This is an optimization exercise on Yosys and OpenROAD, whose aim is small area, not a production implementation.
In this exercise RTL edits were held to simulation tests only and were not proved equivalent to the original.
Not every run is shown, and edits may drop behaviour that the tests do not exercise.
The flow treats the clock pin as an ideal source, which a real chip does not have.

<file path="design.v">
`timescale 1ns / 1ps
module adder(
    input wire [7:0] in1,
    input wire [7:0] in2,
    input wire sub,  
    output wire [7:0] out
    );
    reg [7:0] tmp;
    wire s0,s1,s2,s3,s4,s5,s6,s7;
    wire co0,co1,co2,co3,co4,co5,co6,co7;
    fa f0(in1[0],in2[0],1'b0,s0,co0);
    fa f1(in1[1],in2[1],co0,s1,co1);
    fa f2(in1[2],in2[2],co1,s2,co2);
    fa f3(in1[3],in2[3],co2,s3,co3);
    fa f4(in1[4],in2[4],co3,s4,co4);
    fa f5(in1[5],in2[5],co4,s5,co5);
    fa f6(in1[6],in2[6],co5,s6,co6);
    fa f7(in1[7],in2[7],co6,s7,co7);  
    assign out = {s7,s6,s5,s4,s3,s2,s1,s0} + sub;
endmodule 
module fa( input A,
       input B,
       input CIN,
       output S,
       output COUT
       );
       assign S = A^B^CIN;
       assign COUT = (A&B) | (CIN&A) | (CIN&B);
endmodule
`timescale 1ns / 1ps
module multiplier(
    input wire [7:0] in1,
    input wire [7:0] in2,
    output wire [7:0] out 
    );
    wire [8:0] A_out1, A_out2, A_out3, A_out4, A_out5, A_out6, A_out7, A_out8;
    wire [7:0] Q_out1, Q_out2, Q_out3, Q_out4, Q_out5, Q_out6, Q_out7, Q_out8;
    wire q0_1, q0_2, q0_3, q0_4, q0_5, q0_6, q0_7, q0_8; 
    Booth B1 (
        9'h000,in1,in2,1'b0,
        A_out1,Q_out1,q0_1
        );
    Booth B2 (
        A_out1,in1,Q_out1,q0_1,
        A_out2,Q_out2,q0_2
        );
    Booth B3 (
        A_out2,in1,Q_out2,q0_2,
        A_out3,Q_out3,q0_3
        );
    Booth B4 (
        A_out3,in1,Q_out3,q0_3,
        A_out4,Q_out4,q0_4
        );
    Booth B5 (
        A_out4,in1,Q_out4,q0_4,
        A_out5,Q_out5,q0_5
        );
    Booth B6 (
        A_out5,in1,Q_out5,q0_5,
        A_out6,Q_out6,q0_6
        );
    Booth B7 (
        A_out6,in1,Q_out6,q0_6,
        A_out7,Q_out7,q0_7
        );
    Booth B8 (
        A_out7,in1,Q_out7,q0_7,
        A_out8,Q_out8,q0_8
        );
    assign out = A_out8[7:0];  
endmodule
module Booth(
    input [8:0] A_in,
    input [7:0] M,
    input [7:0] Q_in,
    input  q0,
    output reg [8:0] A_out,
    output reg [7:0] Q_out,
    output reg q0_out
    );
    wire [8:0] sum, diff;
    assign sum = A_in + {M[7], M};
    assign diff = A_in - {M[7], M};
    always@(A_in,Q_in,M,q0,sum,diff)
    begin
        case({Q_in[0],q0})
            2'b00,2'b11: {A_out, Q_out, q0_out} = {A_in[8], A_in, Q_in};
            2'b01: {A_out, Q_out, q0_out} = {sum[8], sum, Q_in};
            default: {A_out, Q_out, q0_out} = {diff[8], diff, Q_in};
        endcase
    end
endmodule
`timescale 1ns / 1ps
module register(
    input wire [7:0] din,
    input wire clk,
    input wire reset,
    input wire ld,
    output reg [7:0] data
    );
    always@(posedge clk or posedge reset)
    begin
        if(reset == 1)
            data <= 0;
        else if(ld == 1)
            data <= din;
    end
endmodule
`timescale 1ns / 1ps
module controller(
    input wire clk,
    input wire reset,
    output reg [3:0] state,
    output reg [9:0] load, mul_en, add1_en, add2_en, mul_read, add1_read, add2_read  
    );
    parameter [3:0] s1 = 4'b0000,
                    s2 = 4'b0001,
                    s3 = 4'b0011,
                    s4 = 4'b0010,
                    s5 = 4'b0110,
                    s6 = 4'b0111,
                    s7 = 4'b1111,
                    s8 = 4'b1110,
                    s9 = 4'b1010,
                    s10 = 4'b1011,
                    s11 = 4'b1001,
                    s12 = 4'b1000;
    reg not_first_flag;  
    always@(posedge clk or posedge reset)
    begin
        if(reset)
            begin
                state <= s1;
                not_first_flag <= 1'b0;
            end
        else
        begin
            if(state == s3)
                not_first_flag <= 1'b1;
            case(state)
                s1: state <= s2;
                s2: state <= s3;
                s3: state <= s4;
                s4: state <= s5;
                s5: state <= s6;
                s6: state <= s7;
                s7: state <= s8;
                s8: state <= s9;
                s9: state <= s10;
                s10: state <= s11;
                s11: state <= s12;
                s12: state <= s1;
                default: state <= s1;
            endcase
        end       
    end
    always@(*)
    begin
        load = 0;
        mul_en = 0;
        add1_en = 0;
        add2_en = 0;
        mul_read = 0;
        add1_read = 0;
        add2_read = 0;
        case(state)
            s1: 
                begin
                    load = 10'b0000000001;
                    if(not_first_flag)
                    begin
                        mul_en = 0; 
                        add1_en = 10'b1000001000; 
                        add2_en = 10'b0001000100; 
                        mul_read = 0; 
                        add1_read = 10'b0000000100;
                        add2_read = 0;
                    end
                end
            s2: 
                begin
                    load = 10'b0000000010;
                    if(not_first_flag)
                    begin
                        mul_en = 0; 
                        add1_en = 0; 
                        add2_en = 10'b0010001000; 
                        mul_read = 0; 
                        add1_read = 10'b0000001000;
                        add2_read = 0;
                    end
                end
            s3:
                begin
                    load = 10'b0000000100; 
                    mul_en = 0; 
                    add1_en = 0; 
                    add2_en = 0; 
                    mul_read = 0; 
                    add1_read = 0;
                    add2_read = 0;
                end
            s4:
                begin
                    load = 10'b0000001000;
                    mul_en = 0;
                    add1_en = 0; 
                    add2_en = 0; 
                    mul_read = 0;
                    add1_read = 0;
                    add2_read = 0;
                end
            s5:
                begin
                    load = 10'b0000010000;
                    mul_en = 0;
                    add1_en = 0; 
                    add2_en = 0; 
                    mul_read = 0;
                    add1_read = 0;
                    add2_read = 0;
                end
            s6:
                begin
                    load = 10'b0000100000;
                    mul_en = 10'b0000010001;  
                    add1_en = 0; 
                    add2_en = 0; 
                    mul_read = 0;
                    add1_read = 0;
                    add2_read = 0;
                end
            s7:
                begin
                    load = 10'b0001000000;
                    mul_en = 10'b0000100010;  
                    add1_en = 0; 
                    add2_en = 0; 
                    mul_read = 10'b0000000001;  
                    add1_read = 0;
                    add2_read = 0;
                end
            s8:
                begin
                    load = 10'b0010000000;  
                    mul_en = 10'b0001000100;  
                    add1_en = 0; 
                    add2_en = 0; 
                    mul_read = 10'b0000000010;  
                    add1_read = 0;
                    add2_read = 0;
                end
            s9:
                begin
                    load = 10'b0100000000;  
                    mul_en = 10'b0010001000;  
                    add1_en = 0; 
                    add2_en = 0; 
                    mul_read = 10'b0000000100;  
                    add1_read = 0;
                    add2_read = 0;
                end
            s10:
                begin
                    load = 10'b1000000000;  
                    mul_en = 0; 
                    add1_en = 10'b0100000001; 
                    add2_en = 0; 
                    mul_read = 10'b0000001000;  
                    add1_read = 0;
                    add2_read = 0;
                end
            s11:
                begin
                    load = 10'b0100000000;  
                    mul_en = 0; 
                    add1_en = 10'b1000000010; 
                    add2_en = 10'b0000010001; 
                    mul_read = 0; 
                    add1_read = 10'b0000000001;
                    add2_read = 0;
                end
            s12:
                begin
                    load = 10'b1000000000;  
                    mul_en = 0; 
                    add1_en = 10'b0100000100; 
                    add2_en = 10'b0000100010; 
                    mul_read = 0; 
                    add1_read = 10'b0000000010;
                    add2_read = 0;
                end
            default: 
                load = 0;
        endcase
    end
endmodule
`timescale 1ns / 1ps
module datapath(
    input wire clk,
    input wire reset,
    input wire [3:0] state,
    input wire [7:0] next_in,
    input wire [9:0] load, mul_en, add1_en, add2_en, mul_read, add1_read, add2_read,  
    output wire [7:0] r1,r2,r3,r4,r5,r6,r7,r8,r9,r10,  
    output reg [7:0] f
    );
    parameter [3:0] s1 = 4'b0000,
                    s2 = 4'b0001,
                    s3 = 4'b0011,
                    s4 = 4'b0010,
                    s5 = 4'b0110,
                    s6 = 4'b0111,
                    s7 = 4'b1111,
                    s8 = 4'b1110,
                    s9 = 4'b1010,
                    s10 = 4'b1011,
                    s11 = 4'b1001,
                    s12 = 4'b1000;
    wire [7:0] sum1,sum2,prod;  
    reg [7:0] add11,add12,add21,add22,mul1,mul2;
    reg not_first_flag;  
    adder A1(add11,add12,1'b0,sum1);  
    adder A2(add21,~add22,1'b1,sum2);  
    multiplier M1(mul1,mul2,prod);
    register reg1((load[0]) ? next_in : (mul_read[0]) ? prod : (add1_read[0]) ? sum1 : (add2_read[0]) ? sum2 : 8'b0,
        clk,reset,
        load[0] || mul_read[0] || add1_read[0] || add2_read[0],
        r1);
    register reg2((load[1]) ? next_in : (mul_read[1]) ? prod : (add1_read[1]) ? sum1 : (add2_read[1]) ? sum2 : 8'b0,
        clk,reset,
        load[1] || mul_read[1] || add1_read[1] || add2_read[1],
        r2);
    register reg3((load[2]) ? next_in : (mul_read[2]) ? prod : (add1_read[2]) ? sum1 : (add2_read[2]) ? sum2 : 8'b0,
        clk,reset,
        load[2] || mul_read[2] || add1_read[2] || add2_read[2],
        r3);
    register reg4((load[3]) ? next_in : (mul_read[3]) ? prod : (add1_read[3]) ? sum1 : (add2_read[3]) ? sum2 : 8'b0,
        clk,reset,
        load[3] || mul_read[3] || add1_read[3] || add2_read[3],
        r4);
    register reg5((load[4]) ? next_in : (mul_read[4]) ? prod : (add1_read[4]) ? sum1 : (add2_read[4]) ? sum2 : 8'b0,
        clk,reset,
        load[4] || mul_read[4] || add1_read[4] || add2_read[4],
        r5);
    register reg6((load[5]) ? next_in : (mul_read[5]) ? prod : (add1_read[5]) ? sum1 : (add2_read[5]) ? sum2 : 8'b0,
        clk,reset,
        load[5] || mul_read[5] || add1_read[5] || add2_read[5],
        r6);
    register reg7((load[6]) ? next_in : (mul_read[6]) ? prod : (add1_read[6]) ? sum1 : (add2_read[6]) ? sum2 : 8'b0,
        clk,reset,
        load[6] || mul_read[6] || add1_read[6] || add2_read[6],
        r7);
    register reg8((load[7]) ? next_in : (mul_read[7]) ? prod : (add1_read[7]) ? sum1 : (add2_read[7]) ? sum2 : 8'b0,
        clk,reset,
        load[7] || mul_read[7] || add1_read[7] || add2_read[7],
        r8);
    register reg9((load[8]) ? next_in : (mul_read[8]) ? prod : (add1_read[8]) ? sum1 : (add2_read[8]) ? sum2 : 8'b0,
        clk,reset,
        load[8] || mul_read[8] || add1_read[8] || add2_read[8],
        r9);
    register reg10((load[9]) ? next_in : (mul_read[9]) ? prod : (add1_read[9]) ? sum1 : (add2_read[9]) ? sum2 : 8'b0,
        clk,reset,
        load[9] || mul_read[9] || add1_read[9] || add2_read[9],
        r10);
    always@(posedge clk or posedge reset)
    begin
        if(reset)
        begin
            f <= 0;     
            not_first_flag <= 1'b0;
        end
        else
        begin
            case(state)
                s1, s2, s3:
                    if(not_first_flag)
                        f <= sum2;
                s4:
                    not_first_flag <= 1'b1;
                s12:
                    f <= sum2;
                default: ;
            endcase
        end
    end
    always@(posedge clk)
    begin
        case(state)
            s1:
                begin
                    if(not_first_flag)
                    begin
                        add11 <= r4;
                        add12 <= r10;
                        add21 <= sum1;
                        add22 <= r7;
                    end
                end
            s2:
                begin
                    if(not_first_flag)
                    begin
                        add21 <= sum1;
                        add22 <= r8;
                    end
                end
            s6:  
                begin
                    mul1 <= r1;
                    mul2 <= r5;
                end
            s7:  
                begin
                    mul1 <= r2;
                    mul2 <= r6;
                end
            s8:  
                begin
                    mul1 <= r3;
                    mul2 <= r7;
                end
            s9:  
                begin
                    mul1 <= r4;
                    mul2 <= r8;
                end
            s10:  
                begin
                    add11 <= r1;
                    add12 <= r9;
                end
            s11:  
                begin
                    add11 <= r2;
                    add12 <= r10;
                    add21 <= sum1;
                    add22 <= r5;
                end
            s12:  
                begin
                    add11 <= r3;
                    add12 <= r9;
                    add21 <= sum1;
                    add22 <= r6;
                end
            default: ;
        endcase
    end
endmodule
`timescale 1ns / 1ps
module top(
    input wire clk,
    input wire reset,
    input wire [7:0] next_in,
    output wire [7:0] f
    );
    wire [7:0] r1,r2,r3,r4,r5,r6,r7,r8,r9,r10;  
    wire [9:0] load, mul_en, add1_en, add2_en, mul_read, add1_read, add2_read;
    wire [3:0] state;
    controller C1(
        clk,
        reset,
        state,
        load, mul_en, add1_en, add2_en, mul_read, add1_read, add2_read  
    );
    datapath DP1(
        clk,
        reset,
        state,
        next_in,
        load, mul_en, add1_en, add2_en, mul_read, add1_read, add2_read,  
        r1,r2,r3,r4,r5,r6,r7,r8,r9,r10,  
        f
    );
endmodule
</file>
<file path="run.sh">
#!/bin/bash
# synth_recipe.tcl (not shown) runs the flow's synth.tcl, then flattens the netlist and writes it again
# the make line also repeats each setting of config.mk as NAME=value (left out here)
make -C /OpenROAD-flow-scripts/flow DESIGN_CONFIG=/design/flow/config.mk WORK_HOME=/design/flow/orfs CLKGATE_MAP_FILE= SYNTH_SCRIPT=/design/flow/synth_recipe.tcl finish
</file>
<file path="config.mk">
export PLATFORM = sky130hd
export DESIGN_NAME = top
export DESIGN_NICKNAME = top
export VERILOG_FILES = /design/flow/design.v
export SDC_FILE = /design/flow/constraint.sdc
export NUM_CORES = 4
export LEC_CHECK = 0
export CAP_MARGIN = 20
export CORE_MARGIN = 2
export CORE_UTILIZATION = 40
export SLEW_MARGIN = 20
</file>
<file path="constraint.sdc">
create_clock -name core_clock -period 12.0 [get_ports {clk}]
set_input_delay 2.4000 -clock core_clock [delete_from_list [all_inputs] [get_ports {clk}]]
set_output_delay 2.4000 -clock core_clock [all_outputs]
set_load 0.01 [all_outputs]
</file>
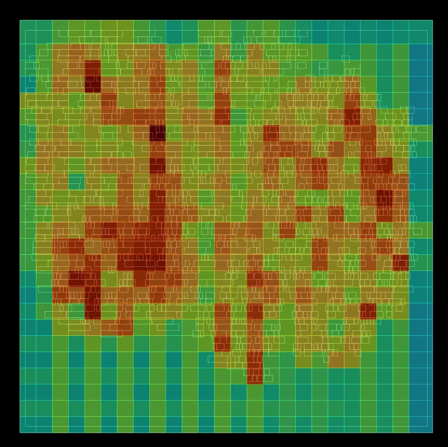
Fig. 1. Routing congestion map (run 1).
wire length per cell: 19.42 um
Total GRT Usage: 21.37%
met2 Usage GRT: 35.04%
fin util: 45.60%
met3 GRT Util: 3.355%

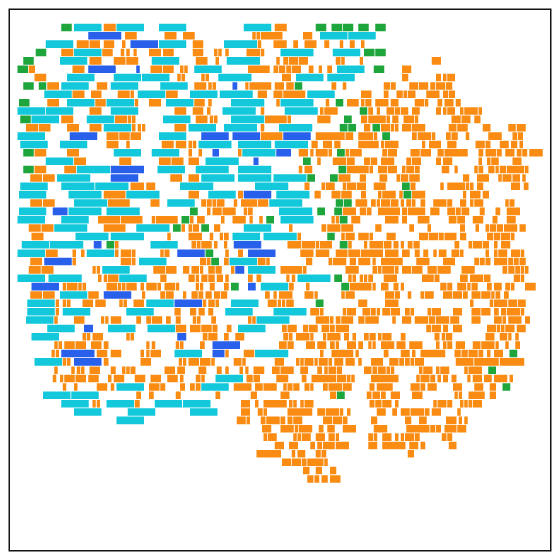
Fig. 2. Placement by cell class (run 1).
Key: blue = clock drivers and dummy loads [cells 32, share of their area 4.9%]; orange = all other logic [cells 1074, share of their area 62%]; cyan = flip-flops [cells 142, share of their area 30%]; green = other buffers and delay cells [cells 56, share of their area 3.7%]

==> impl_metrics.env, run 1 <==
export IMPL_status="no timing/DRC/antenna violations"
export IMPL_drc_errors=0
export IMPL_synth_fa_ha_area_share_pct=9.914
export IMPL_synth_compound_area_share_pct=19.27
export IMPL_final_cells=1689
export IMPL_netlist_instances=1286
export IMPL_nonClkBufAreaFrac_pct=3.518
export IMPL_fin_area_sq_um=13160
export IMPL_numCtsBuffers=17
export IMPL_start_util_pct=40.85
export IMPL_final_cell_mix="160 x nand2_1, 105 x nor2_1, 94 x dfrtp_1"
export IMPL_drt_iter0_drc=1065
export IMPL_drv_slew=0
export IMPL_grt_antenna_before_repair=1
export IMPL_n_all_inverters=65
export IMPL_crit_path_start="DP1.mul1[0]$_DFFE_PP_"
export IMPL_ys_seq_area_share_pct=32.18
export IMPL_buffers_excl_clock=56
export IMPL_yosysWarnings=4
export IMPL_synth_top_area_share_pct=19.96
export IMPL_rows=62
export IMPL_num_multi_input_gates=1009
export IMPL_vias=9965
export IMPL_netlist_top_cells_area="dfrtp_1 20%, edfxtp_1 12%, mux2_2 6.9%, ha_1 6.7%, nand2_1 5.1%"
export IMPL_dp_cells=1644
export IMPL_crit_type="register to register"
export IMPL_n_clock_buffer=20
export IMPL_grt_pass1_vias=9566
export IMPL_path_clk_slew_ns=0.06
export IMPL_critPathMostFrequentCell="ha_1"
export IMPL_htree_levels=4
export IMPL_worstPathArrival_ns=11.69
export IMPL_endpoint_kind="register"
export IMPL_fill_cells=2771
export IMPL_synth_main_ff_cell="dfrtp_1"
export IMPL_cp_depth=47
export IMPL_cp_buffers_inverters=3
export IMPL_hold_start="DP1.reg9.data[3]$_DFFE_PP0P_"
export IMPL_grt_overflow=0
export IMPL_top_layer="met4"
export IMPL_max_freq_ghz=0.08775
export IMPL_gp_congestion=0.8678
export IMPL_async_flop_share_pct=66.20
export IMPL_synth_distinct_cells=97
export IMPL_multi_input_area_sq_um=7559
export IMPL_grt_pass1_wl_um=52370
export IMPL_place_hpwl_um=23980
export IMPL_synth_xor_area_share_pct=9.086
export IMPL_synth_common_cells="160 x nand2_1, 106 x nor2_1, 94 x dfrtp_1"
export IMPL_yosys_area_share_simple_pct=16.81
export IMPL_r2r_cells=47
export IMPL_clkSinkCount=142
export IMPL_synthMuxAreaShare_pct=8.248
export IMPL_ys_ff_latch=142
export IMPL_tritoncts="yes"
export IMPL_min_period_over_period_pct=94.96
export IMPL_dpl_cell_area_sq_um=12370
export IMPL_nWellTaps=384
export IMPL_wl_met1_um=14350
export IMPL_drv_cap=0
export IMPL_crit_end="DP1.reg2.data[7]$_DFFE_PP0P_"
export IMPL_cts_resized=0
export IMPL_dp_slack_ns=0.2526
export IMPL_crit_family="compound AO/OA/AOI/OAI gates"
export IMPL_timing_final_crit_period_ns=11.40
export IMPL_vias_per_cell=5.900
export IMPL_drtPass1Iterations=8
export IMPL_fin_ws_ns=0.6042
export IMPL_num_antenna_cells=1
export IMPL_grt_busiest_layer="met2"
export IMPL_yosysTopAreaCell="dfrtp_1"
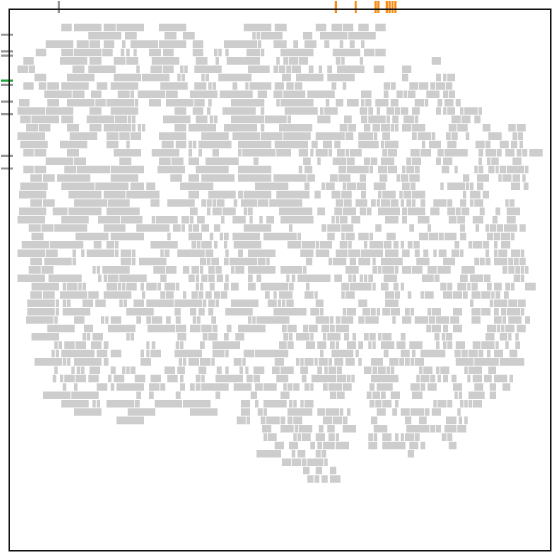
Fig. 3. Pin map (run 1).
Pins as bars across the die edge, other pins in grey.
Key: orange = `f` [pins 8, direction output, edge top]; green = `reset` [pins 1, direction input, edge left]
All pins by edge: 9 left, 9 top.

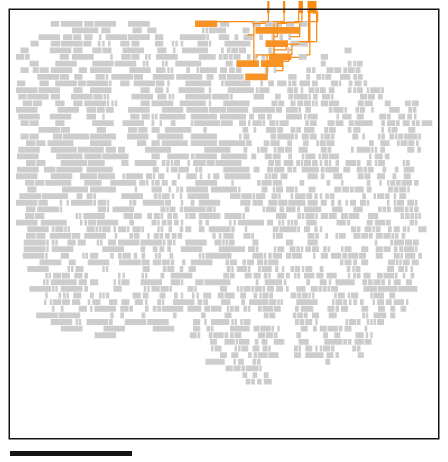
Fig. 4. Wires at chosen ports, followed through buffers (run 1).
The bar under the picture is 50 um long.
Key: orange = `f` [bits 8, direction output, edge top, end cells 8, buffers 8, wire 223 um]
port buffer count: 17
I/O Pins: 18

==> run 2: a larger rewrite; changed files in full <==
==> design.v <==
module fa(
    input wire a,
    input wire b,
    input wire c,
    output wire s,
    output wire co
    );
    assign s = a ^ b ^ c;
    assign co = (a & b) | (a & c) | (b & c);
endmodule
module ha(
    input wire a,
    input wire b,
    output wire s,
    output wire co
    );
    assign s = a ^ b;
    assign co = a & b;
endmodule
module top(
    input wire clk,
    input wire reset,
    input wire [7:0] next_in,
    output reg [7:0] f
    );
    reg [3:0] st;
    reg [7:0] r0, r1, r2, r3;
    wire pb = ~st[3] & st[2];
    wire pd = st[3] & ~st[2];
    wire [7:0] a = r0;
    wire [7:0] b = next_in;
    wire t0 = ~(~(a[0] & b[1])) & ~(~(a[1] & b[0]));
    wire t1, t2;
    fa ut1 (~(a[0] & b[2]), ~(a[1] & b[1]), ~(a[2] & b[0]), t1, t2);
    wire t3 = t0 & ~(t1);
    wire t4, t5;
    fa ut4 (~(a[0] & b[3]), ~(a[1] & b[2]), ~(a[2] & b[1]), t4, t5);
    wire t6, t7;
    fa ut6 (~(a[3] & b[0]), t2, t4, t6, t7);
    wire t8 = t3 & ~(t6);
    wire t9, t10;
    fa ut9 (~(a[0] & b[4]), ~(a[1] & b[3]), ~(a[2] & b[2]), t9, t10);
    wire t11, t12;
    fa ut11 (~(a[3] & b[1]), ~(a[4] & b[0]), t5, t11, t12);
    wire t13, t14;
    fa ut13 (t9, t7, t11, t13, t14);
    wire t15 = t8 & ~(t13);
    wire t16, t17;
    fa ut16 (~(a[0] & b[5]), ~(a[1] & b[4]), ~(a[2] & b[3]), t16, t17);
    wire t18, t19;
    fa ut18 (~(a[3] & b[2]), ~(a[4] & b[1]), ~(a[5] & b[0]), t18, t19);
    wire t20, t21;
    fa ut20 (t10, t16, t18, t20, t21);
    wire t22, t23;
    fa ut22 (t12, t20, t14, t22, t23);
    wire t24 = t15 & ~(t22);
    wire t25, t26;
    fa ut25 (~(a[0] & b[6]), ~(a[1] & b[5]), ~(a[2] & b[4]), t25, t26);
    wire t27, t28;
    fa ut27 (~(a[3] & b[3]), ~(a[4] & b[2]), ~(a[5] & b[1]), t27, t28);
    wire t29, t30;
    fa ut29 (~(a[6] & b[0]), t17, t19, t29, t30);
    wire t31, t32;
    fa ut31 (t25, t27, t21, t31, t32);
    wire t33, t34;
    fa ut33 (t29, t31, t23, t33, t34);
    wire t35 = t24 & ~(t33);
    wire t36, t37;
    fa ut36 (~(a[1] & b[6]), ~(a[2] & b[5]), ~(a[3] & b[4]), t36, t37);
    wire t38, t39;
    fa ut38 (~(a[4] & b[3]), ~(a[5] & b[2]), ~(a[6] & b[1]), t38, t39);
    wire t40, t41;
    fa ut40 ((a[7] & b[0]), (a[0] & b[7]), t26, t40, t41);
    wire t42, t43;
    fa ut42 (t28, t36, t38, t42, t43);
    wire t44, t45;
    fa ut44 (t30, t40, t42, t44, t45);
    wire t46, t47;
    fa ut46 (t32, t44, t34, t46, t47);
    wire t48 = t35 & ~(t46);
    wire t49, t50;
    fa ut49 (b[0], ~(a[2] & b[6]), ~(a[3] & b[5]), t49, t50);
    wire t51, t52;
    fa ut51 (~(a[4] & b[4]), ~(a[5] & b[3]), ~(a[6] & b[2]), t51, t52);
    wire t53, t54;
    fa ut53 ((a[7] & b[1]), (a[1] & b[7]), t37, t53, t54);
    wire t55, t56;
    fa ut55 (t39, t49, t51, t55, t56);
    wire t57, t58;
    fa ut57 (t41, t43, t53, t57, t58);
    wire t59, t60;
    fa ut59 (t55, t45, t57, t59, t60);
    wire t61 = ~(t48);
    wire t62, t63;
    fa ut62 (t59, t47, t61, t62, t63);
    wire t64, t65;
    fa ut64 (b[1], ~(a[3] & b[6]), ~(a[4] & b[5]), t64, t65);
    wire t66, t67;
    fa ut66 (~(a[5] & b[4]), ~(a[6] & b[3]), (a[7] & b[2]), t66, t67);
    wire t68, t69;
    fa ut68 ((a[2] & b[7]), t50, t52, t68, t69);
    wire t70, t71;
    fa ut70 (t64, t66, t54, t70, t71);
    wire t72, t73;
    fa ut72 (t56, t68, t58, t72, t73);
    wire t74, t75;
    fa ut74 (t70, t60, t72, t74, t75);
    wire t76 = t74 ^ t63;
    wire t77 = ~(t74) | ~(t63);
    wire t78, t79;
    fa ut78 (b[2], ~(a[4] & b[6]), ~(a[5] & b[5]), t78, t79);
    wire t80, t81;
    fa ut80 (~(a[6] & b[4]), (a[7] & b[3]), (a[3] & b[7]), t80, t81);
    wire t82, t83;
    fa ut82 (t65, t78, t67, t82, t83);
    wire t84, t85;
    fa ut84 (t80, t69, t82, t84, t85);
    wire t86, t87;
    fa ut86 (t71, t84, t73, t86, t87);
    wire t88 = ~(t77);
    wire t89, t90;
    fa ut89 (t75, t86, t88, t89, t90);
    wire t91, t92;
    fa ut91 (b[3], ~(a[5] & b[6]), ~(a[6] & b[5]), t91, t92);
    wire t93, t94;
    fa ut93 ((a[7] & b[4]), (a[4] & b[7]), t79, t93, t94);
    wire t95, t96;
    fa ut95 (t91, t81, t93, t95, t96);
    wire t97, t98;
    fa ut97 (t83, t95, t85, t97, t98);
    wire t99, t100;
    fa ut99 (t97, t87, t90, t99, t100);
    wire t101, t102;
    fa ut101 (b[4], ~(a[6] & b[6]), (a[7] & b[5]), t101, t102);
    wire t103, t104;
    fa ut103 ((a[5] & b[7]), t92, t101, t103, t104);
    wire t105, t106;
    fa ut105 (t94, t103, t96, t105, t106);
    wire t107, t108;
    fa ut107 (t105, t98, t100, t107, t108);
    wire t109, t110;
    fa ut109 (b[5], (a[7] & b[6]), (a[6] & b[7]), t109, t110);
    wire t111, t112;
    fa ut111 (t102, t109, t104, t111, t112);
    wire t113, t114;
    fa ut113 (t111, t106, t108, t113, t114);
    wire t115, t116;
    fa ut115 (b[6], ~(a[7] & b[7]), t110, t115, t116);
    wire t117, t118;
    fa ut117 (t115, t112, t114, t117, t118);
    wire t119 = b[7] ^ t116 ^ t118;
    wire [7:0] q = {t119, ~(t117), ~(t113), ~(t107), ~(t99), ~(t89), ~(t76), ~(t62)};
    wire [7:0] sc;
    wire [7:0] s;
    assign s[0] = r0[0] ^ next_in[0];
    assign sc[0] = r0[0] & next_in[0];
    genvar i;
    generate
        for (i = 1; i < 8; i = i + 1) begin : add
            assign s[i] = r0[i] ^ next_in[i] ^ sc[i-1];
            assign sc[i] = (r0[i] & next_in[i]) | (r0[i] & sc[i-1]) | (next_in[i] & sc[i-1]);
        end
    endgenerate
    wire [7:0] nx = pb ? q : pd ? s : next_in;
    always @(posedge clk) begin
        r0 <= r1;
        r1 <= r2;
        r2 <= r3;
        r3 <= nx;
    end
    always @(posedge clk or posedge reset)
        if (reset)
            st <= 4'b0000;
        else begin
            st[1:0] <= st[1:0] + 2'd1;
            if (&st[1:0])
                st[3:2] <= {st[3] ^ st[2], st[3] | ~st[2]};
        end
    wire fen = (st == 4'b1011) | (st[3:2] == 2'b11 && st[1:0] != 2'b11);
    always @(posedge clk or posedge reset)
        if (reset)
            f <= 8'd0;
        else if (fen)
            f <= r1;
endmodule
==> config.mk <==
export PLATFORM = sky130hd
export DESIGN_NAME = top
export DESIGN_NICKNAME = top
export VERILOG_FILES = /design/flow/design.v
export SDC_FILE = /design/flow/constraint.sdc
export NUM_CORES = 4
export LEC_CHECK = 0
export CAP_MARGIN = 20
export CORE_MARGIN = 2
export CORE_UTILIZATION = 40
export CTS_BUF_LIST = sky130_fd_sc_hd__clkbuf_4
export SLEW_MARGIN = 20
export SYNTH_HIERARCHICAL = 1
export SYNTH_MINIMUM_KEEP_SIZE = 0
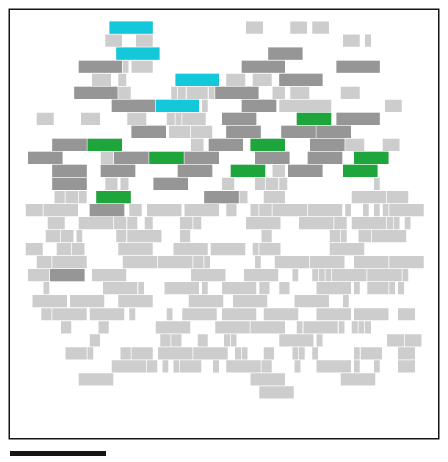
Fig. 5. Sequential cells grouped by signal name (run 2).
The bar under the picture is 20 um long.
Key: green = `r0` [placed flops 8]; cyan = `st` [placed flops 4]
Another 32 sequential cells are not coloured.
fin util: 45.92%
Seq/total area: 28.71%
sequential cell area: 940.9 sq um

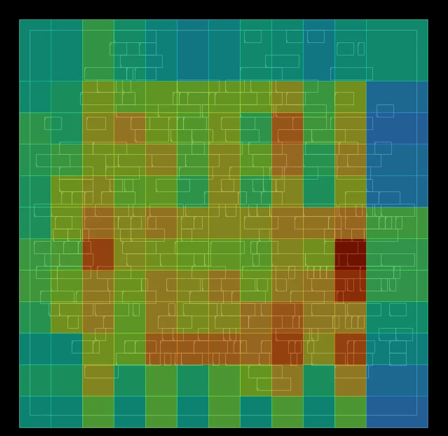
Fig. 6. Routing congestion map (run 2).
met2 Usage GRT: 25.32%
met3 GRT Util: 3.232%
global route hottest layer: met2

==> impl_metrics.env, run 2 <==
export IMPL_grt_pass1_vias=1834
export IMPL_fin_ws_ns=2.734
export IMPL_final_nets=332
export IMPL_dieWidth_um=89.37
export IMPL_synth_main_ff_cell="dfxtp_1"
export IMPL_nWellTaps=99
export IMPL_cp_start_kind="input port"
export IMPL_dp_cells=341
export IMPL_synth_top_area_share_pct=41.20
export IMPL_grt_overflow=0
export IMPL_tightest_slew_ns=0.5684
export IMPL_netlist_top_cells_area="fa_1 41%, dfxtp_1 22%, dfrtp_1 10%, ha_1 5.6%, nand2_1 5.2%"
export IMPL_cts_buffer_depth=2
export IMPL_drtPass1Iterations=4
export IMPL_drc_errors=0
export IMPL_io_pins=18
export IMPL_wl_per_cell_um=14.96
export IMPL_grt_pass1_wl_um=8997
export IMPL_place_hpwl_um=4012
export IMPL_start_util_pct=40.85
export IMPL_drv_slew=0
export IMPL_vias=1693
export IMPL_wl_met2_um=2719
export IMPL_path_clk_slew_ns=0.12
export IMPL_drt_iter0_drc=82
export IMPL_setup_viol=0
export IMPL_top_layer="met4"
export IMPL_rows=31
export IMPL_buffers_excl_clock=17
export IMPL_hold_depth=0
export IMPL_fill_cells=684
export IMPL_hold_path_endpoint="r1[3]$_DFF_P_"
export IMPL_critPathSlowestCell="clkdlybuf4s50_1"
export IMPL_status="no timing/DRC/antenna violations"
export IMPL_largest_class="multi-input gates"
export IMPL_clkSinkCount=44
export IMPL_cp_depth=19
export IMPL_portBuffers=17
export IMPL_endpoint_kind="register"
export IMPL_critPathMostFrequentCell="fa_1"
export IMPL_hold_start="r2[3]$_DFF_P_"
export IMPL_synthMuxAreaShare_pct=3.562
export IMPL_num_multi_input_gates=170
export IMPL_vias_per_cell=4.851
export IMPL_yosysMostFrequentCell="fa_1"
export IMPL_cp_buffers_inverters=1
export IMPL_dp_slack_ns=2.366
export IMPL_max_freq_ghz=0.1079
export IMPL_ys_seq_area_share_pct=32.27
export IMPL_htree_levels=2
export IMPL_min_period_over_period_pct=77.22
export IMPL_yosysTopAreaCell="fa_1"
export IMPL_numCtsBuffers=5
export IMPL_n_all_inverters=11
export IMPL_final_cells=349
export IMPL_slew_headroom_pct=61.35
export IMPL_crit_family="adder cells"
export IMPL_crit_type="input port to register"
export IMPL_cts_resized=0
export IMPL_ys_ff_latch=44
export IMPL_synth_common_cells="60 x fa_1, 40 x nand2_1, 32 x dfxtp_1"
export IMPL_r2r_cells=19
export IMPL_synth_area_sq_um=2915
export IMPL_r2r_end="r3[7]$_DFF_P_"
export IMPL_critPathMaxStageDelay_ns=0.82
export IMPL_crit_end="r3[7]$_DFF_P_"
export IMPL_yosys_area_share_simple_pct=10.77
export IMPL_nonClkBufAreaFrac_pct=5.193
export IMPL_timing_final_crit_period_ns=9.266
export IMPL_final_cell_mix="60 x fa_1, 40 x nand2_1, 32 x dfxtp_1"
export IMPL_crit_path_start="next_in[3]"
export IMPL_gp_congestion=0.7638
export IMPL_netlist_instances=228
export IMPL_yosysWarnings=7
export IMPL_multi_input_area_sq_um=1921
export IMPL_synth_compound_area_share_pct=3.863
export IMPL_fin_area_sq_um=3277
export IMPL_async_flop_share_pct=27.27
export IMPL_synth_fa_ha_area_share_pct=46.78
export IMPL_core_sq_um=7137
export IMPL_hold_class="register to register"
export IMPL_num_antenna_cells=0
export IMPL_grt_usage_pct=15.33
export IMPL_synth_xor_area_share_pct=0.9013
export IMPL_timing_hold_ws_ns=0.3352
export IMPL_dpl_cell_area_sq_um=3197
export IMPL_r2r_setup_slack_ns=5.02
export IMPL_synth_top_family_by_area="adder cells"
export IMPL_cp_max_fo=11
export IMPL_n_clock_buffer=6
export IMPL_grt_max_degree=18
export IMPL_grt_antenna_before_repair=0
export IMPL_tns_ns=0
export IMPL_wl_met1_um=2252
export IMPL_multi_input_area_share_pct=58.61
export IMPL_drv_cap=0
export IMPL_tritoncts="yes"
export IMPL_synth_distinct_cells=19
export IMPL_worstPathArrival_ns=9.52
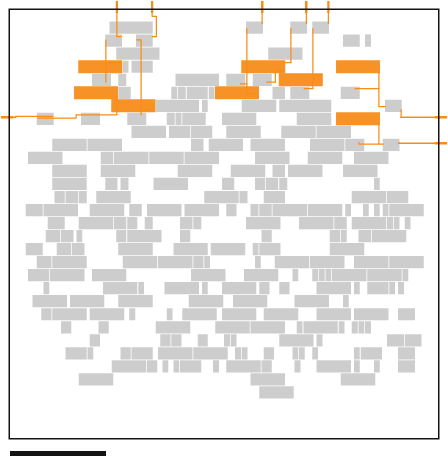
Fig. 7. Wires at chosen ports, followed through buffers (run 2).
The bar under the picture is 20 um long.
Key: orange = `f` [bits 8, direction output, edge 5 top, 2 right, 1 left, end cells 8, buffers 8, wire 171 um]

==> run 2 -> run 3 <==
--- a/config.mk
+++ b/config.mk
@@ -8,7 +8,6 @@
 export CAP_MARGIN = 20
 export CORE_MARGIN = 2
 export CORE_UTILIZATION = 40
-export CTS_BUF_LIST = sky130_fd_sc_hd__clkbuf_4
 export SLEW_MARGIN = 20
 export SYNTH_HIERARCHICAL = 1
 export SYNTH_MINIMUM_KEEP_SIZE = 0
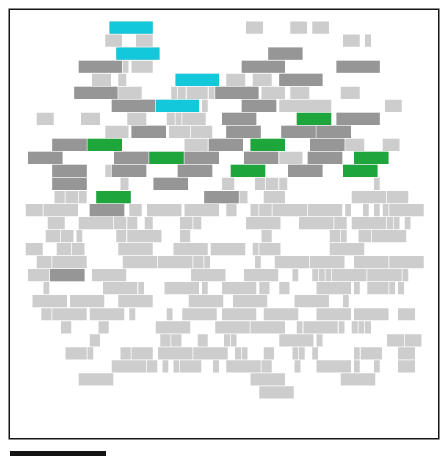
Fig. 8. Sequential cells grouped by signal name (run 3).
The bar under the picture is 20 um long.
Key: cyan = `st` [placed flops 4]; green = `r0` [placed flops 8]
Another 32 sequential cells are not coloured.
fin util: 46.30%
Seq/total area: 28.47%

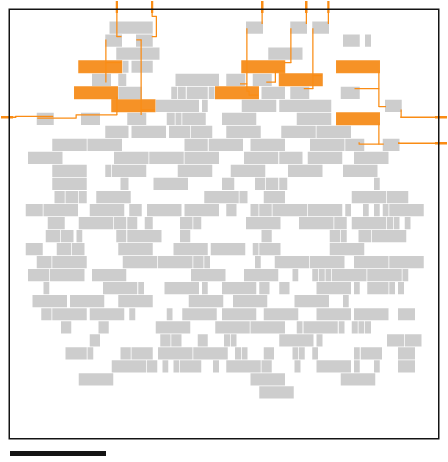
Fig. 9. Wires at chosen ports, followed through buffers (run 3).
The bar under the picture is 20 um long.
Key: orange = `f` [bits 8, direction output, edge 5 top, 2 right, 1 left, end cells 8, buffers 8, wire 171 um]

==> impl_metrics.env, run 3 <==
export IMPL_status="no timing/DRC/antenna violations"
export IMPL_async_flop_share_pct=27.27
export IMPL_ys_ff_latch=44
export IMPL_ys_seq_area_share_pct=32.27
export IMPL_yosysMostFrequentCell="fa_1"
export IMPL_synth_top_area_share_pct=41.20
export IMPL_n_all_inverters=11
export IMPL_top_layer="met4"
export IMPL_vias=1687
export IMPL_n_clock_buffer=6
export IMPL_path_clk_slew_ns=0.08
export IMPL_final_cell_mix="60 x fa_1, 40 x nand2_1, 32 x dfxtp_1"
export IMPL_wl_met2_um=2668
export IMPL_cts_resized=0
export IMPL_crit_type="input port to register"
export IMPL_tns_ns=0
export IMPL_hold_path_endpoint="r1[3]$_DFF_P_"
export IMPL_numCtsBuffers=5
export IMPL_fin_ws_ns=2.680
export IMPL_dieWidth_um=89.37
export IMPL_num_multi_input_gates=170
export IMPL_drc_errors=0
export IMPL_rows=31
export IMPL_dp_slack_ns=2.366
export IMPL_grt_pass1_wl_um=8997
export IMPL_fill_cells=681
export IMPL_hold_class="register to register"
export IMPL_drv_cap=0
export IMPL_setup_viol=0
export IMPL_drtPass1Iterations=4
export IMPL_r2r_setup_slack_ns=5.03
export IMPL_netlist_instances=228
export IMPL_clkSinkCount=44
export IMPL_portBuffers=17
export IMPL_synthMuxAreaShare_pct=3.562
export IMPL_timing_final_crit_period_ns=9.320
export IMPL_cp_depth=19
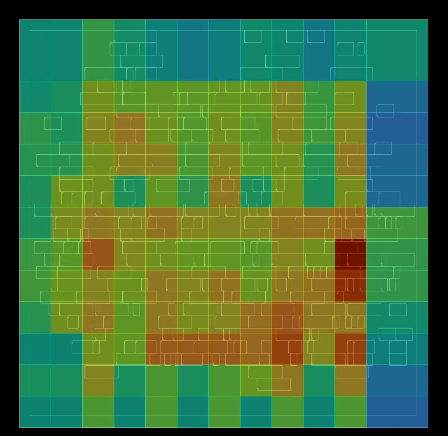
Fig. 10. Routing congestion map (run 3).
met2 Usage GRT: 25.39%
met1 usage: 20.55%

==> run 3 -> run 4 <==
==> flow/run.sh (new file) <==
#!/bin/bash
# The standard layout (standard.sh), with two changes:
#  - the port buffers are the smallest buffer (buf_1) instead of the
#    resizer's default pick;
#  - CTS uses clkbuf_4 for the root and leaf buffers and inserts no dummy
#    loads.
# Everything else (synthesis, floorplan, power grid, placement, routing)
# is the standard flow's. make's full output goes to standard.log; ORFS's
# per-step logs stay under orfs/logs/.
set -euo pipefail
export BUFFER_PORTS_ARGS="-buffer_cell sky130_fd_sc_hd__buf_1"
export CTS_ARGS="-sink_clustering_enable -repair_clock_nets -buf_list sky130_fd_sc_hd__clkbuf_4 -root_buf sky130_fd_sc_hd__clkbuf_4 -dont_use_dummy_load"
bash standard.sh > standard.log 2>&1
==> standard.sh (new file) <==
#!/bin/bash
# synth_recipe.tcl (not shown) runs the flow's synth.tcl, then flattens the netlist and writes it again
# the make line also repeats each setting of config.mk as NAME=value (left out here)
make -C /OpenROAD-flow-scripts/flow DESIGN_CONFIG=/design/flow/config.mk WORK_HOME=/design/flow/orfs CLKGATE_MAP_FILE= SYNTH_SCRIPT=/design/flow/synth_recipe.tcl "${@:-finish}"
removed: run.sh
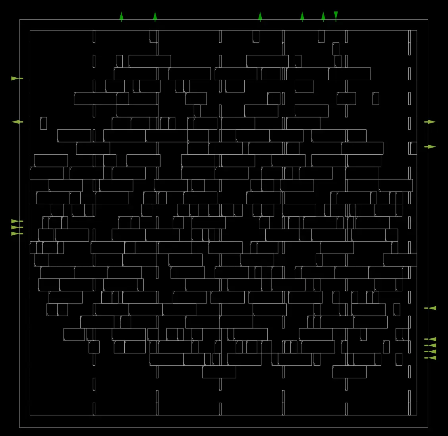
Fig. 11. Placed standard cells (run 4).
Seq/total area: 30.08%
fin util: 43.83%
Rows: 31
tap cells: 99
sequential cell count: 44

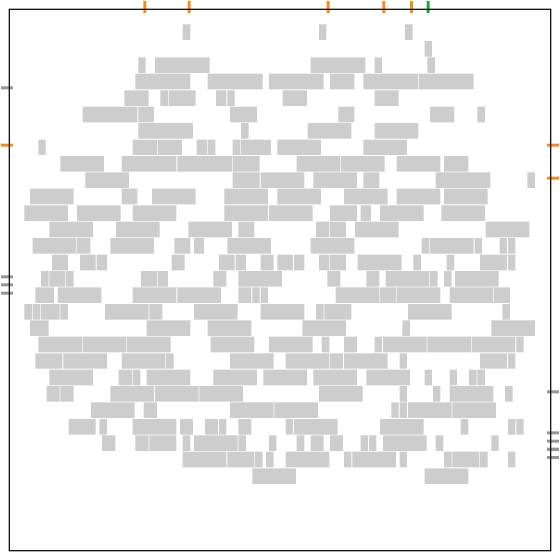
Fig. 12. Pin map (run 4).
Pins as bars across the die edge, other pins in grey.
Key: orange = `f` [pins 8, direction output, edge 5 top, 2 right, 1 left]; green = `reset` [pins 1, direction input, edge top]
All pins by edge: 7 right, 6 top, 5 left.

==> impl_metrics.env, run 4 <==
export IMPL_status="no timing/DRC/antenna violations"
export IMPL_hold_class="register to register"
export IMPL_crit_family="adder cells"
export IMPL_drv_cap=0
export IMPL_fin_area_sq_um=3128
export IMPL_grt_met1_usage_pct=19.41
export IMPL_drv_slew=0
export IMPL_core_sq_um=7137
export IMPL_n_all_inverters=11
export IMPL_num_antenna_cells=0
export IMPL_num_multi_input_gates=170
export IMPL_synth_compound_area_share_pct=3.863
export IMPL_min_period_over_period_pct=74.34
export IMPL_async_flop_share_pct=27.27
export IMPL_drc_errors=0
export IMPL_critPathMaxStageDelay_ns=0.53
export IMPL_cp_max_fo=11
export IMPL_seq_area_sq_um=940.9
export IMPL_grt_antenna_before_repair=0
export IMPL_vias_per_cell=4.855
export IMPL_met3_usage_pct=3.970
export IMPL_yosysMostFrequentCell="fa_1"
export IMPL_hold_depth=0
export IMPL_crit_type="input port to register"
export IMPL_r2r_cells=19
export IMPL_crit_end="r3[7]$_DFF_P_"
export IMPL_critPathSlowestCell="or4_1"
export IMPL_nonClkBufAreaFrac_pct=2.040
export IMPL_synth_area_sq_um=2915
export IMPL_netlist_top_cells_area="fa_1 41%, dfxtp_1 22%, dfrtp_1 10%, ha_1 5.6%, nand2_1 5.2%"
export IMPL_synthMuxAreaShare_pct=3.562
export IMPL_place_hpwl_um=3923
export IMPL_multi_input_area_share_pct=61.40
export IMPL_r2r_end="r3[7]$_DFF_P_"
export IMPL_synth_fa_ha_area_share_pct=46.78
export IMPL_tns_ns=0
export IMPL_dp_slack_ns=2.690
export IMPL_largest_class="multi-input gates"
export IMPL_tightest_slew_ns=0.6873
export IMPL_critPathMostFrequentCell="fa_1"
export IMPL_cts_buffer_depth=2
export IMPL_ys_ff_latch=44
export IMPL_synth_main_ff_cell="dfxtp_1"
export IMPL_grt_max_degree=18
export IMPL_yosysTopAreaCell="fa_1"
export IMPL_cp_start_kind="input port"
export IMPL_grt_pass1_wl_um=8887
export IMPL_final_cells=346
export IMPL_max_freq_ghz=0.1121
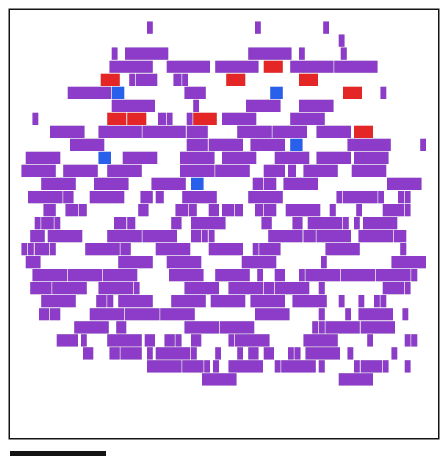
Fig. 13. Cell sizes after repair (run 4).
The bar under the picture is 20 um long.
Key: blue = drive 3 to 4 [cells 5, share 2.0%]; red = drive 2 [cells 9, share 3.6%]; purple = drive 1 or less [cells 233, share 94%]

==> run 4 -> run 5 <==
--- a/design.v
+++ b/design.v
@@ -152,31 +152,34 @@
     wire [7:0] q = {t119, ~(t117), ~(t113), ~(t107), ~(t99), ~(t89), ~(t76), ~(t62)};
     wire [7:0] sc;
     wire [7:0] s;
-    assign s[0] = r0[0] ^ next_in[0];
-    assign sc[0] = r0[0] & next_in[0];
+    wire [7:0] m = r0 & {8{pd}};
+    ha sa0 (m[0], next_in[0], s[0], sc[0]);
     genvar i;
     generate
-        for (i = 1; i < 8; i = i + 1) begin : add
-            assign s[i] = r0[i] ^ next_in[i] ^ sc[i-1];
-            assign sc[i] = (r0[i] & next_in[i]) | (r0[i] & sc[i-1]) | (next_in[i] & sc[i-1]);
+        for (i = 1; i < 7; i = i + 1) begin : add
+            fa sa (m[i], next_in[i], sc[i-1], s[i], sc[i]);
         end
     endgenerate
-    wire [7:0] nx = pb ? q : pd ? s : next_in;
+    assign s[7] = m[7] ^ next_in[7] ^ sc[6];
+    assign sc[7] = 1'b0;
+    wire [7:0] nx = pb ? q : s;
     always @(posedge clk) begin
         r0 <= r1;
         r1 <= r2;
         r2 <= r3;
         r3 <= nx;
     end
+    wire c = st[1] & st[0];
     always @(posedge clk or posedge reset)
         if (reset)
             st <= 4'b0000;
         else begin
-            st[1:0] <= st[1:0] + 2'd1;
-            if (&st[1:0])
-                st[3:2] <= {st[3] ^ st[2], st[3] | ~st[2]};
+            st[0] <= ~st[0];
+            st[1] <= st[1] ^ st[0];
+            st[2] <= st[2] ^ (c & ~(st[2] & st[3]));
+            st[3] <= st[3] ^ (c & st[2]);
         end
-    wire fen = (st == 4'b1011) | (st[3:2] == 2'b11 && st[1:0] != 2'b11);
+    wire fen = st[3] & (st[2] ^ c);
     always @(posedge clk or posedge reset)
         if (reset)
             f <= 8'd0;
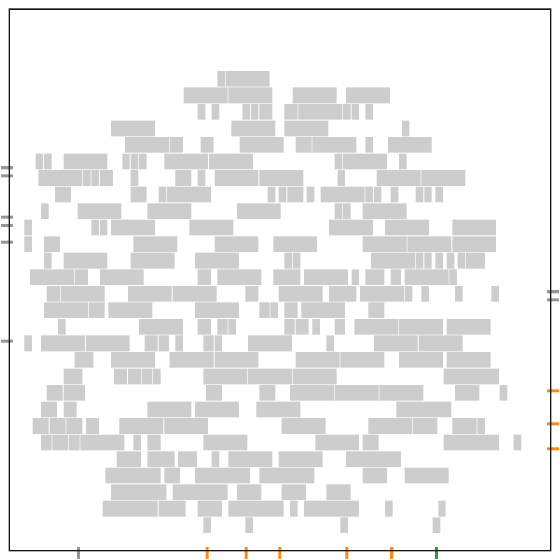
Fig. 14. Pin map (run 5).
Pins as bars across the die edge, other pins in grey.
Key: green = `reset` [pins 1, direction input, edge bottom]; orange = `f` [pins 8, direction output, edge 5 bottom, 3 right]
die height: 88.84 um
Die X: 88.84 um

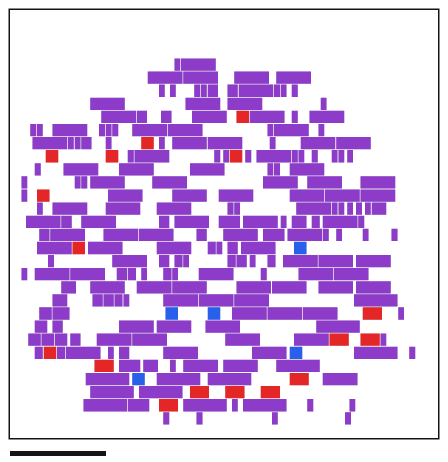
Fig. 15. Cell sizes after repair (run 5).
The bar under the picture is 20 um long.
Key: red = drive 2 [cells 17, share 7.0%]; purple = drive 1 or less [cells 221, share 91%]; blue = drive 3 to 4 [cells 5, share 2.1%]

==> impl_metrics.env, run 5 <==
export IMPL_status="no timing/DRC/antenna violations"
export IMPL_gp_congestion=0.7592
export IMPL_ys_seq_area_share_pct=32.68
export IMPL_largest_class="multi-input gates"
export IMPL_rsz0062_at_grt="false"
export IMPL_crit_type="input port to register"
export IMPL_dpl_cell_area_sq_um=3005
export IMPL_path_clk_slew_ns=0.12
export IMPL_rows=30
export IMPL_drv_cap=0
export IMPL_top_layer="met4"
export IMPL_async_flop_share_pct=27.27
export IMPL_min_period_over_period_pct=72.62
export IMPL_grt_antenna_before_repair=0
export IMPL_vias=1647
export IMPL_timing_hold_ws_ns=0.2892
export IMPL_drv_slew=0
export IMPL_nonClkBufAreaFrac_pct=2.097
export IMPL_grt_usage_pct=15.40
export IMPL_ys_ff_latch=44
export IMPL_synth_main_ff_cell="dfxtp_1"
export IMPL_detail_route_antenna_nets=0
export IMPL_fin_util_pct=44.30
export IMPL_grt_busiest_layer="met2"
export IMPL_synthMuxAreaShare_pct=3.868
export IMPL_fill_cells=655
export IMPL_place_hpwl_um=4099
export IMPL_htree_levels=2
export IMPL_critPathMostFrequentCell="fa_1"
export IMPL_final_cells=339
export IMPL_seq_area_share_pct=30.92
export IMPL_portBuffers=17
export IMPL_io_pins=18
export IMPL_yosysTopAreaCell="fa_1"
export IMPL_r2r_cells=19
export IMPL_hold_depth=0
export IMPL_n_clock_buffer=5
export IMPL_yosys_area_share_simple_pct=15.30
export IMPL_vias_per_cell=4.858
export IMPL_numCtsBuffers=5
export IMPL_dp_slack_ns=2.932
export IMPL_nFlopsAndLatches=44
export IMPL_timing_final_crit_period_ns=8.714
export IMPL_grt_met1_usage_pct=21.92
export IMPL_drt_iter0_drc=61
export IMPL_tritoncts="yes"
export IMPL_clkSinkCount=44
export IMPL_drc_errors=0
export IMPL_r2r_end="r3[7]$_DFF_P_"
export IMPL_fin_ws_ns=3.286
export IMPL_max_freq_ghz=0.1148
export IMPL_cts_resized=0
export IMPL_final_nets=319
export IMPL_hold_class="register to register"
export IMPL_drtPass1Iterations=5
export IMPL_num_multi_input_gates=175
export IMPL_critPathMaxStageDelay_ns=0.53
export IMPL_wl_met1_um=2334
export IMPL_fin_area_sq_um=3043
export IMPL_cts_buffer_depth=2
export IMPL_crit_path_start="next_in[3]"
export IMPL_yosysMostFrequentCell="fa_1"
export IMPL_synth_distinct_cells=29
export IMPL_multi_input_area_share_pct=61.55
export IMPL_critPathSlowestCell="fa_1"
export IMPL_grt_pass1_vias=1806
export IMPL_endpoint_kind="register"
export IMPL_cp_depth=20
export IMPL_met3_usage_pct=3.078
export IMPL_grt_max_degree=16
export IMPL_synth_common_cells="60 x fa_1, 55 x nand2_1, 32 x dfxtp_1"
export IMPL_crit_end="r3[7]$_DFF_P_"
export IMPL_tns_ns=0
export IMPL_setup_viol=0
export IMPL_start_util_pct=41.91
export IMPL_synth_top_area_share_pct=41.72
export IMPL_tightest_slew_ns=0.6620
export IMPL_worstPathArrival_ns=8.93
export IMPL_grt_pass1_wl_um=8983
export IMPL_synth_top_family_by_area="adder cells"
export IMPL_dp_cells=334
export IMPL_synth_fa_ha_area_share_pct=43.46
export IMPL_multi_input_area_sq_um=1873
export IMPL_yosysWarnings=7
export IMPL_core_sq_um=6869
export IMPL_r2r_setup_slack_ns=5.31
export IMPL_wl_met2_um=2551
export IMPL_hold_start="r3[4]$_DFF_P_"
export IMPL_synth_compound_area_share_pct=1.825
export IMPL_slew_headroom_pct=55.87
export IMPL_hold_path_endpoint="r2[4]$_DFF_P_"
export IMPL_buffers_excl_clock=17
export IMPL_num_antenna_cells=0
export IMPL_grt_overflow=0
export IMPL_synth_area_sq_um=2879
export IMPL_wl_per_cell_um=14.99
export IMPL_seq_area_sq_um=940.9
export IMPL_cp_buffers_inverters=1
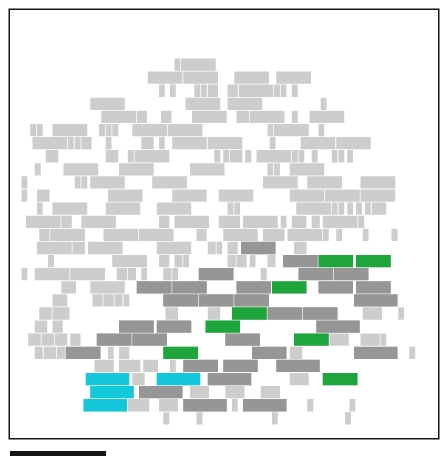
Fig. 16. Sequential cells grouped by signal name (run 5).
The bar under the picture is 20 um long.
Key: cyan = `st` [placed flops 4, where lower left]; green = `r0` [placed flops 8]
Another 32 sequential cells are not coloured.

==> run 5 -> run 6 <==
--- a/design.v
+++ b/design.v
@@ -17,6 +17,23 @@
     assign s = a ^ b;
     assign co = a & b;
 endmodule
+module selq(
+    input wire seln,
+    input wire qn,
+    input wire s,
+    output wire y
+    );
+    assign y = (~qn & ~seln) | (s & seln);
+endmodule
+module hold(
+    input wire en,
+    input wire enb,
+    input wire d,
+    input wire q,
+    output wire y
+    );
+    assign y = (en & d) | (enb & q);
+endmodule
 module top(
     input wire clk,
     input wire reset,
@@ -26,7 +43,7 @@
     reg [3:0] st;
     reg [7:0] r0, r1, r2, r3;
     wire pb = ~st[3] & st[2];
-    wire pd = st[3] & ~st[2];
+    wire pd = st[3] & st[2];
     wire [7:0] a = r0;
     wire [7:0] b = next_in;
     wire t0 = ~(~(a[0] & b[1])) & ~(~(a[1] & b[0]));
@@ -148,8 +165,9 @@
     fa ut115 (b[6], ~(a[7] & b[7]), t110, t115, t116);
     wire t117, t118;
     fa ut117 (t115, t112, t114, t117, t118);
-    wire t119 = b[7] ^ t116 ^ t118;
-    wire [7:0] q = {t119, ~(t117), ~(t113), ~(t107), ~(t99), ~(t89), ~(t76), ~(t62)};
+    wire t119, t120;
+    fa ut119 (b[7], t116, t118, t119, t120);
+    wire [7:0] qn = ~{t119, ~(t117), ~(t113), ~(t107), ~(t99), ~(t89), ~(t76), ~(t62)};
     wire [7:0] sc;
     wire [7:0] s;
     wire [7:0] m = r0 & {8{pd}};
@@ -160,29 +178,41 @@
             fa sa (m[i], next_in[i], sc[i-1], s[i], sc[i]);
         end
     endgenerate
-    assign s[7] = m[7] ^ next_in[7] ^ sc[6];
-    assign sc[7] = 1'b0;
-    wire [7:0] nx = pb ? q : s;
+    fa sa7 (m[7], next_in[7], sc[6], s[7], sc[7]);
+    wire pbn = ~pb;
+    wire [7:0] nx;
+    generate
+        for (i = 0; i < 8; i = i + 1) begin : sel
+            selq u (pbn, qn[i], s[i], nx[i]);
+        end
+    endgenerate
     always @(posedge clk) begin
         r0 <= r1;
         r1 <= r2;
         r2 <= r3;
         r3 <= nx;
     end
-    wire c = st[1] & st[0];
+    wire c = st[1] & ~st[0];
     always @(posedge clk or posedge reset)
         if (reset)
             st <= 4'b0000;
         else begin
-            st[0] <= ~st[0];
-            st[1] <= st[1] ^ st[0];
-            st[2] <= st[2] ^ (c & ~(st[2] & st[3]));
-            st[3] <= st[3] ^ (c & st[2]);
-        end
-    wire fen = st[3] & (st[2] ^ c);
+            st[0] <= ~st[1];
+            st[1] <= st[0];
+            st[2] <= c ? ~(st[3] & st[2]) : st[2];
+            st[3] <= c ? st[2] : st[3];
+        end
+    wire fen = st[3] & ~(st[2] ^ c);
+    wire fenb = ~fen;
+    wire [7:0] fd;
+    generate
+        for (i = 0; i < 8; i = i + 1) begin : fh
+            hold u (fen, fenb, r1[i], f[i], fd[i]);
+        end
+    endgenerate
     always @(posedge clk or posedge reset)
         if (reset)
             f <= 8'd0;
-        else if (fen)
-            f <= r1;
-endmodule
+        else
+            f <= fd;
+endmodule
==> flow/run.sh (replaced) <==
#!/bin/bash
# The standard layout (standard.sh), with these changes:
#  - the port buffers are the smallest buffer (buf_1) instead of the
#    resizer's default pick;
#  - CTS inserts no dummy loads, and after CTS flow/post_cts.tcl resizes
#    its buffers: a clkbuf_2 root, and clkbuf_8 leaves for leaves driving
#    more than 10 flip-flops, clkbuf_4 for the others.
# Everything else (synthesis, floorplan, power grid, placement, routing)
# is the standard flow's. make's full output goes to standard.log; ORFS's
# per-step logs stay under orfs/logs/.
set -euo pipefail
export BUFFER_PORTS_ARGS="-buffer_cell sky130_fd_sc_hd__buf_1"
export CTS_ARGS="-sink_clustering_enable -repair_clock_nets -buf_list sky130_fd_sc_hd__clkbuf_4 -root_buf sky130_fd_sc_hd__clkbuf_4 -dont_use_dummy_load"
export POST_CTS_TCL="$PWD/flow/post_cts.tcl"
export CTS_ROOT_CELL=sky130_fd_sc_hd__clkbuf_2
export CTS_LEAF_BIG=sky130_fd_sc_hd__clkbuf_8
export CTS_LEAF_SMALL=sky130_fd_sc_hd__clkbuf_4
export CTS_LEAF_SPLIT=10
bash standard.sh > standard.log 2>&1
==> flow/post_cts.tcl (new file) <==
# Resize the clock tree that CTS built: the root buffer becomes
# $::env(CTS_ROOT_CELL); each leaf buffer becomes $::env(CTS_LEAF_BIG) if
# it drives more than $::env(CTS_LEAF_SPLIT) sinks, else
# $::env(CTS_LEAF_SMALL). The tree's shape and placement stay as CTS made
# them.
set block [ord::get_db_block]
set db [ord::get_db]
set clk_net [$block findNet clk]
set root ""
foreach it [$clk_net getITerms] {
  if { [$it isInputSignal] } { set root [$it getInst] }
}
if { $root eq "" } { error "post_cts: no clock root buffer" }
set root_out ""
foreach it [$root getITerms] {
  if { [$it isOutputSignal] } { set root_out [$it getNet] }
}
foreach it [$root_out getITerms] {
  if { ![$it isInputSignal] } { continue }
  set leaf [$it getInst]
  if { ![string match "sky130_fd_sc_hd__clkbuf_*" [[$leaf getMaster] getName]] } { continue }
  set n 0
  foreach lt [$leaf getITerms] {
    if { [$lt isOutputSignal] } {
      foreach st [[$lt getNet] getITerms] {
        if { [$st isInputSignal] } { incr n }
      }
    }
  }
  if { $n > $::env(CTS_LEAF_SPLIT) } { set cell $::env(CTS_LEAF_BIG) } else { set cell $::env(CTS_LEAF_SMALL) }
  $leaf swapMaster [$db findMaster $cell]
  puts "post_cts: leaf [$leaf getName] drives $n sinks: $cell"
}
$root swapMaster [$db findMaster $::env(CTS_ROOT_CELL)]
puts "post_cts: root [$root getName]: $::env(CTS_ROOT_CELL)"
detailed_placement
check_placement -verbose
estimate_parasitics -placement
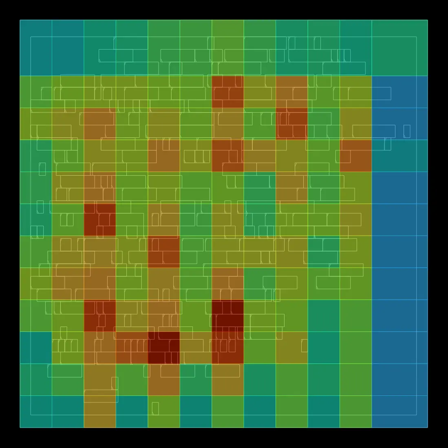
Fig. 17. Routing congestion map (run 6).
Total GRT Usage: 15.56%
met2 Usage GRT: 26.52%
wire length per cell: 15.64 um
met3 GRT Util: 2.074%

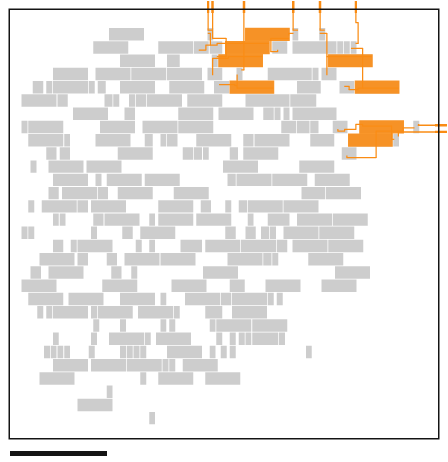
Fig. 18. Wires at chosen ports, followed through buffers (run 6).
The bar under the picture is 20 um long.
Key: orange = `f` [bits 8, direction output, edge 6 top, 2 right, end cells 8, buffers 8, wire 195 um]

==> impl_metrics.env, run 6 <==
export IMPL_status="no timing/DRC/antenna violations"
export IMPL_critPathSlowestCell="fa_1"
export IMPL_grt_max_degree=17
export IMPL_yosys_area_share_simple_pct=15.00
export IMPL_cp_buffers_inverters=2
export IMPL_vias_per_cell=4.877
export IMPL_crit_family="adder cells"
export IMPL_r2r_cells=19
export IMPL_worstPathArrival_ns=9.05
export IMPL_grt_met1_usage_pct=21.17
export IMPL_synth_xor_area_share_pct=0
export IMPL_top_layer="met4"
export IMPL_wl_met1_um=2410
export IMPL_synth_fa_ha_area_share_pct=44.92
export IMPL_clkSinkCount=44
export IMPL_gp_congestion=0.7750
export IMPL_vias=1629
export IMPL_multi_input_area_sq_um=1827
export IMPL_timing_hold_ws_ns=0.3178
export IMPL_io_pins=18
export IMPL_setup_viol=0
export IMPL_wl_met2_um=2622
export IMPL_hold_start="r2[5]$_DFF_P_"
export IMPL_drc_errors=0
export IMPL_drv_slew=0
export IMPL_detail_route_antenna_nets=0
export IMPL_timing_final_crit_period_ns=8.779
export IMPL_n_all_inverters=3
export IMPL_fill_cells=632
export IMPL_final_cell_mix="62 x fa_1, 54 x nand2_1, 32 x dfxtp_1"
export IMPL_dieWidth_um=87.95
export IMPL_cp_max_fo=10
export IMPL_rsz0062_at_grt="false"
export IMPL_yosysMostFrequentCell="fa_1"
export IMPL_synth_compound_area_share_pct=4.350
export IMPL_slew_headroom_pct=57.70
export IMPL_fin_util_pct=44.31
export IMPL_synth_distinct_cells=22
export IMPL_ys_ff_latch=44
export IMPL_synth_area_sq_um=2819
export IMPL_hold_class="register to register"
export IMPL_r2r_end="r3[7]$_DFF_P_"
export IMPL_n_clock_buffer=5
export IMPL_grt_busiest_layer="met2"
export IMPL_grt_pass1_vias=1860
export IMPL_synth_main_ff_cell="dfxtp_1"
export IMPL_tritoncts="yes"
export IMPL_synth_top_area_share_pct=44.03
export IMPL_nFlopsAndLatches=44
export IMPL_multi_input_area_share_pct=60.68
export IMPL_rows=30
export IMPL_grt_pass1_wl_um=9073
export IMPL_nWellTaps=96
export IMPL_seq_area_sq_um=940.9
export IMPL_drtPass1Iterations=4
export IMPL_dp_slack_ns=2.841
export IMPL_synth_common_cells="62 x fa_1, 54 x nand2_1, 32 x dfxtp_1"
export IMPL_core_sq_um=6794
export IMPL_endpoint_kind="register"
export IMPL_tns_ns=0
export IMPL_num_multi_input_gates=169
export IMPL_die_h_um=87.95
export IMPL_netlist_instances=224
export IMPL_start_util_pct=41.49
export IMPL_netlist_top_cells_area="fa_1 44%, dfxtp_1 23%, dfrtp_1 11%, nand2_1 7.2%, and2_1 3.1%"
export IMPL_synthMuxAreaShare_pct=0.5326
export IMPL_seq_area_share_pct=31.26
export IMPL_cp_depth=20
export IMPL_critPathMaxStageDelay_ns=0.51
export IMPL_fin_area_sq_um=3010
export IMPL_grt_overflow=0
export IMPL_yosysTopAreaCell="fa_1"
export IMPL_buffers_excl_clock=17
export IMPL_async_flop_share_pct=27.27
export IMPL_drv_cap=0
export IMPL_drt_iter0_drc=38
export IMPL_num_antenna_cells=0
export IMPL_hold_path_endpoint="r1[5]$_DFF_P_"
export IMPL_crit_end="r3[7]$_DFF_P_"
export IMPL_crit_path_start="next_in[3]"
export IMPL_max_freq_ghz=0.1139
export IMPL_tightest_slew_ns=0.6346
export IMPL_cp_start_kind="input port"
export IMPL_grt_antenna_before_repair=0
export IMPL_dp_cells=329
export IMPL_largest_class="multi-input gates"
export IMPL_final_cells=334
export IMPL_crit_type="input port to register"
export IMPL_hold_depth=0
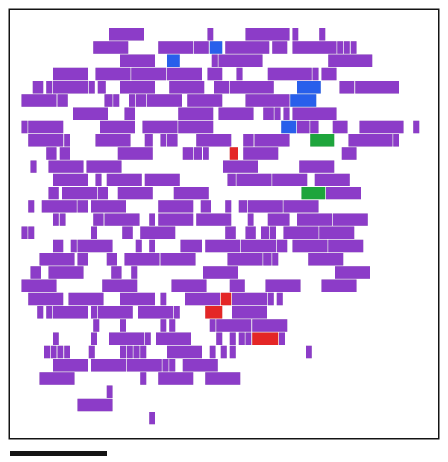
Fig. 19. Cell sizes after repair (run 6).
The bar under the picture is 20 um long.
Key: red = drive 2 [cells 4, share 1.7%]; purple = drive 1 or less [cells 227, share 95%]; blue = drive 3 to 4 [cells 5, share 2.1%]; green = drive 6 and up [cells 2, share 0.84%]

## Run 7: files that changed since run 6, shown whole
==> design.v <==
module fa(
    input wire a,
    input wire b,
    input wire c,
    output wire s,
    output wire co
    );
    assign s = a ^ b ^ c;
    assign co = (a & b) | (a & c) | (b & c);
endmodule
module ha(
    input wire a,
    input wire b,
    output wire s,
    output wire co
    );
    assign s = a ^ b;
    assign co = a & b;
endmodule
module selx(
    input wire seln,
    input wire pn,
    input wire en,
    input wire r,
    output wire y
    );
    assign y = (~pn & ~seln) | (r & en);
endmodule
module xr(
    input wire a,
    input wire b,
    output wire y
    );
    assign y = a ^ b;
endmodule
module nr(
    input wire a,
    input wire b,
    output wire y
    );
    assign y = ~(a | b);
endmodule
module anb(
    input wire a,
    input wire b,
    output wire y
    );
    assign y = a & ~b;
endmodule
module selxp(
    input wire sel,
    input wire p,
    input wire en,
    input wire r,
    output wire y
    );
    assign y = (p & sel) | (r & en);
endmodule
module hold(
    input wire en,
    input wire enb,
    input wire d,
    input wire q,
    output wire y
    );
    assign y = (en & d) | (enb & q);
endmodule
module top(
    input wire clk,
    input wire reset,
    input wire [7:0] next_in,
    output reg [7:0] f
    );
    reg [3:0] st;
    reg [7:0] r0, r1, r2, r3;
    wire pb = ~st[3] & st[2];
    wire pd = st[3] & st[2];
    wire [7:0] a = r0;
    wire [7:0] b = next_in;
    wire t0 = ~(~(a[0] & b[1])) & ~(~(a[1] & b[0]));
    wire t1, t2;
    fa ut1 (~(a[0] & b[2]), ~(a[1] & b[1]), ~(a[2] & b[0]), t1, t2);
    wire t3 = t0 & ~(t1);
    wire t4, t5;
    fa ut4 (~(a[0] & b[3]), ~(a[1] & b[2]), ~(a[2] & b[1]), t4, t5);
    wire t6, t7;
    fa ut6 (~(a[3] & b[0]), t2, t4, t6, t7);
    wire t8 = t3 & ~(t6);
    wire t9, t10;
    fa ut9 (~(a[0] & b[4]), ~(a[1] & b[3]), ~(a[2] & b[2]), t9, t10);
    wire t11, t12;
    fa ut11 (~(a[3] & b[1]), ~(a[4] & b[0]), t5, t11, t12);
    wire t13, t14;
    fa ut13 (t9, t7, t11, t13, t14);
    wire t15 = t8 & ~(t13);
    wire t16, t17;
    fa ut16 (~(a[0] & b[5]), ~(a[1] & b[4]), ~(a[2] & b[3]), t16, t17);
    wire t18, t19;
    fa ut18 (~(a[3] & b[2]), ~(a[4] & b[1]), ~(a[5] & b[0]), t18, t19);
    wire t20, t21;
    fa ut20 (t10, t16, t18, t20, t21);
    wire t22, t23;
    fa ut22 (t12, t20, t14, t22, t23);
    wire t24 = t15 & ~(t22);
    wire t25, t26;
    fa ut25 (~(a[0] & b[6]), ~(a[1] & b[5]), ~(a[2] & b[4]), t25, t26);
    wire t27, t28;
    fa ut27 (~(a[3] & b[3]), ~(a[4] & b[2]), ~(a[5] & b[1]), t27, t28);
    wire t29, t30;
    fa ut29 (~(a[6] & b[0]), t17, t19, t29, t30);
    wire t31, t32;
    fa ut31 (t25, t27, t21, t31, t32);
    wire t33, t34;
    fa ut33 (t29, t31, t23, t33, t34);
    wire t35 = t24 & ~(t33);
    wire t36, t37;
    fa ut36 (~(a[1] & b[6]), ~(a[2] & b[5]), ~(a[3] & b[4]), t36, t37);
    wire t38, t39;
    fa ut38 (~(a[4] & b[3]), ~(a[5] & b[2]), ~(a[6] & b[1]), t38, t39);
    wire t40, t41;
    fa ut40 ((a[7] & b[0]), (a[0] & b[7]), t26, t40, t41);
    wire t42, t43;
    fa ut42 (t28, t36, t38, t42, t43);
    wire t44, t45;
    fa ut44 (t30, t40, t42, t44, t45);
    wire t46, t47;
    fa ut46 (t32, t44, t34, t46, t47);
    wire t48 = t35 & ~(t46);
    wire t49, t50;
    fa ut49 (~(a[2] & b[6]), ~(a[3] & b[5]), ~(a[4] & b[4]), t49, t50);
    wire t51, t52;
    fa ut51 (~(a[5] & b[3]), ~(a[6] & b[2]), (a[7] & b[1]), t51, t52);
    wire t53, t54;
    fa ut53 ((a[1] & b[7]), t37, t39, t53, t54);
    wire t55, t56;
    fa ut55 (t49, t51, t41, t55, t56);
    wire t57, t58;
    fa ut57 (t43, t53, t45, t57, t58);
    wire t59, t60;
    fa ut59 (t55, t57, t47, t59, t60);
    wire t61;
    xr ut61 (t48, t59, t61);
    wire t62;
    anb ut62 (t48, t59, t62);
    wire t63, t64;
    fa ut63 (~(a[3] & b[6]), ~(a[4] & b[5]), ~(a[5] & b[4]), t63, t64);
    wire t65, t66;
    fa ut65 (~(a[6] & b[3]), (a[7] & b[2]), (a[2] & b[7]), t65, t66);
    wire t67, t68;
    fa ut67 (t50, t63, t52, t67, t68);
    wire t69, t70;
    fa ut69 (t65, t54, t67, t69, t70);
    wire t71, t72;
    fa ut71 (t56, t69, t58, t71, t72);
    wire t73 = ~(t62);
    wire t74, t75;
    fa ut74 (t71, t60, t73, t74, t75);
    wire t76, t77;
    fa ut76 (~(a[4] & b[6]), ~(a[5] & b[5]), ~(a[6] & b[4]), t76, t77);
    wire t78, t79;
    fa ut78 ((a[7] & b[3]), (a[3] & b[7]), t64, t78, t79);
    wire t80, t81;
    fa ut80 (t76, t66, t78, t80, t81);
    wire t82, t83;
    fa ut82 (t68, t80, t70, t82, t83);
    wire t84, t85;
    fa ut84 (t82, t72, t75, t84, t85);
    wire t86;
    xr ut86 (t74, t84, t86);
    wire t87;
    nr ut87 (t74, t84, t87);
    wire t88, t89;
    fa ut88 (~(a[5] & b[6]), ~(a[6] & b[5]), (a[7] & b[4]), t88, t89);
    wire t90, t91;
    fa ut90 ((a[4] & b[7]), t77, t88, t90, t91);
    wire t92, t93;
    fa ut92 (t79, t90, t81, t92, t93);
    wire t94, t95;
    fa ut94 (t92, t83, t85, t94, t95);
    wire t96;
    xr ut96 (t87, t94, t96);
    wire t97;
    anb ut97 (t87, t94, t97);
    wire t98, t99;
    fa ut98 (~(a[6] & b[6]), (a[7] & b[5]), (a[5] & b[7]), t98, t99);
    wire t100, t101;
    fa ut100 (t89, t98, t91, t100, t101);
    wire t102, t103;
    fa ut102 (t100, t93, t95, t102, t103);
    wire t104;
    xr ut104 (t97, t102, t104);
    wire t105;
    anb ut105 (t97, t102, t105);
    wire t106, t107;
    fa ut106 ((a[7] & b[6]), (a[6] & b[7]), t99, t106, t107);
    wire t108, t109;
    fa ut108 (t106, t101, t103, t108, t109);
    wire t110;
    xr ut110 (t105, t108, t110);
    wire t111;
    anb ut111 (t105, t108, t111);
    wire t112, t113;
    fa ut112 (~(a[7] & b[7]), t107, t109, t112, t113);
    wire t114;
    xr ut114 (t111, t112, t114);
    wire t115;
    anb ut115 (t111, t112, t115);
    wire t116 = t113 ^ t115;
    wire pbn = ~pb;
    wire [7:0] x;
    wire [7:0] y = next_in ^ {8{pb}};
    selx u_x0 (pbn, t61, pd, r0[0], x[0]);
    selxp u_x1 (pb, t74, pd, r0[1], x[1]);
    selxp u_x2 (pb, t86, pd, r0[2], x[2]);
    selx u_x3 (pbn, t96, pd, r0[3], x[3]);
    selx u_x4 (pbn, t104, pd, r0[4], x[4]);
    selx u_x5 (pbn, t110, pd, r0[5], x[5]);
    selx u_x6 (pbn, t114, pd, r0[6], x[6]);
    selxp u_x7 (pb, t116, pd, r0[7], x[7]);
    genvar i;
    wire [7:0] sc;
    wire [7:0] nx;
    ha sa0 (x[0], y[0], nx[0], sc[0]);
    generate
        for (i = 1; i < 8; i = i + 1) begin : add
            fa sa (x[i], y[i], sc[i-1], nx[i], sc[i]);
        end
    endgenerate
    always @(posedge clk) begin
        r0 <= r1;
        r1 <= r2;
        r2 <= r3;
        r3 <= nx;
    end
    wire c = st[1] & ~st[0];
    always @(posedge clk or posedge reset)
        if (reset)
            st <= 4'b0000;
        else begin
            st[0] <= ~st[1];
            st[1] <= st[0];
            st[2] <= c ? ~(st[3] & st[2]) : st[2];
            st[3] <= c ? st[2] : st[3];
        end
    wire fen = st[3] & ~(st[2] ^ c);
    wire fenb = ~fen;
    wire [7:0] fd;
    generate
        for (i = 0; i < 8; i = i + 1) begin : fh
            hold u (fen, fenb, r1[i], f[i], fd[i]);
        end
    endgenerate
    always @(posedge clk or posedge reset)
        if (reset)
            f <= 8'd0;
        else
            f <= fd;
endmodule
==> flow/run.sh <==
#!/bin/bash
# The standard layout (standard.sh), with these changes:
#  - the port buffers are the smallest buffer (buf_1) instead of the
#    resizer's default pick;
#  - CTS inserts no dummy loads, and after CTS flow/post_cts.tcl resizes
#    its buffers: a clkbuf_2 root, and clkbuf_8 leaves for leaves driving
#    more than 10 flip-flops, clkbuf_4 for the others.
#  - synthesis tells ABC that each output of a module drives 1 fF instead
#    of the platform's 5 (ABC_LOAD_IN_FF), so that the small kept modules
#    in rtl/adder.v are not mapped to oversized cells.
# Everything else (synthesis, floorplan, power grid, placement, routing)
# is the standard flow's. make's full output goes to standard.log; ORFS's
# per-step logs stay under orfs/logs/.
set -euo pipefail
export BUFFER_PORTS_ARGS="-buffer_cell sky130_fd_sc_hd__buf_1"
export CTS_ARGS="-sink_clustering_enable -repair_clock_nets -buf_list sky130_fd_sc_hd__clkbuf_4 -root_buf sky130_fd_sc_hd__clkbuf_4 -dont_use_dummy_load"
export POST_CTS_TCL="$PWD/flow/post_cts.tcl"
export CTS_ROOT_CELL=sky130_fd_sc_hd__clkbuf_2
export CTS_LEAF_BIG=sky130_fd_sc_hd__clkbuf_8
export CTS_LEAF_SMALL=sky130_fd_sc_hd__clkbuf_4
export CTS_LEAF_SPLIT=10
bash standard.sh ABC_LOAD_IN_FF=1 finish > standard.log 2>&1
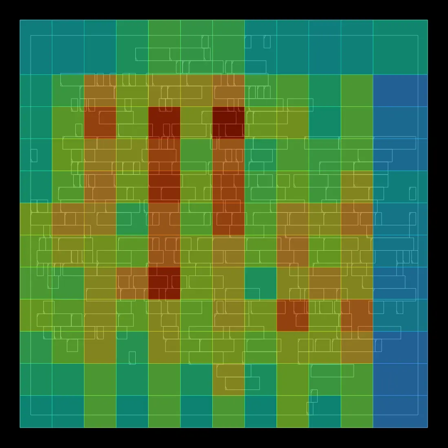
Fig. 20. Routing congestion map (run 7).
met2 Usage GRT: 23.28%
fin util: 43.61%
Total GRT Usage: 14.35%
wire length per cell: 14.83 um
met3 GRT Util: 2.262%

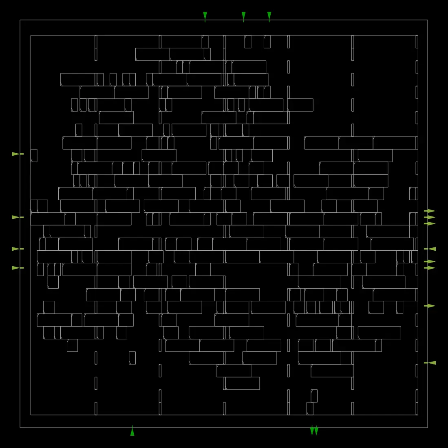
Fig. 21. Placed standard cells (run 7).
Seq/total area: 31.76%
Rows: 30

==> impl_metrics.env, run 7 <==
export IMPL_status="no timing/DRC/antenna violations"
export IMPL_n_all_inverters=4
export IMPL_drv_slew=0
export IMPL_timing_hold_ws_ns=0.3122
export IMPL_ys_ff_latch=44
export IMPL_synth_top_family_by_area="adder cells"
export IMPL_wl_met2_um=2360
export IMPL_tns_ns=0
export IMPL_min_period_over_period_pct=79.93
export IMPL_timing_final_crit_period_ns=9.592
export IMPL_fill_cells=635
export IMPL_final_cell_mix="55 x fa_1, 47 x nand2_1, 32 x dfxtp_1"
export IMPL_grt_met1_usage_pct=20.22
export IMPL_drv_cap=0
export IMPL_critPathMostFrequentCell="fa_1"
export IMPL_setup_viol=0
export IMPL_hold_path_endpoint="r1[4]$_DFF_P_"
export IMPL_grt_antenna_before_repair=0
export IMPL_crit_path_start="next_in[3]"
export IMPL_yosysWarnings=7
export IMPL_yosysTopAreaCell="fa_1"
export IMPL_wl_met1_um=2384
export IMPL_nWellTaps=96
export IMPL_synthMuxAreaShare_pct=0.4025
export IMPL_tritoncts="yes"
export IMPL_grt_max_degree=15
export IMPL_detail_route_antenna_nets=0
export IMPL_clkSinkCount=44
export IMPL_fin_area_sq_um=2963
export IMPL_synth_main_ff_cell="dfxtp_1"
export IMPL_synth_common_cells="55 x fa_1, 47 x nand2_1, 32 x dfxtp_1"
export IMPL_grt_overflow=0
export IMPL_rsz0062_at_grt="false"
export IMPL_cp_buffers_inverters=2
export IMPL_grt_busiest_layer="met2"
export IMPL_dpl_cell_area_sq_um=2915
export IMPL_hold_depth=0
export IMPL_r2r_setup_slack_ns=4.34
export IMPL_final_nets=304
export IMPL_vias=1589
export IMPL_n_clock_buffer=5
export IMPL_nFlopsAndLatches=44
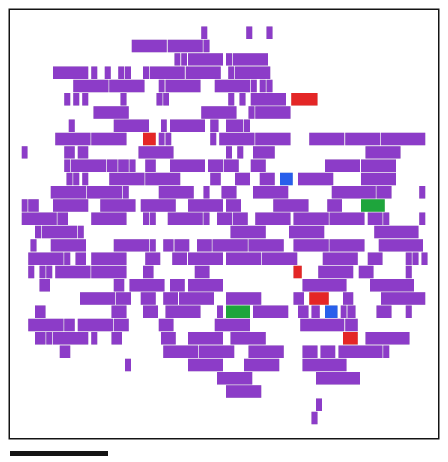
Fig. 22. Cell sizes after repair (run 7).
The bar under the picture is 20 um long.
Key: green = drive 6 and up [cells 2, share 0.85%]; blue = drive 3 to 4 [cells 2, share 0.85%]; red = drive 2 [cells 5, share 2.1%]; purple = drive 1 or less [cells 227, share 96%]
Area Overhead vs Synth: 5.903%
number of non-clock buffers: 17

==> run 7 -> run 8 <==
--- a/design.v
+++ b/design.v
@@ -17,44 +17,27 @@
     assign s = a ^ b;
     assign co = a & b;
 endmodule
-module selx(
+module sxa(
+    input wire sel,
     input wire seln,
-    input wire pn,
     input wire en,
+    input wire enn,
+    input wire p,
     input wire r,
     output wire y
     );
-    assign y = (~pn & ~seln) | (r & en);
-endmodule
-module xr(
-    input wire a,
-    input wire b,
-    output wire y
-    );
-    assign y = a ^ b;
-endmodule
-module nr(
-    input wire a,
-    input wire b,
-    output wire y
-    );
-    assign y = ~(a | b);
-endmodule
-module anb(
-    input wire a,
-    input wire b,
-    output wire y
-    );
-    assign y = a & ~b;
-endmodule
-module selxp(
+    assign y = (p & sel) | (~r & ~enn);
+endmodule
+module sxb(
     input wire sel,
+    input wire seln,
+    input wire en,
+    input wire enn,
     input wire p,
-    input wire en,
     input wire r,
     output wire y
     );
-    assign y = (p & sel) | (r & en);
+    assign y = ~((p | seln) & (r | enn));
 endmodule
 module hold(
     input wire en,
@@ -138,10 +121,8 @@
     fa ut57 (t43, t53, t45, t57, t58);
     wire t59, t60;
     fa ut59 (t55, t57, t47, t59, t60);
-    wire t61;
-    xr ut61 (t48, t59, t61);
-    wire t62;
-    anb ut62 (t48, t59, t62);
+    wire t61 = t48 ^ t59;
+    wire t62 = t48 | ~(t59);
     wire t63, t64;
     fa ut63 (~(a[3] & b[6]), ~(a[4] & b[5]), ~(a[5] & b[4]), t63, t64);
     wire t65, t66;
@@ -165,58 +146,38 @@
     fa ut82 (t68, t80, t70, t82, t83);
     wire t84, t85;
     fa ut84 (t82, t72, t75, t84, t85);
-    wire t86;
-    xr ut86 (t74, t84, t86);
-    wire t87;
-    nr ut87 (t74, t84, t87);
+    wire t86, t87;
+    fa ut86 (~(a[5] & b[6]), ~(a[6] & b[5]), (a[7] & b[4]), t86, t87);
     wire t88, t89;
-    fa ut88 (~(a[5] & b[6]), ~(a[6] & b[5]), (a[7] & b[4]), t88, t89);
+    fa ut88 ((a[4] & b[7]), t77, t86, t88, t89);
     wire t90, t91;
-    fa ut90 ((a[4] & b[7]), t77, t88, t90, t91);
+    fa ut90 (t79, t88, t81, t90, t91);
     wire t92, t93;
-    fa ut92 (t79, t90, t81, t92, t93);
+    fa ut92 (t90, t83, t85, t92, t93);
     wire t94, t95;
-    fa ut94 (t92, t83, t85, t94, t95);
-    wire t96;
-    xr ut96 (t87, t94, t96);
-    wire t97;
-    anb ut97 (t87, t94, t97);
+    fa ut94 (~(a[6] & b[6]), (a[7] & b[5]), (a[5] & b[7]), t94, t95);
+    wire t96, t97;
+    fa ut96 (t87, t94, t89, t96, t97);
     wire t98, t99;
-    fa ut98 (~(a[6] & b[6]), (a[7] & b[5]), (a[5] & b[7]), t98, t99);
+    fa ut98 (t96, t91, t93, t98, t99);
     wire t100, t101;
-    fa ut100 (t89, t98, t91, t100, t101);
+    fa ut100 ((a[7] & b[6]), (a[6] & b[7]), t95, t100, t101);
     wire t102, t103;
-    fa ut102 (t100, t93, t95, t102, t103);
-    wire t104;
-    xr ut104 (t97, t102, t104);
-    wire t105;
-    anb ut105 (t97, t102, t105);
-    wire t106, t107;
-    fa ut106 ((a[7] & b[6]), (a[6] & b[7]), t99, t106, t107);
-    wire t108, t109;
-    fa ut108 (t106, t101, t103, t108, t109);
-    wire t110;
-    xr ut110 (t105, t108, t110);
-    wire t111;
-    anb ut111 (t105, t108, t111);
-    wire t112, t113;
-    fa ut112 (~(a[7] & b[7]), t107, t109, t112, t113);
-    wire t114;
-    xr ut114 (t111, t112, t114);
-    wire t115;
-    anb ut115 (t111, t112, t115);
-    wire t116 = t113 ^ t115;
+    fa ut102 (t100, t97, t99, t102, t103);
+    wire t104, t105;
+    fa ut104 (~(a[7] & b[7]), t101, t103, t104, t105);
     wire pbn = ~pb;
+    wire pdn = ~pd;
     wire [7:0] x;
-    wire [7:0] y = next_in ^ {8{pb}};
-    selx u_x0 (pbn, t61, pd, r0[0], x[0]);
-    selxp u_x1 (pb, t74, pd, r0[1], x[1]);
-    selxp u_x2 (pb, t86, pd, r0[2], x[2]);
-    selx u_x3 (pbn, t96, pd, r0[3], x[3]);
-    selx u_x4 (pbn, t104, pd, r0[4], x[4]);
-    selx u_x5 (pbn, t110, pd, r0[5], x[5]);
-    selx u_x6 (pbn, t114, pd, r0[6], x[6]);
-    selxp u_x7 (pb, t116, pd, r0[7], x[7]);
+    wire [7:0] y = next_in;
+    sxb u_x0 (pb, pbn, pd, pdn, t61, r0[0], x[0]);
+    sxa u_x1 (pb, pbn, pd, pdn, t74, r0[1], x[1]);
+    sxa u_x2 (pb, pbn, pd, pdn, t84, r0[2], x[2]);
+    sxa u_x3 (pb, pbn, pd, pdn, t92, r0[3], x[3]);
+    sxa u_x4 (pb, pbn, pd, pdn, t98, r0[4], x[4]);
+    sxa u_x5 (pb, pbn, pd, pdn, t102, r0[5], x[5]);
+    sxa u_x6 (pb, pbn, pd, pdn, t104, r0[6], x[6]);
+    sxb u_x7 (pb, pbn, pd, pdn, t105, r0[7], x[7]);
     genvar i;
     wire [7:0] sc;
     wire [7:0] nx;
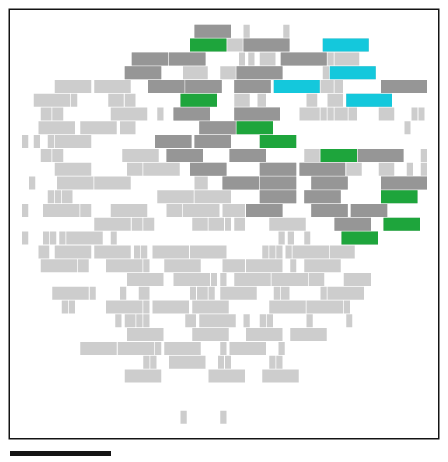
Fig. 23. Sequential cells grouped by signal name (run 8).
The bar under the picture is 20 um long.
Key: cyan = `st` [placed flops 4, where upper right]; green = `r0` [placed flops 8]
fin util: 44.13%
Seq/total area: 33.77%

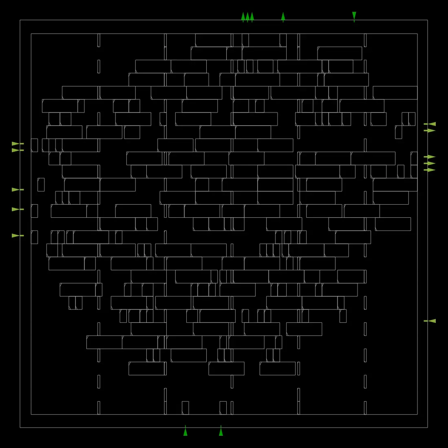
Fig. 24. Placed standard cells (run 8).
tap cells: 77
Rows: 29
post-route insts no fill: 294
fillcell total: 613
Core Footprint: 6314 sq um

==> impl_metrics.env, run 8 <==
export IMPL_status="no timing/DRC/antenna violations"
export IMPL_drv_slew=0
export IMPL_yosysWarnings=7
export IMPL_worstPathArrival_ns=9.50
export IMPL_wl_met1_um=2221
export IMPL_synth_edff_count=0
export IMPL_r2r_setup_slack_ns=4.64
export IMPL_top_layer="met4"
export IMPL_cp_buffers_inverters=1
export IMPL_dpl_cell_area_sq_um=2739
export IMPL_drt_iter0_drc=53
export IMPL_num_antenna_cells=0
export IMPL_vias=1497
export IMPL_drc_errors=0
export IMPL_tritoncts="yes"
export IMPL_grt_util_met2_pct=24.10
export IMPL_skew_ns=0.02724
export IMPL_netlist_instances=197
export IMPL_multi_input_area_sq_um=1619
export IMPL_drive_gt1_share_pct=3.687
export IMPL_hold_depth=0
export IMPL_multi_input_area_share_pct=58.11
export IMPL_drtPass1Iterations=4
export IMPL_synth_distinct_cells=22
export IMPL_synth_fa_ha_area_share_pct=43.50
export IMPL_ys_seq_area_share_pct=36.35
export IMPL_yosysMostFrequentCell="fa_1"
export IMPL_fin_ws_ns=2.720
export IMPL_r2r_end="r3[7]$_DFF_P_"
export IMPL_crit_end="r3[7]$_DFF_P_"
export IMPL_crit_path_start="next_in[1]"
export IMPL_synth_common_cells="55 x fa_1, 48 x nand2_1, 32 x dfxtp_1"
export IMPL_grt_met1_usage_pct=20.08
export IMPL_min_period_over_period_pct=77.33
export IMPL_detail_route_antenna_nets=0
export IMPL_nFlopsAndLatches=44
export IMPL_synth_top_family_by_area="adder cells"
export IMPL_final_cell_mix="55 x fa_1, 48 x nand2_1, 32 x dfxtp_1"
export IMPL_die_h_um=84.45
export IMPL_grt_pass1_vias=1648
export IMPL_clkLatencyLatePin_ns=0.37
export IMPL_num_multi_input_gates=146
export IMPL_critPathSlowestCell="fa_1"
export IMPL_dieWidth_um=84.45
export IMPL_seq_area_sq_um=940.9
export IMPL_endpoint_kind="register"
export IMPL_hold_path_endpoint="r1[5]$_DFF_P_"
export IMPL_hold_class="register to register"
export IMPL_synth_top_area_share_pct=42.53
export IMPL_largest_class="multi-input gates"
export IMPL_buffers_excl_clock=17
export IMPL_timing_final_crit_period_ns=9.280
export IMPL_grt_antenna_before_repair=0
export IMPL_n_clock_buffer=5
export IMPL_dp_cells=289
export IMPL_start_util_pct=41.00
export IMPL_cp_start_kind="input port"
export IMPL_setup_viol=0
export IMPL_r2r_cells=18
export IMPL_n_all_inverters=5
export IMPL_grt_pass1_wl_um=7983
export IMPL_grt_max_degree=17
export IMPL_cp_max_fo=8
export IMPL_clkSinkCount=44
export IMPL_crit_family="adder cells"
export IMPL_hold_start="r2[5]$_DFF_P_"
export IMPL_synth_xor_area_share_pct=0
export IMPL_areaGrowthSynthToFinish_pct=7.636
export IMPL_place_hpwl_um=3635
export IMPL_drv_cap=0
export IMPL_gp_congestion=0.8303
export IMPL_grt_busiest_layer="met2"
export IMPL_io_pins=18
export IMPL_tightest_slew_ns=1.039
export IMPL_synth_area_sq_um=2589
export IMPL_wl_met2_um=2288
export IMPL_portBuffers=17
export IMPL_nonClkBufAreaFrac_pct=2.290
export IMPL_cp_depth=19
export IMPL_slew_headroom_pct=29.98
export IMPL_grt_overflow=0
export IMPL_synth_main_ff_cell="dfxtp_1"
export IMPL_fin_area_sq_um=2786
export IMPL_max_freq_ghz=0.1078
export IMPL_synthMuxAreaShare_pct=0.4350
export IMPL_yosys_area_share_simple_pct=12.71
export IMPL_vias_per_cell=5.092
export IMPL_timing_hold_ws_ns=0.3121
export IMPL_dp_slack_ns=2.316
export IMPL_yosysTopAreaCell="fa_1"
export IMPL_path_clk_slew_ns=0.08
export IMPL_async_flop_share_pct=27.27
export IMPL_ys_ff_latch=44
export IMPL_critPathMostFrequentCell="fa_1"
export IMPL_netlist_top_cells_area="fa_1 43%, dfxtp_1 25%, dfrtp_1 12%, nand2_1 7.0%, and2_0 3.4%"
export IMPL_synth_compound_area_share_pct=5.897
export IMPL_tns_ns=0
export IMPL_critPathMaxStageDelay_ns=0.45
export IMPL_crit_type="input port to register"
export IMPL_rsz0062_at_grt="false"
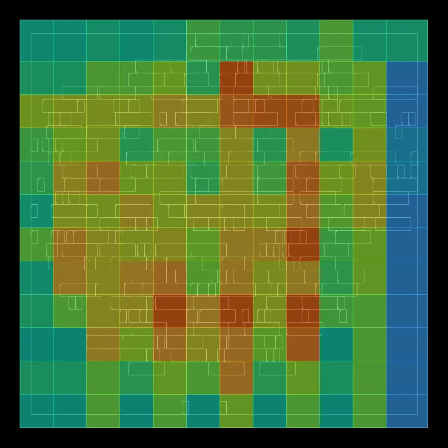
Fig. 25. Routing congestion map (run 8).
Total GRT Usage: 14.52%
wire length per cell: 15.94 um
met3 GRT Util: 2.360%

==> run 8 -> run 9 <==
--- a/design.v
+++ b/design.v
@@ -101,83 +101,89 @@
     wire t38, t39;
     fa ut38 (~(a[4] & b[3]), ~(a[5] & b[2]), ~(a[6] & b[1]), t38, t39);
     wire t40, t41;
-    fa ut40 ((a[7] & b[0]), (a[0] & b[7]), t26, t40, t41);
+    fa ut40 (t26, t28, t36, t40, t41);
     wire t42, t43;
-    fa ut42 (t28, t36, t38, t42, t43);
+    fa ut42 (t38, t30, t40, t42, t43);
     wire t44, t45;
-    fa ut44 (t30, t40, t42, t44, t45);
+    fa ut44 (t32, t42, t34, t44, t45);
     wire t46, t47;
-    fa ut46 (t32, t44, t34, t46, t47);
-    wire t48 = t35 & ~(t46);
+    fa ut46 (~(a[7] & b[0]), ~(a[0] & b[7]), t35, t46, t47);
+    wire t48 = ~(t44) & t46;
     wire t49, t50;
     fa ut49 (~(a[2] & b[6]), ~(a[3] & b[5]), ~(a[4] & b[4]), t49, t50);
     wire t51, t52;
-    fa ut51 (~(a[5] & b[3]), ~(a[6] & b[2]), (a[7] & b[1]), t51, t52);
+    fa ut51 (~(a[5] & b[3]), ~(a[6] & b[2]), t37, t51, t52);
     wire t53, t54;
-    fa ut53 ((a[1] & b[7]), t37, t39, t53, t54);
+    fa ut53 (t39, t49, t41, t53, t54);
     wire t55, t56;
-    fa ut55 (t49, t51, t41, t55, t56);
+    fa ut55 (t51, t43, t53, t55, t56);
     wire t57, t58;
-    fa ut57 (t43, t53, t45, t57, t58);
-    wire t59, t60;
-    fa ut59 (t55, t57, t47, t59, t60);
-    wire t61 = t48 ^ t59;
-    wire t62 = t48 | ~(t59);
-    wire t63, t64;
-    fa ut63 (~(a[3] & b[6]), ~(a[4] & b[5]), ~(a[5] & b[4]), t63, t64);
-    wire t65, t66;
-    fa ut65 (~(a[6] & b[3]), (a[7] & b[2]), (a[2] & b[7]), t65, t66);
-    wire t67, t68;
-    fa ut67 (t50, t63, t52, t67, t68);
-    wire t69, t70;
-    fa ut69 (t65, t54, t67, t69, t70);
-    wire t71, t72;
-    fa ut71 (t56, t69, t58, t71, t72);
-    wire t73 = ~(t62);
-    wire t74, t75;
-    fa ut74 (t71, t60, t73, t74, t75);
-    wire t76, t77;
-    fa ut76 (~(a[4] & b[6]), ~(a[5] & b[5]), ~(a[6] & b[4]), t76, t77);
-    wire t78, t79;
-    fa ut78 ((a[7] & b[3]), (a[3] & b[7]), t64, t78, t79);
-    wire t80, t81;
-    fa ut80 (t76, t66, t78, t80, t81);
-    wire t82, t83;
-    fa ut82 (t68, t80, t70, t82, t83);
-    wire t84, t85;
-    fa ut84 (t82, t72, t75, t84, t85);
+    fa ut57 (~(a[7] & b[1]), ~(a[1] & b[7]), t47, t57, t58);
+    wire t59 = ~(t48);
+    wire t60, t61;
+    fa ut60 (t55, t45, t59, t60, t61);
+    wire t62 = t57 ^ t60;
+    wire t63 = t57 | ~(t60);
+    wire t64, t65;
+    fa ut64 (~(a[3] & b[6]), ~(a[4] & b[5]), ~(a[5] & b[4]), t64, t65);
+    wire t66, t67;
+    fa ut66 (~(a[6] & b[3]), t50, t64, t66, t67);
+    wire t68, t69;
+    fa ut68 (t52, t66, t54, t68, t69);
+    wire t70, t71;
+    fa ut70 (~(a[7] & b[2]), ~(a[2] & b[7]), t58, t70, t71);
+    wire t72, t73;
+    fa ut72 (t56, t68, t61, t72, t73);
+    wire t74 = ~(t72);
+    wire t75, t76;
+    fa ut75 (t63, t70, t74, t75, t76);
+    wire t77, t78;
+    fa ut77 (~(a[4] & b[6]), ~(a[5] & b[5]), ~(a[6] & b[4]), t77, t78);
+    wire t79, t80;
+    fa ut79 (t65, t77, t67, t79, t80);
+    wire t81, t82;
+    fa ut81 (~(a[7] & b[3]), ~(a[3] & b[7]), t71, t81, t82);
+    wire t83, t84;
+    fa ut83 (t79, t69, t73, t83, t84);
+    wire t85 = ~(t83);
     wire t86, t87;
-    fa ut86 (~(a[5] & b[6]), ~(a[6] & b[5]), (a[7] & b[4]), t86, t87);
+    fa ut86 (t81, t76, t85, t86, t87);
     wire t88, t89;
-    fa ut88 ((a[4] & b[7]), t77, t86, t88, t89);
+    fa ut88 (~(a[5] & b[6]), ~(a[6] & b[5]), t78, t88, t89);
     wire t90, t91;
-    fa ut90 (t79, t88, t81, t90, t91);
+    fa ut90 (~(a[7] & b[4]), ~(a[4] & b[7]), t82, t90, t91);
     wire t92, t93;
-    fa ut92 (t90, t83, t85, t92, t93);
-    wire t94, t95;
-    fa ut94 (~(a[6] & b[6]), (a[7] & b[5]), (a[5] & b[7]), t94, t95);
-    wire t96, t97;
-    fa ut96 (t87, t94, t89, t96, t97);
-    wire t98, t99;
-    fa ut98 (t96, t91, t93, t98, t99);
-    wire t100, t101;
-    fa ut100 ((a[7] & b[6]), (a[6] & b[7]), t95, t100, t101);
+    fa ut92 (t88, t80, t84, t92, t93);
+    wire t94 = ~(t92);
+    wire t95, t96;
+    fa ut95 (t90, t87, t94, t95, t96);
+    wire t97, t98;
+    fa ut97 (~(a[7] & b[5]), ~(a[5] & b[7]), t91, t97, t98);
+    wire t99, t100;
+    fa ut99 (~(a[6] & b[6]), t89, t93, t99, t100);
+    wire t101 = ~(t99);
     wire t102, t103;
-    fa ut102 (t100, t97, t99, t102, t103);
+    fa ut102 (t97, t96, t101, t102, t103);
     wire t104, t105;
-    fa ut104 (~(a[7] & b[7]), t101, t103, t104, t105);
+    fa ut104 (~(a[7] & b[6]), ~(a[6] & b[7]), t98, t104, t105);
+    wire t106 = ~(t100);
+    wire t107, t108;
+    fa ut107 (t106, t104, t103, t107, t108);
+    wire t109 = ~(~(a[7] & b[7]));
+    wire t110, t111;
+    fa ut110 (t109, t105, t108, t110, t111);
     wire pbn = ~pb;
     wire pdn = ~pd;
     wire [7:0] x;
     wire [7:0] y = next_in;
-    sxb u_x0 (pb, pbn, pd, pdn, t61, r0[0], x[0]);
-    sxa u_x1 (pb, pbn, pd, pdn, t74, r0[1], x[1]);
-    sxa u_x2 (pb, pbn, pd, pdn, t84, r0[2], x[2]);
-    sxa u_x3 (pb, pbn, pd, pdn, t92, r0[3], x[3]);
-    sxa u_x4 (pb, pbn, pd, pdn, t98, r0[4], x[4]);
-    sxa u_x5 (pb, pbn, pd, pdn, t102, r0[5], x[5]);
-    sxa u_x6 (pb, pbn, pd, pdn, t104, r0[6], x[6]);
-    sxb u_x7 (pb, pbn, pd, pdn, t105, r0[7], x[7]);
+    sxb u_x0 (pb, pbn, pd, pdn, t62, r0[0], x[0]);
+    sxb u_x1 (pb, pbn, pd, pdn, t75, r0[1], x[1]);
+    sxb u_x2 (pb, pbn, pd, pdn, t86, r0[2], x[2]);
+    sxb u_x3 (pb, pbn, pd, pdn, t95, r0[3], x[3]);
+    sxb u_x4 (pb, pbn, pd, pdn, t102, r0[4], x[4]);
+    sxb u_x5 (pb, pbn, pd, pdn, t107, r0[5], x[5]);
+    sxb u_x6 (pb, pbn, pd, pdn, t110, r0[6], x[6]);
+    sxa u_x7 (pb, pbn, pd, pdn, t111, r0[7], x[7]);
     genvar i;
     wire [7:0] sc;
     wire [7:0] nx;
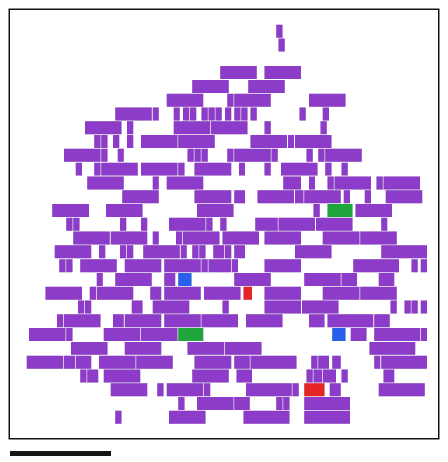
Fig. 26. Cell sizes after repair (run 9).
The bar under the picture is 20 um long.
Key: purple = drive 1 or less [cells 220, share 97%]; red = drive 2 [cells 2, share 0.88%]; green = drive 6 and up [cells 2, share 0.88%]; blue = drive 3 to 4 [cells 2, share 0.88%]
fin area: 2758 sq um
Area Overhead vs Synth: 6.576%
final worst setup slack: 1.719 ns

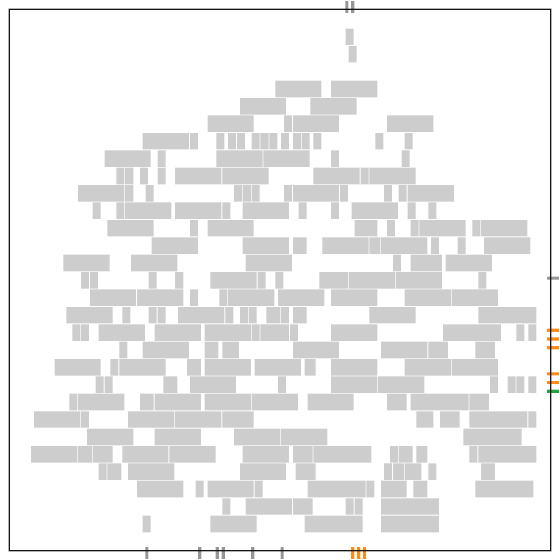
Fig. 27. Pin map (run 9).
Pins as bars across the die edge, other pins in grey.
Key: green = `reset` [pins 1, direction input, edge right]; orange = `f` [pins 8, direction output, edge 5 right, 3 bottom]
All pins by edge: 9 bottom, 7 right, 2 top.
Die X: 84.43 um
die height: 84.43 um

==> impl_metrics.env, run 9 <==
export IMPL_status="no timing/DRC/antenna violations"
export IMPL_cp_buffers_inverters=2
export IMPL_rsz0062_at_grt="false"
export IMPL_setup_viol=0
export IMPL_cp_start_kind="input port"
export IMPL_crit_path_start="next_in[3]"
export IMPL_hold_start="r1[2]$_DFF_P_"
export IMPL_yosysMostFrequentCell="nand2_1"
export IMPL_wl_met1_um=2096
export IMPL_nonClkBufAreaFrac_pct=2.314
export IMPL_fill_cells=604
export IMPL_drv_slew=0
export IMPL_synth_main_ff_cell="dfxtp_1"
export IMPL_grt_util_met2_pct=24.82
export IMPL_met3_usage_pct=2.163
export IMPL_top_layer="met4"
export IMPL_slew_headroom_pct=35.77
export IMPL_rows=29
export IMPL_portBuffers=17
export IMPL_drive_gt1_share_pct=2.655
export IMPL_grt_max_degree=14
export IMPL_grt_antenna_before_repair=0
export IMPL_grt_pass1_vias=1710
export IMPL_synth_compound_area_share_pct=5.416
export IMPL_tns_ns=0
export IMPL_synthMuxAreaShare_pct=0.4352
export IMPL_drv_cap=0
export IMPL_max_freq_ghz=0.09727
export IMPL_endpoint_kind="register"
export IMPL_async_flop_share_pct=27.27
export IMPL_place_hpwl_um=3642
export IMPL_ys_seq_area_share_pct=36.36
export IMPL_yosysWarnings=7
export IMPL_grt_usage_pct=15.01
export IMPL_drc_errors=0
export IMPL_num_antenna_cells=0
export IMPL_seq_area_sq_um=940.9
export IMPL_synth_top_area_share_pct=42.55
export IMPL_tightest_slew_ns=0.9534
export IMPL_wl_per_cell_um=15.10
export IMPL_yosysTopAreaCell="fa_1"
export IMPL_fin_util_pct=43.68
export IMPL_n_clock_buffer=5
export IMPL_grt_pass1_wl_um=8383
export IMPL_final_cell_mix="62 x nand2_1, 55 x fa_1, 32 x dfxtp_1"
export IMPL_seq_area_share_pct=34.12
export IMPL_buffers_excl_clock=17
export IMPL_num_multi_input_gates=148
export IMPL_synth_area_sq_um=2587
export IMPL_tritoncts="yes"
export IMPL_critPathSlowestCell="fa_1"
export IMPL_timing_final_crit_period_ns=10.28
export IMPL_worstPathArrival_ns=10.50
export IMPL_min_period_over_period_pct=85.67
export IMPL_multi_input_area_sq_um=1564
export IMPL_critPathMostFrequentCell="fa_1"
export IMPL_hold_depth=0
export IMPL_r2r_end="r3[7]$_DFF_P_"
export IMPL_synth_edff_count=0
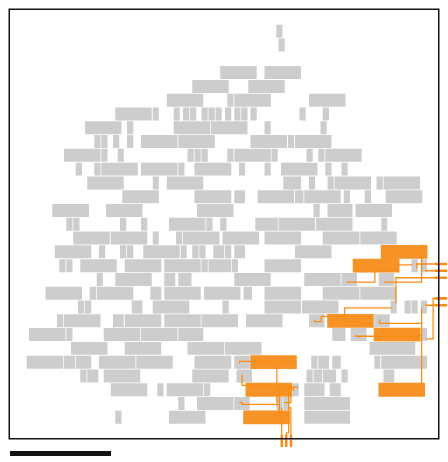
Fig. 28. Wires at chosen ports, followed through buffers (run 9).
The bar under the picture is 20 um long.
Key: orange = `f` [bits 8, direction output, edge 5 right, 3 bottom, end cells 8, buffers 8, wire 201 um]

==> run 9 -> run 10 <==
--- a/design.v
+++ b/design.v
@@ -26,7 +26,7 @@
     input wire r,
     output wire y
     );
-    assign y = (p & sel) | (~r & ~enn);
+    assign y = (p & ~seln) | (~r & ~enn);
 endmodule
 module sxb(
     input wire sel,
@@ -38,6 +38,48 @@
     output wire y
     );
     assign y = ~((p | seln) & (r | enn));
+endmodule
+module xr(
+    input wire a,
+    input wire b,
+    output wire y
+    );
+    assign y = a ^ b;
+endmodule
+module nr(
+    input wire a,
+    input wire b,
+    output wire y
+    );
+    assign y = ~(a | b);
+endmodule
+module nd(
+    input wire a,
+    input wire b,
+    output wire y
+    );
+    assign y = ~(a & b);
+endmodule
+module o2(
+    input wire a,
+    input wire b,
+    output wire y
+    );
+    assign y = a | b;
+endmodule
+module anb(
+    input wire a,
+    input wire b,
+    output wire y
+    );
+    assign y = a & ~b;
+endmodule
+module onb(
+    input wire a,
+    input wire b,
+    output wire y
+    );
+    assign y = a | ~b;
 endmodule
 module hold(
     input wire en,
@@ -122,8 +164,10 @@
     wire t59 = ~(t48);
     wire t60, t61;
     fa ut60 (t55, t45, t59, t60, t61);
-    wire t62 = t57 ^ t60;
-    wire t63 = t57 | ~(t60);
+    wire t62;
+    xr ut62 (t57, t60, t62);
+    wire t63;
+    onb ut63 (t57, t60, t63);
     wire t64, t65;
     fa ut64 (~(a[3] & b[6]), ~(a[4] & b[5]), ~(a[5] & b[4]), t64, t65);
     wire t66, t67;
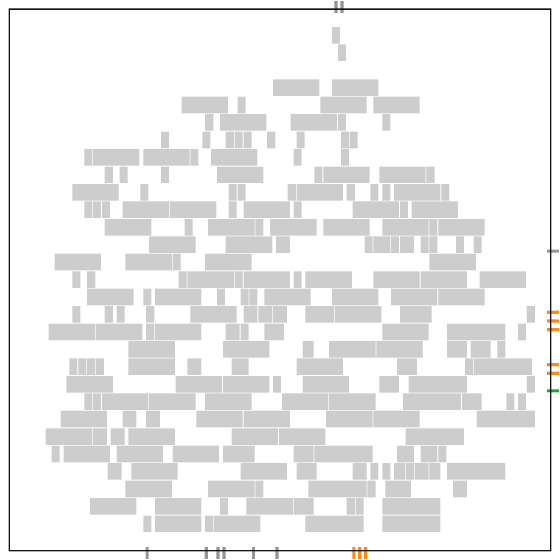
Fig. 29. Pin map (run 10).
Pins as bars across the die edge, other pins in grey.
Key: orange = `f` [pins 8, direction output, edge 5 right, 3 bottom]; green = `reset` [pins 1, direction input, edge right]
All pins by edge: 9 bottom, 7 right, 2 top.

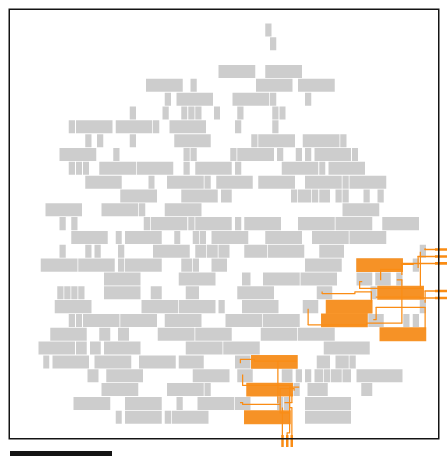
Fig. 30. Wires at chosen ports, followed through buffers (run 10).
The bar under the picture is 20 um long.
Key: orange = `f` [bits 8, direction output, edge 5 right, 3 bottom, end cells 8, buffers 8, wire 201 um]

==> impl_metrics.env, run 10 <==
export IMPL_drv_cap=0
export IMPL_place_hpwl_um=3594
export IMPL_timing_final_crit_period_ns=10.41
export IMPL_grt_max_degree=15
export IMPL_drt_iter0_drc=33
export IMPL_crit_path_start="next_in[3]"
export IMPL_slew_headroom_pct=35.85
export IMPL_areaGrowthSynthToFinish_pct=6.618
export IMPL_top_layer="met4"
export IMPL_setup_viol=0
export IMPL_crit_end="r3[7]$_DFF_P_"
export IMPL_wl_met1_um=2171
export IMPL_min_period_over_period_pct=86.73
export IMPL_io_pins=18
export IMPL_dpl_cell_area_sq_um=2694
export IMPL_r2r_end="r3[7]$_DFF_P_"
export IMPL_nonClkBufAreaFrac_pct=2.328
export IMPL_critPathMaxStageDelay_ns=0.50
export IMPL_hold_path_endpoint="r2[3]$_DFF_P_"
export IMPL_wl_met2_um=2263
export IMPL_start_util_pct=40.96
export IMPL_vias=1501
export IMPL_gp_congestion=0.7932
export IMPL_wl_per_cell_um=15.27
export IMPL_grt_antenna_before_repair=0
export IMPL_cp_start_kind="input port"
export IMPL_multi_input_area_sq_um=1559
export IMPL_cp_max_fo=9
export IMPL_fill_cells=585
export IMPL_tritoncts="yes"
export IMPL_hold_depth=0
export IMPL_cp_buffers_inverters=2
export IMPL_drtPass1Iterations=4
export IMPL_timing_hold_ws_ns=0.3213
export IMPL_max_freq_ghz=0.09609
export IMPL_clkLatencyLatePin_ns=0.36
export IMPL_num_multi_input_gates=148
export IMPL_drive_gt1_share_pct=2.691
export IMPL_drc_errors=0
export IMPL_grt_overflow=0
export IMPL_grt_pass1_vias=1720
export IMPL_buffers_excl_clock=17
export IMPL_multi_input_area_share_pct=56.87
export IMPL_met3_usage_pct=2.753
export IMPL_vias_per_cell=5.003
export IMPL_fin_ws_ns=1.593
export IMPL_largest_class="multi-input gates"
export IMPL_dp_slack_ns=1.167
export IMPL_num_antenna_cells=0
export IMPL_dp_cells=295
export IMPL_rsz0062_at_grt="false"
export IMPL_critPathSlowestCell="fa_1"
export IMPL_dieWidth_um=84.18
export IMPL_final_cell_mix="62 x nand2_1, 55 x fa_1, 32 x dfxtp_1"
export IMPL_status="no timing/DRC/antenna violations"
export IMPL_grt_busiest_layer="met2"
export IMPL_endpoint_kind="register"
export IMPL_netlist_instances=211
export IMPL_detail_route_antenna_nets=0
export IMPL_portBuffers=17
export IMPL_tightest_slew_ns=0.9522
export IMPL_hold_start="r3[3]$_DFF_P_"
export IMPL_grt_util_met2_pct=24.31
export IMPL_skew_ns=0.02521
export IMPL_path_clk_slew_ns=0.10
export IMPL_r2r_cells=22
export IMPL_n_all_inverters=9
export IMPL_crit_type="input port to register"
export IMPL_nFlopsAndLatches=44
export IMPL_drv_slew=0
export IMPL_grt_pass1_wl_um=8321
export IMPL_rows=29
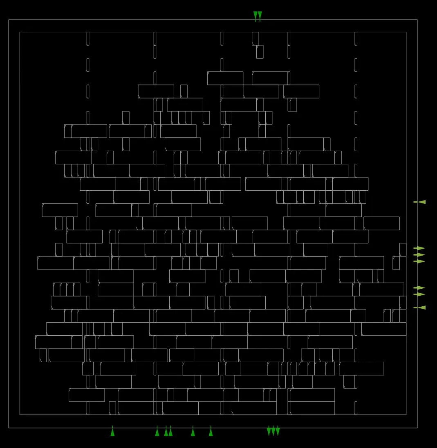
Fig. 31. Placed standard cells (run 10).
post-route insts no fill: 300
fin util: 43.67%


==> gallery <==
Placed standard cells.
(a)
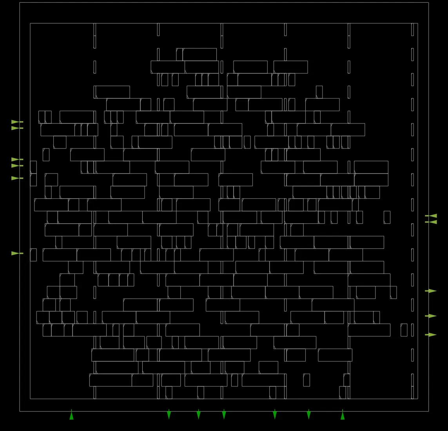
(b)
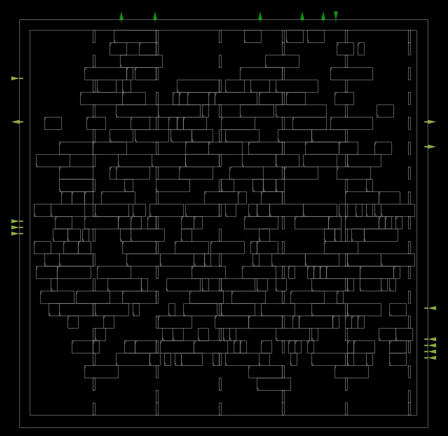
(c)
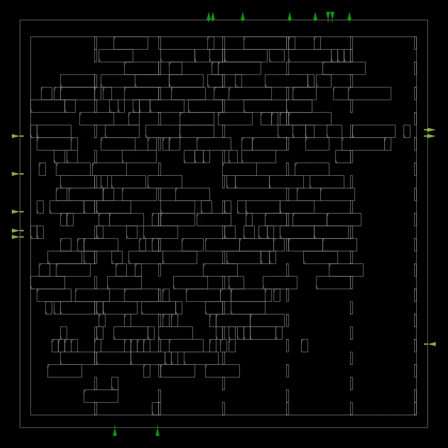
(d)
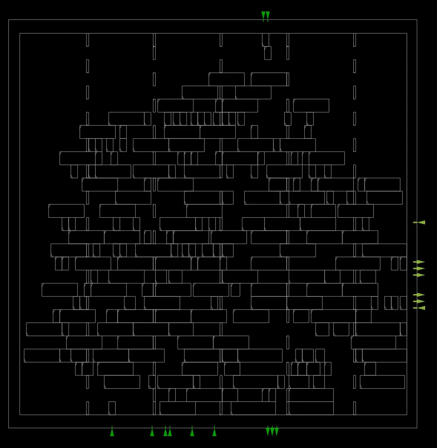
(e)
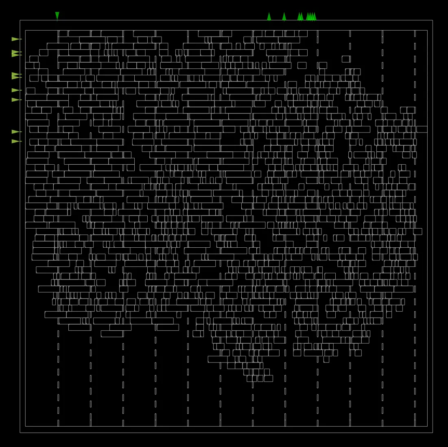
The one with the most cells is (e).
The one with the most sequential cells is (e).
(e) -> run 1
(d) -> run 9
(a) -> run 5
(b) -> run 3
(c) -> run 6

## port drivers added, routing unchanged
No port has a modelled driver above. Below, the same layouts with a new extraction and two added sets of constraints. Step 1 (the two cells are an assumption about what drives the block):
set clk [get_ports {clk}]
set_driving_cell -lib_cell sky130_fd_sc_hd__clkbuf_16 $clk
set_driving_cell -lib_cell sky130_fd_sc_hd__buf_2 [delete_from_list [all_inputs] $clk]
Step 2, shift: input delay + t, output delay - t, t = (earliest + latest rising clock arrival at the registers) / 2. This alone moves slack from input paths to output paths. Slacks: ideal ports / drivers / drivers and shift; pairs: ideal ports / drivers.
run	shift t [ns]	slack for setup (ns)	worst register clock-pin slew, ns
run 1	0.464	0.604 / 0.604 / 0.604	0.06 / 0.06
run 2	0.360	2.734 / 2.727 / 2.367	0.12 / 0.12
run 3	0.305	2.680 / 2.676 / 2.371	0.08 / 0.08
run 4	0.351	3.079 / 3.076 / 2.725	0.12 / 0.12
run 5	0.344	3.286 / 3.286 / 2.943	0.12 / 0.12
run 6	0.363	3.221 / 3.221 / 2.858	0.10 / 0.10
run 7	0.367	2.408 / 2.408 / 2.041	0.09 / 0.09
run 8	0.371	2.720 / 2.711 / 2.340	0.09 / 0.09
run 9	0.368	1.719 / 1.703 / 1.335	0.10 / 0.10
run 10	0.363	1.593 / 1.574 / 1.211	0.10 / 0.10
After both steps every run listed still meets setup and hold. The setup slack of run 9, which loses most, moves by -0.016 ns with the drivers and by -0.384 ns with both steps.
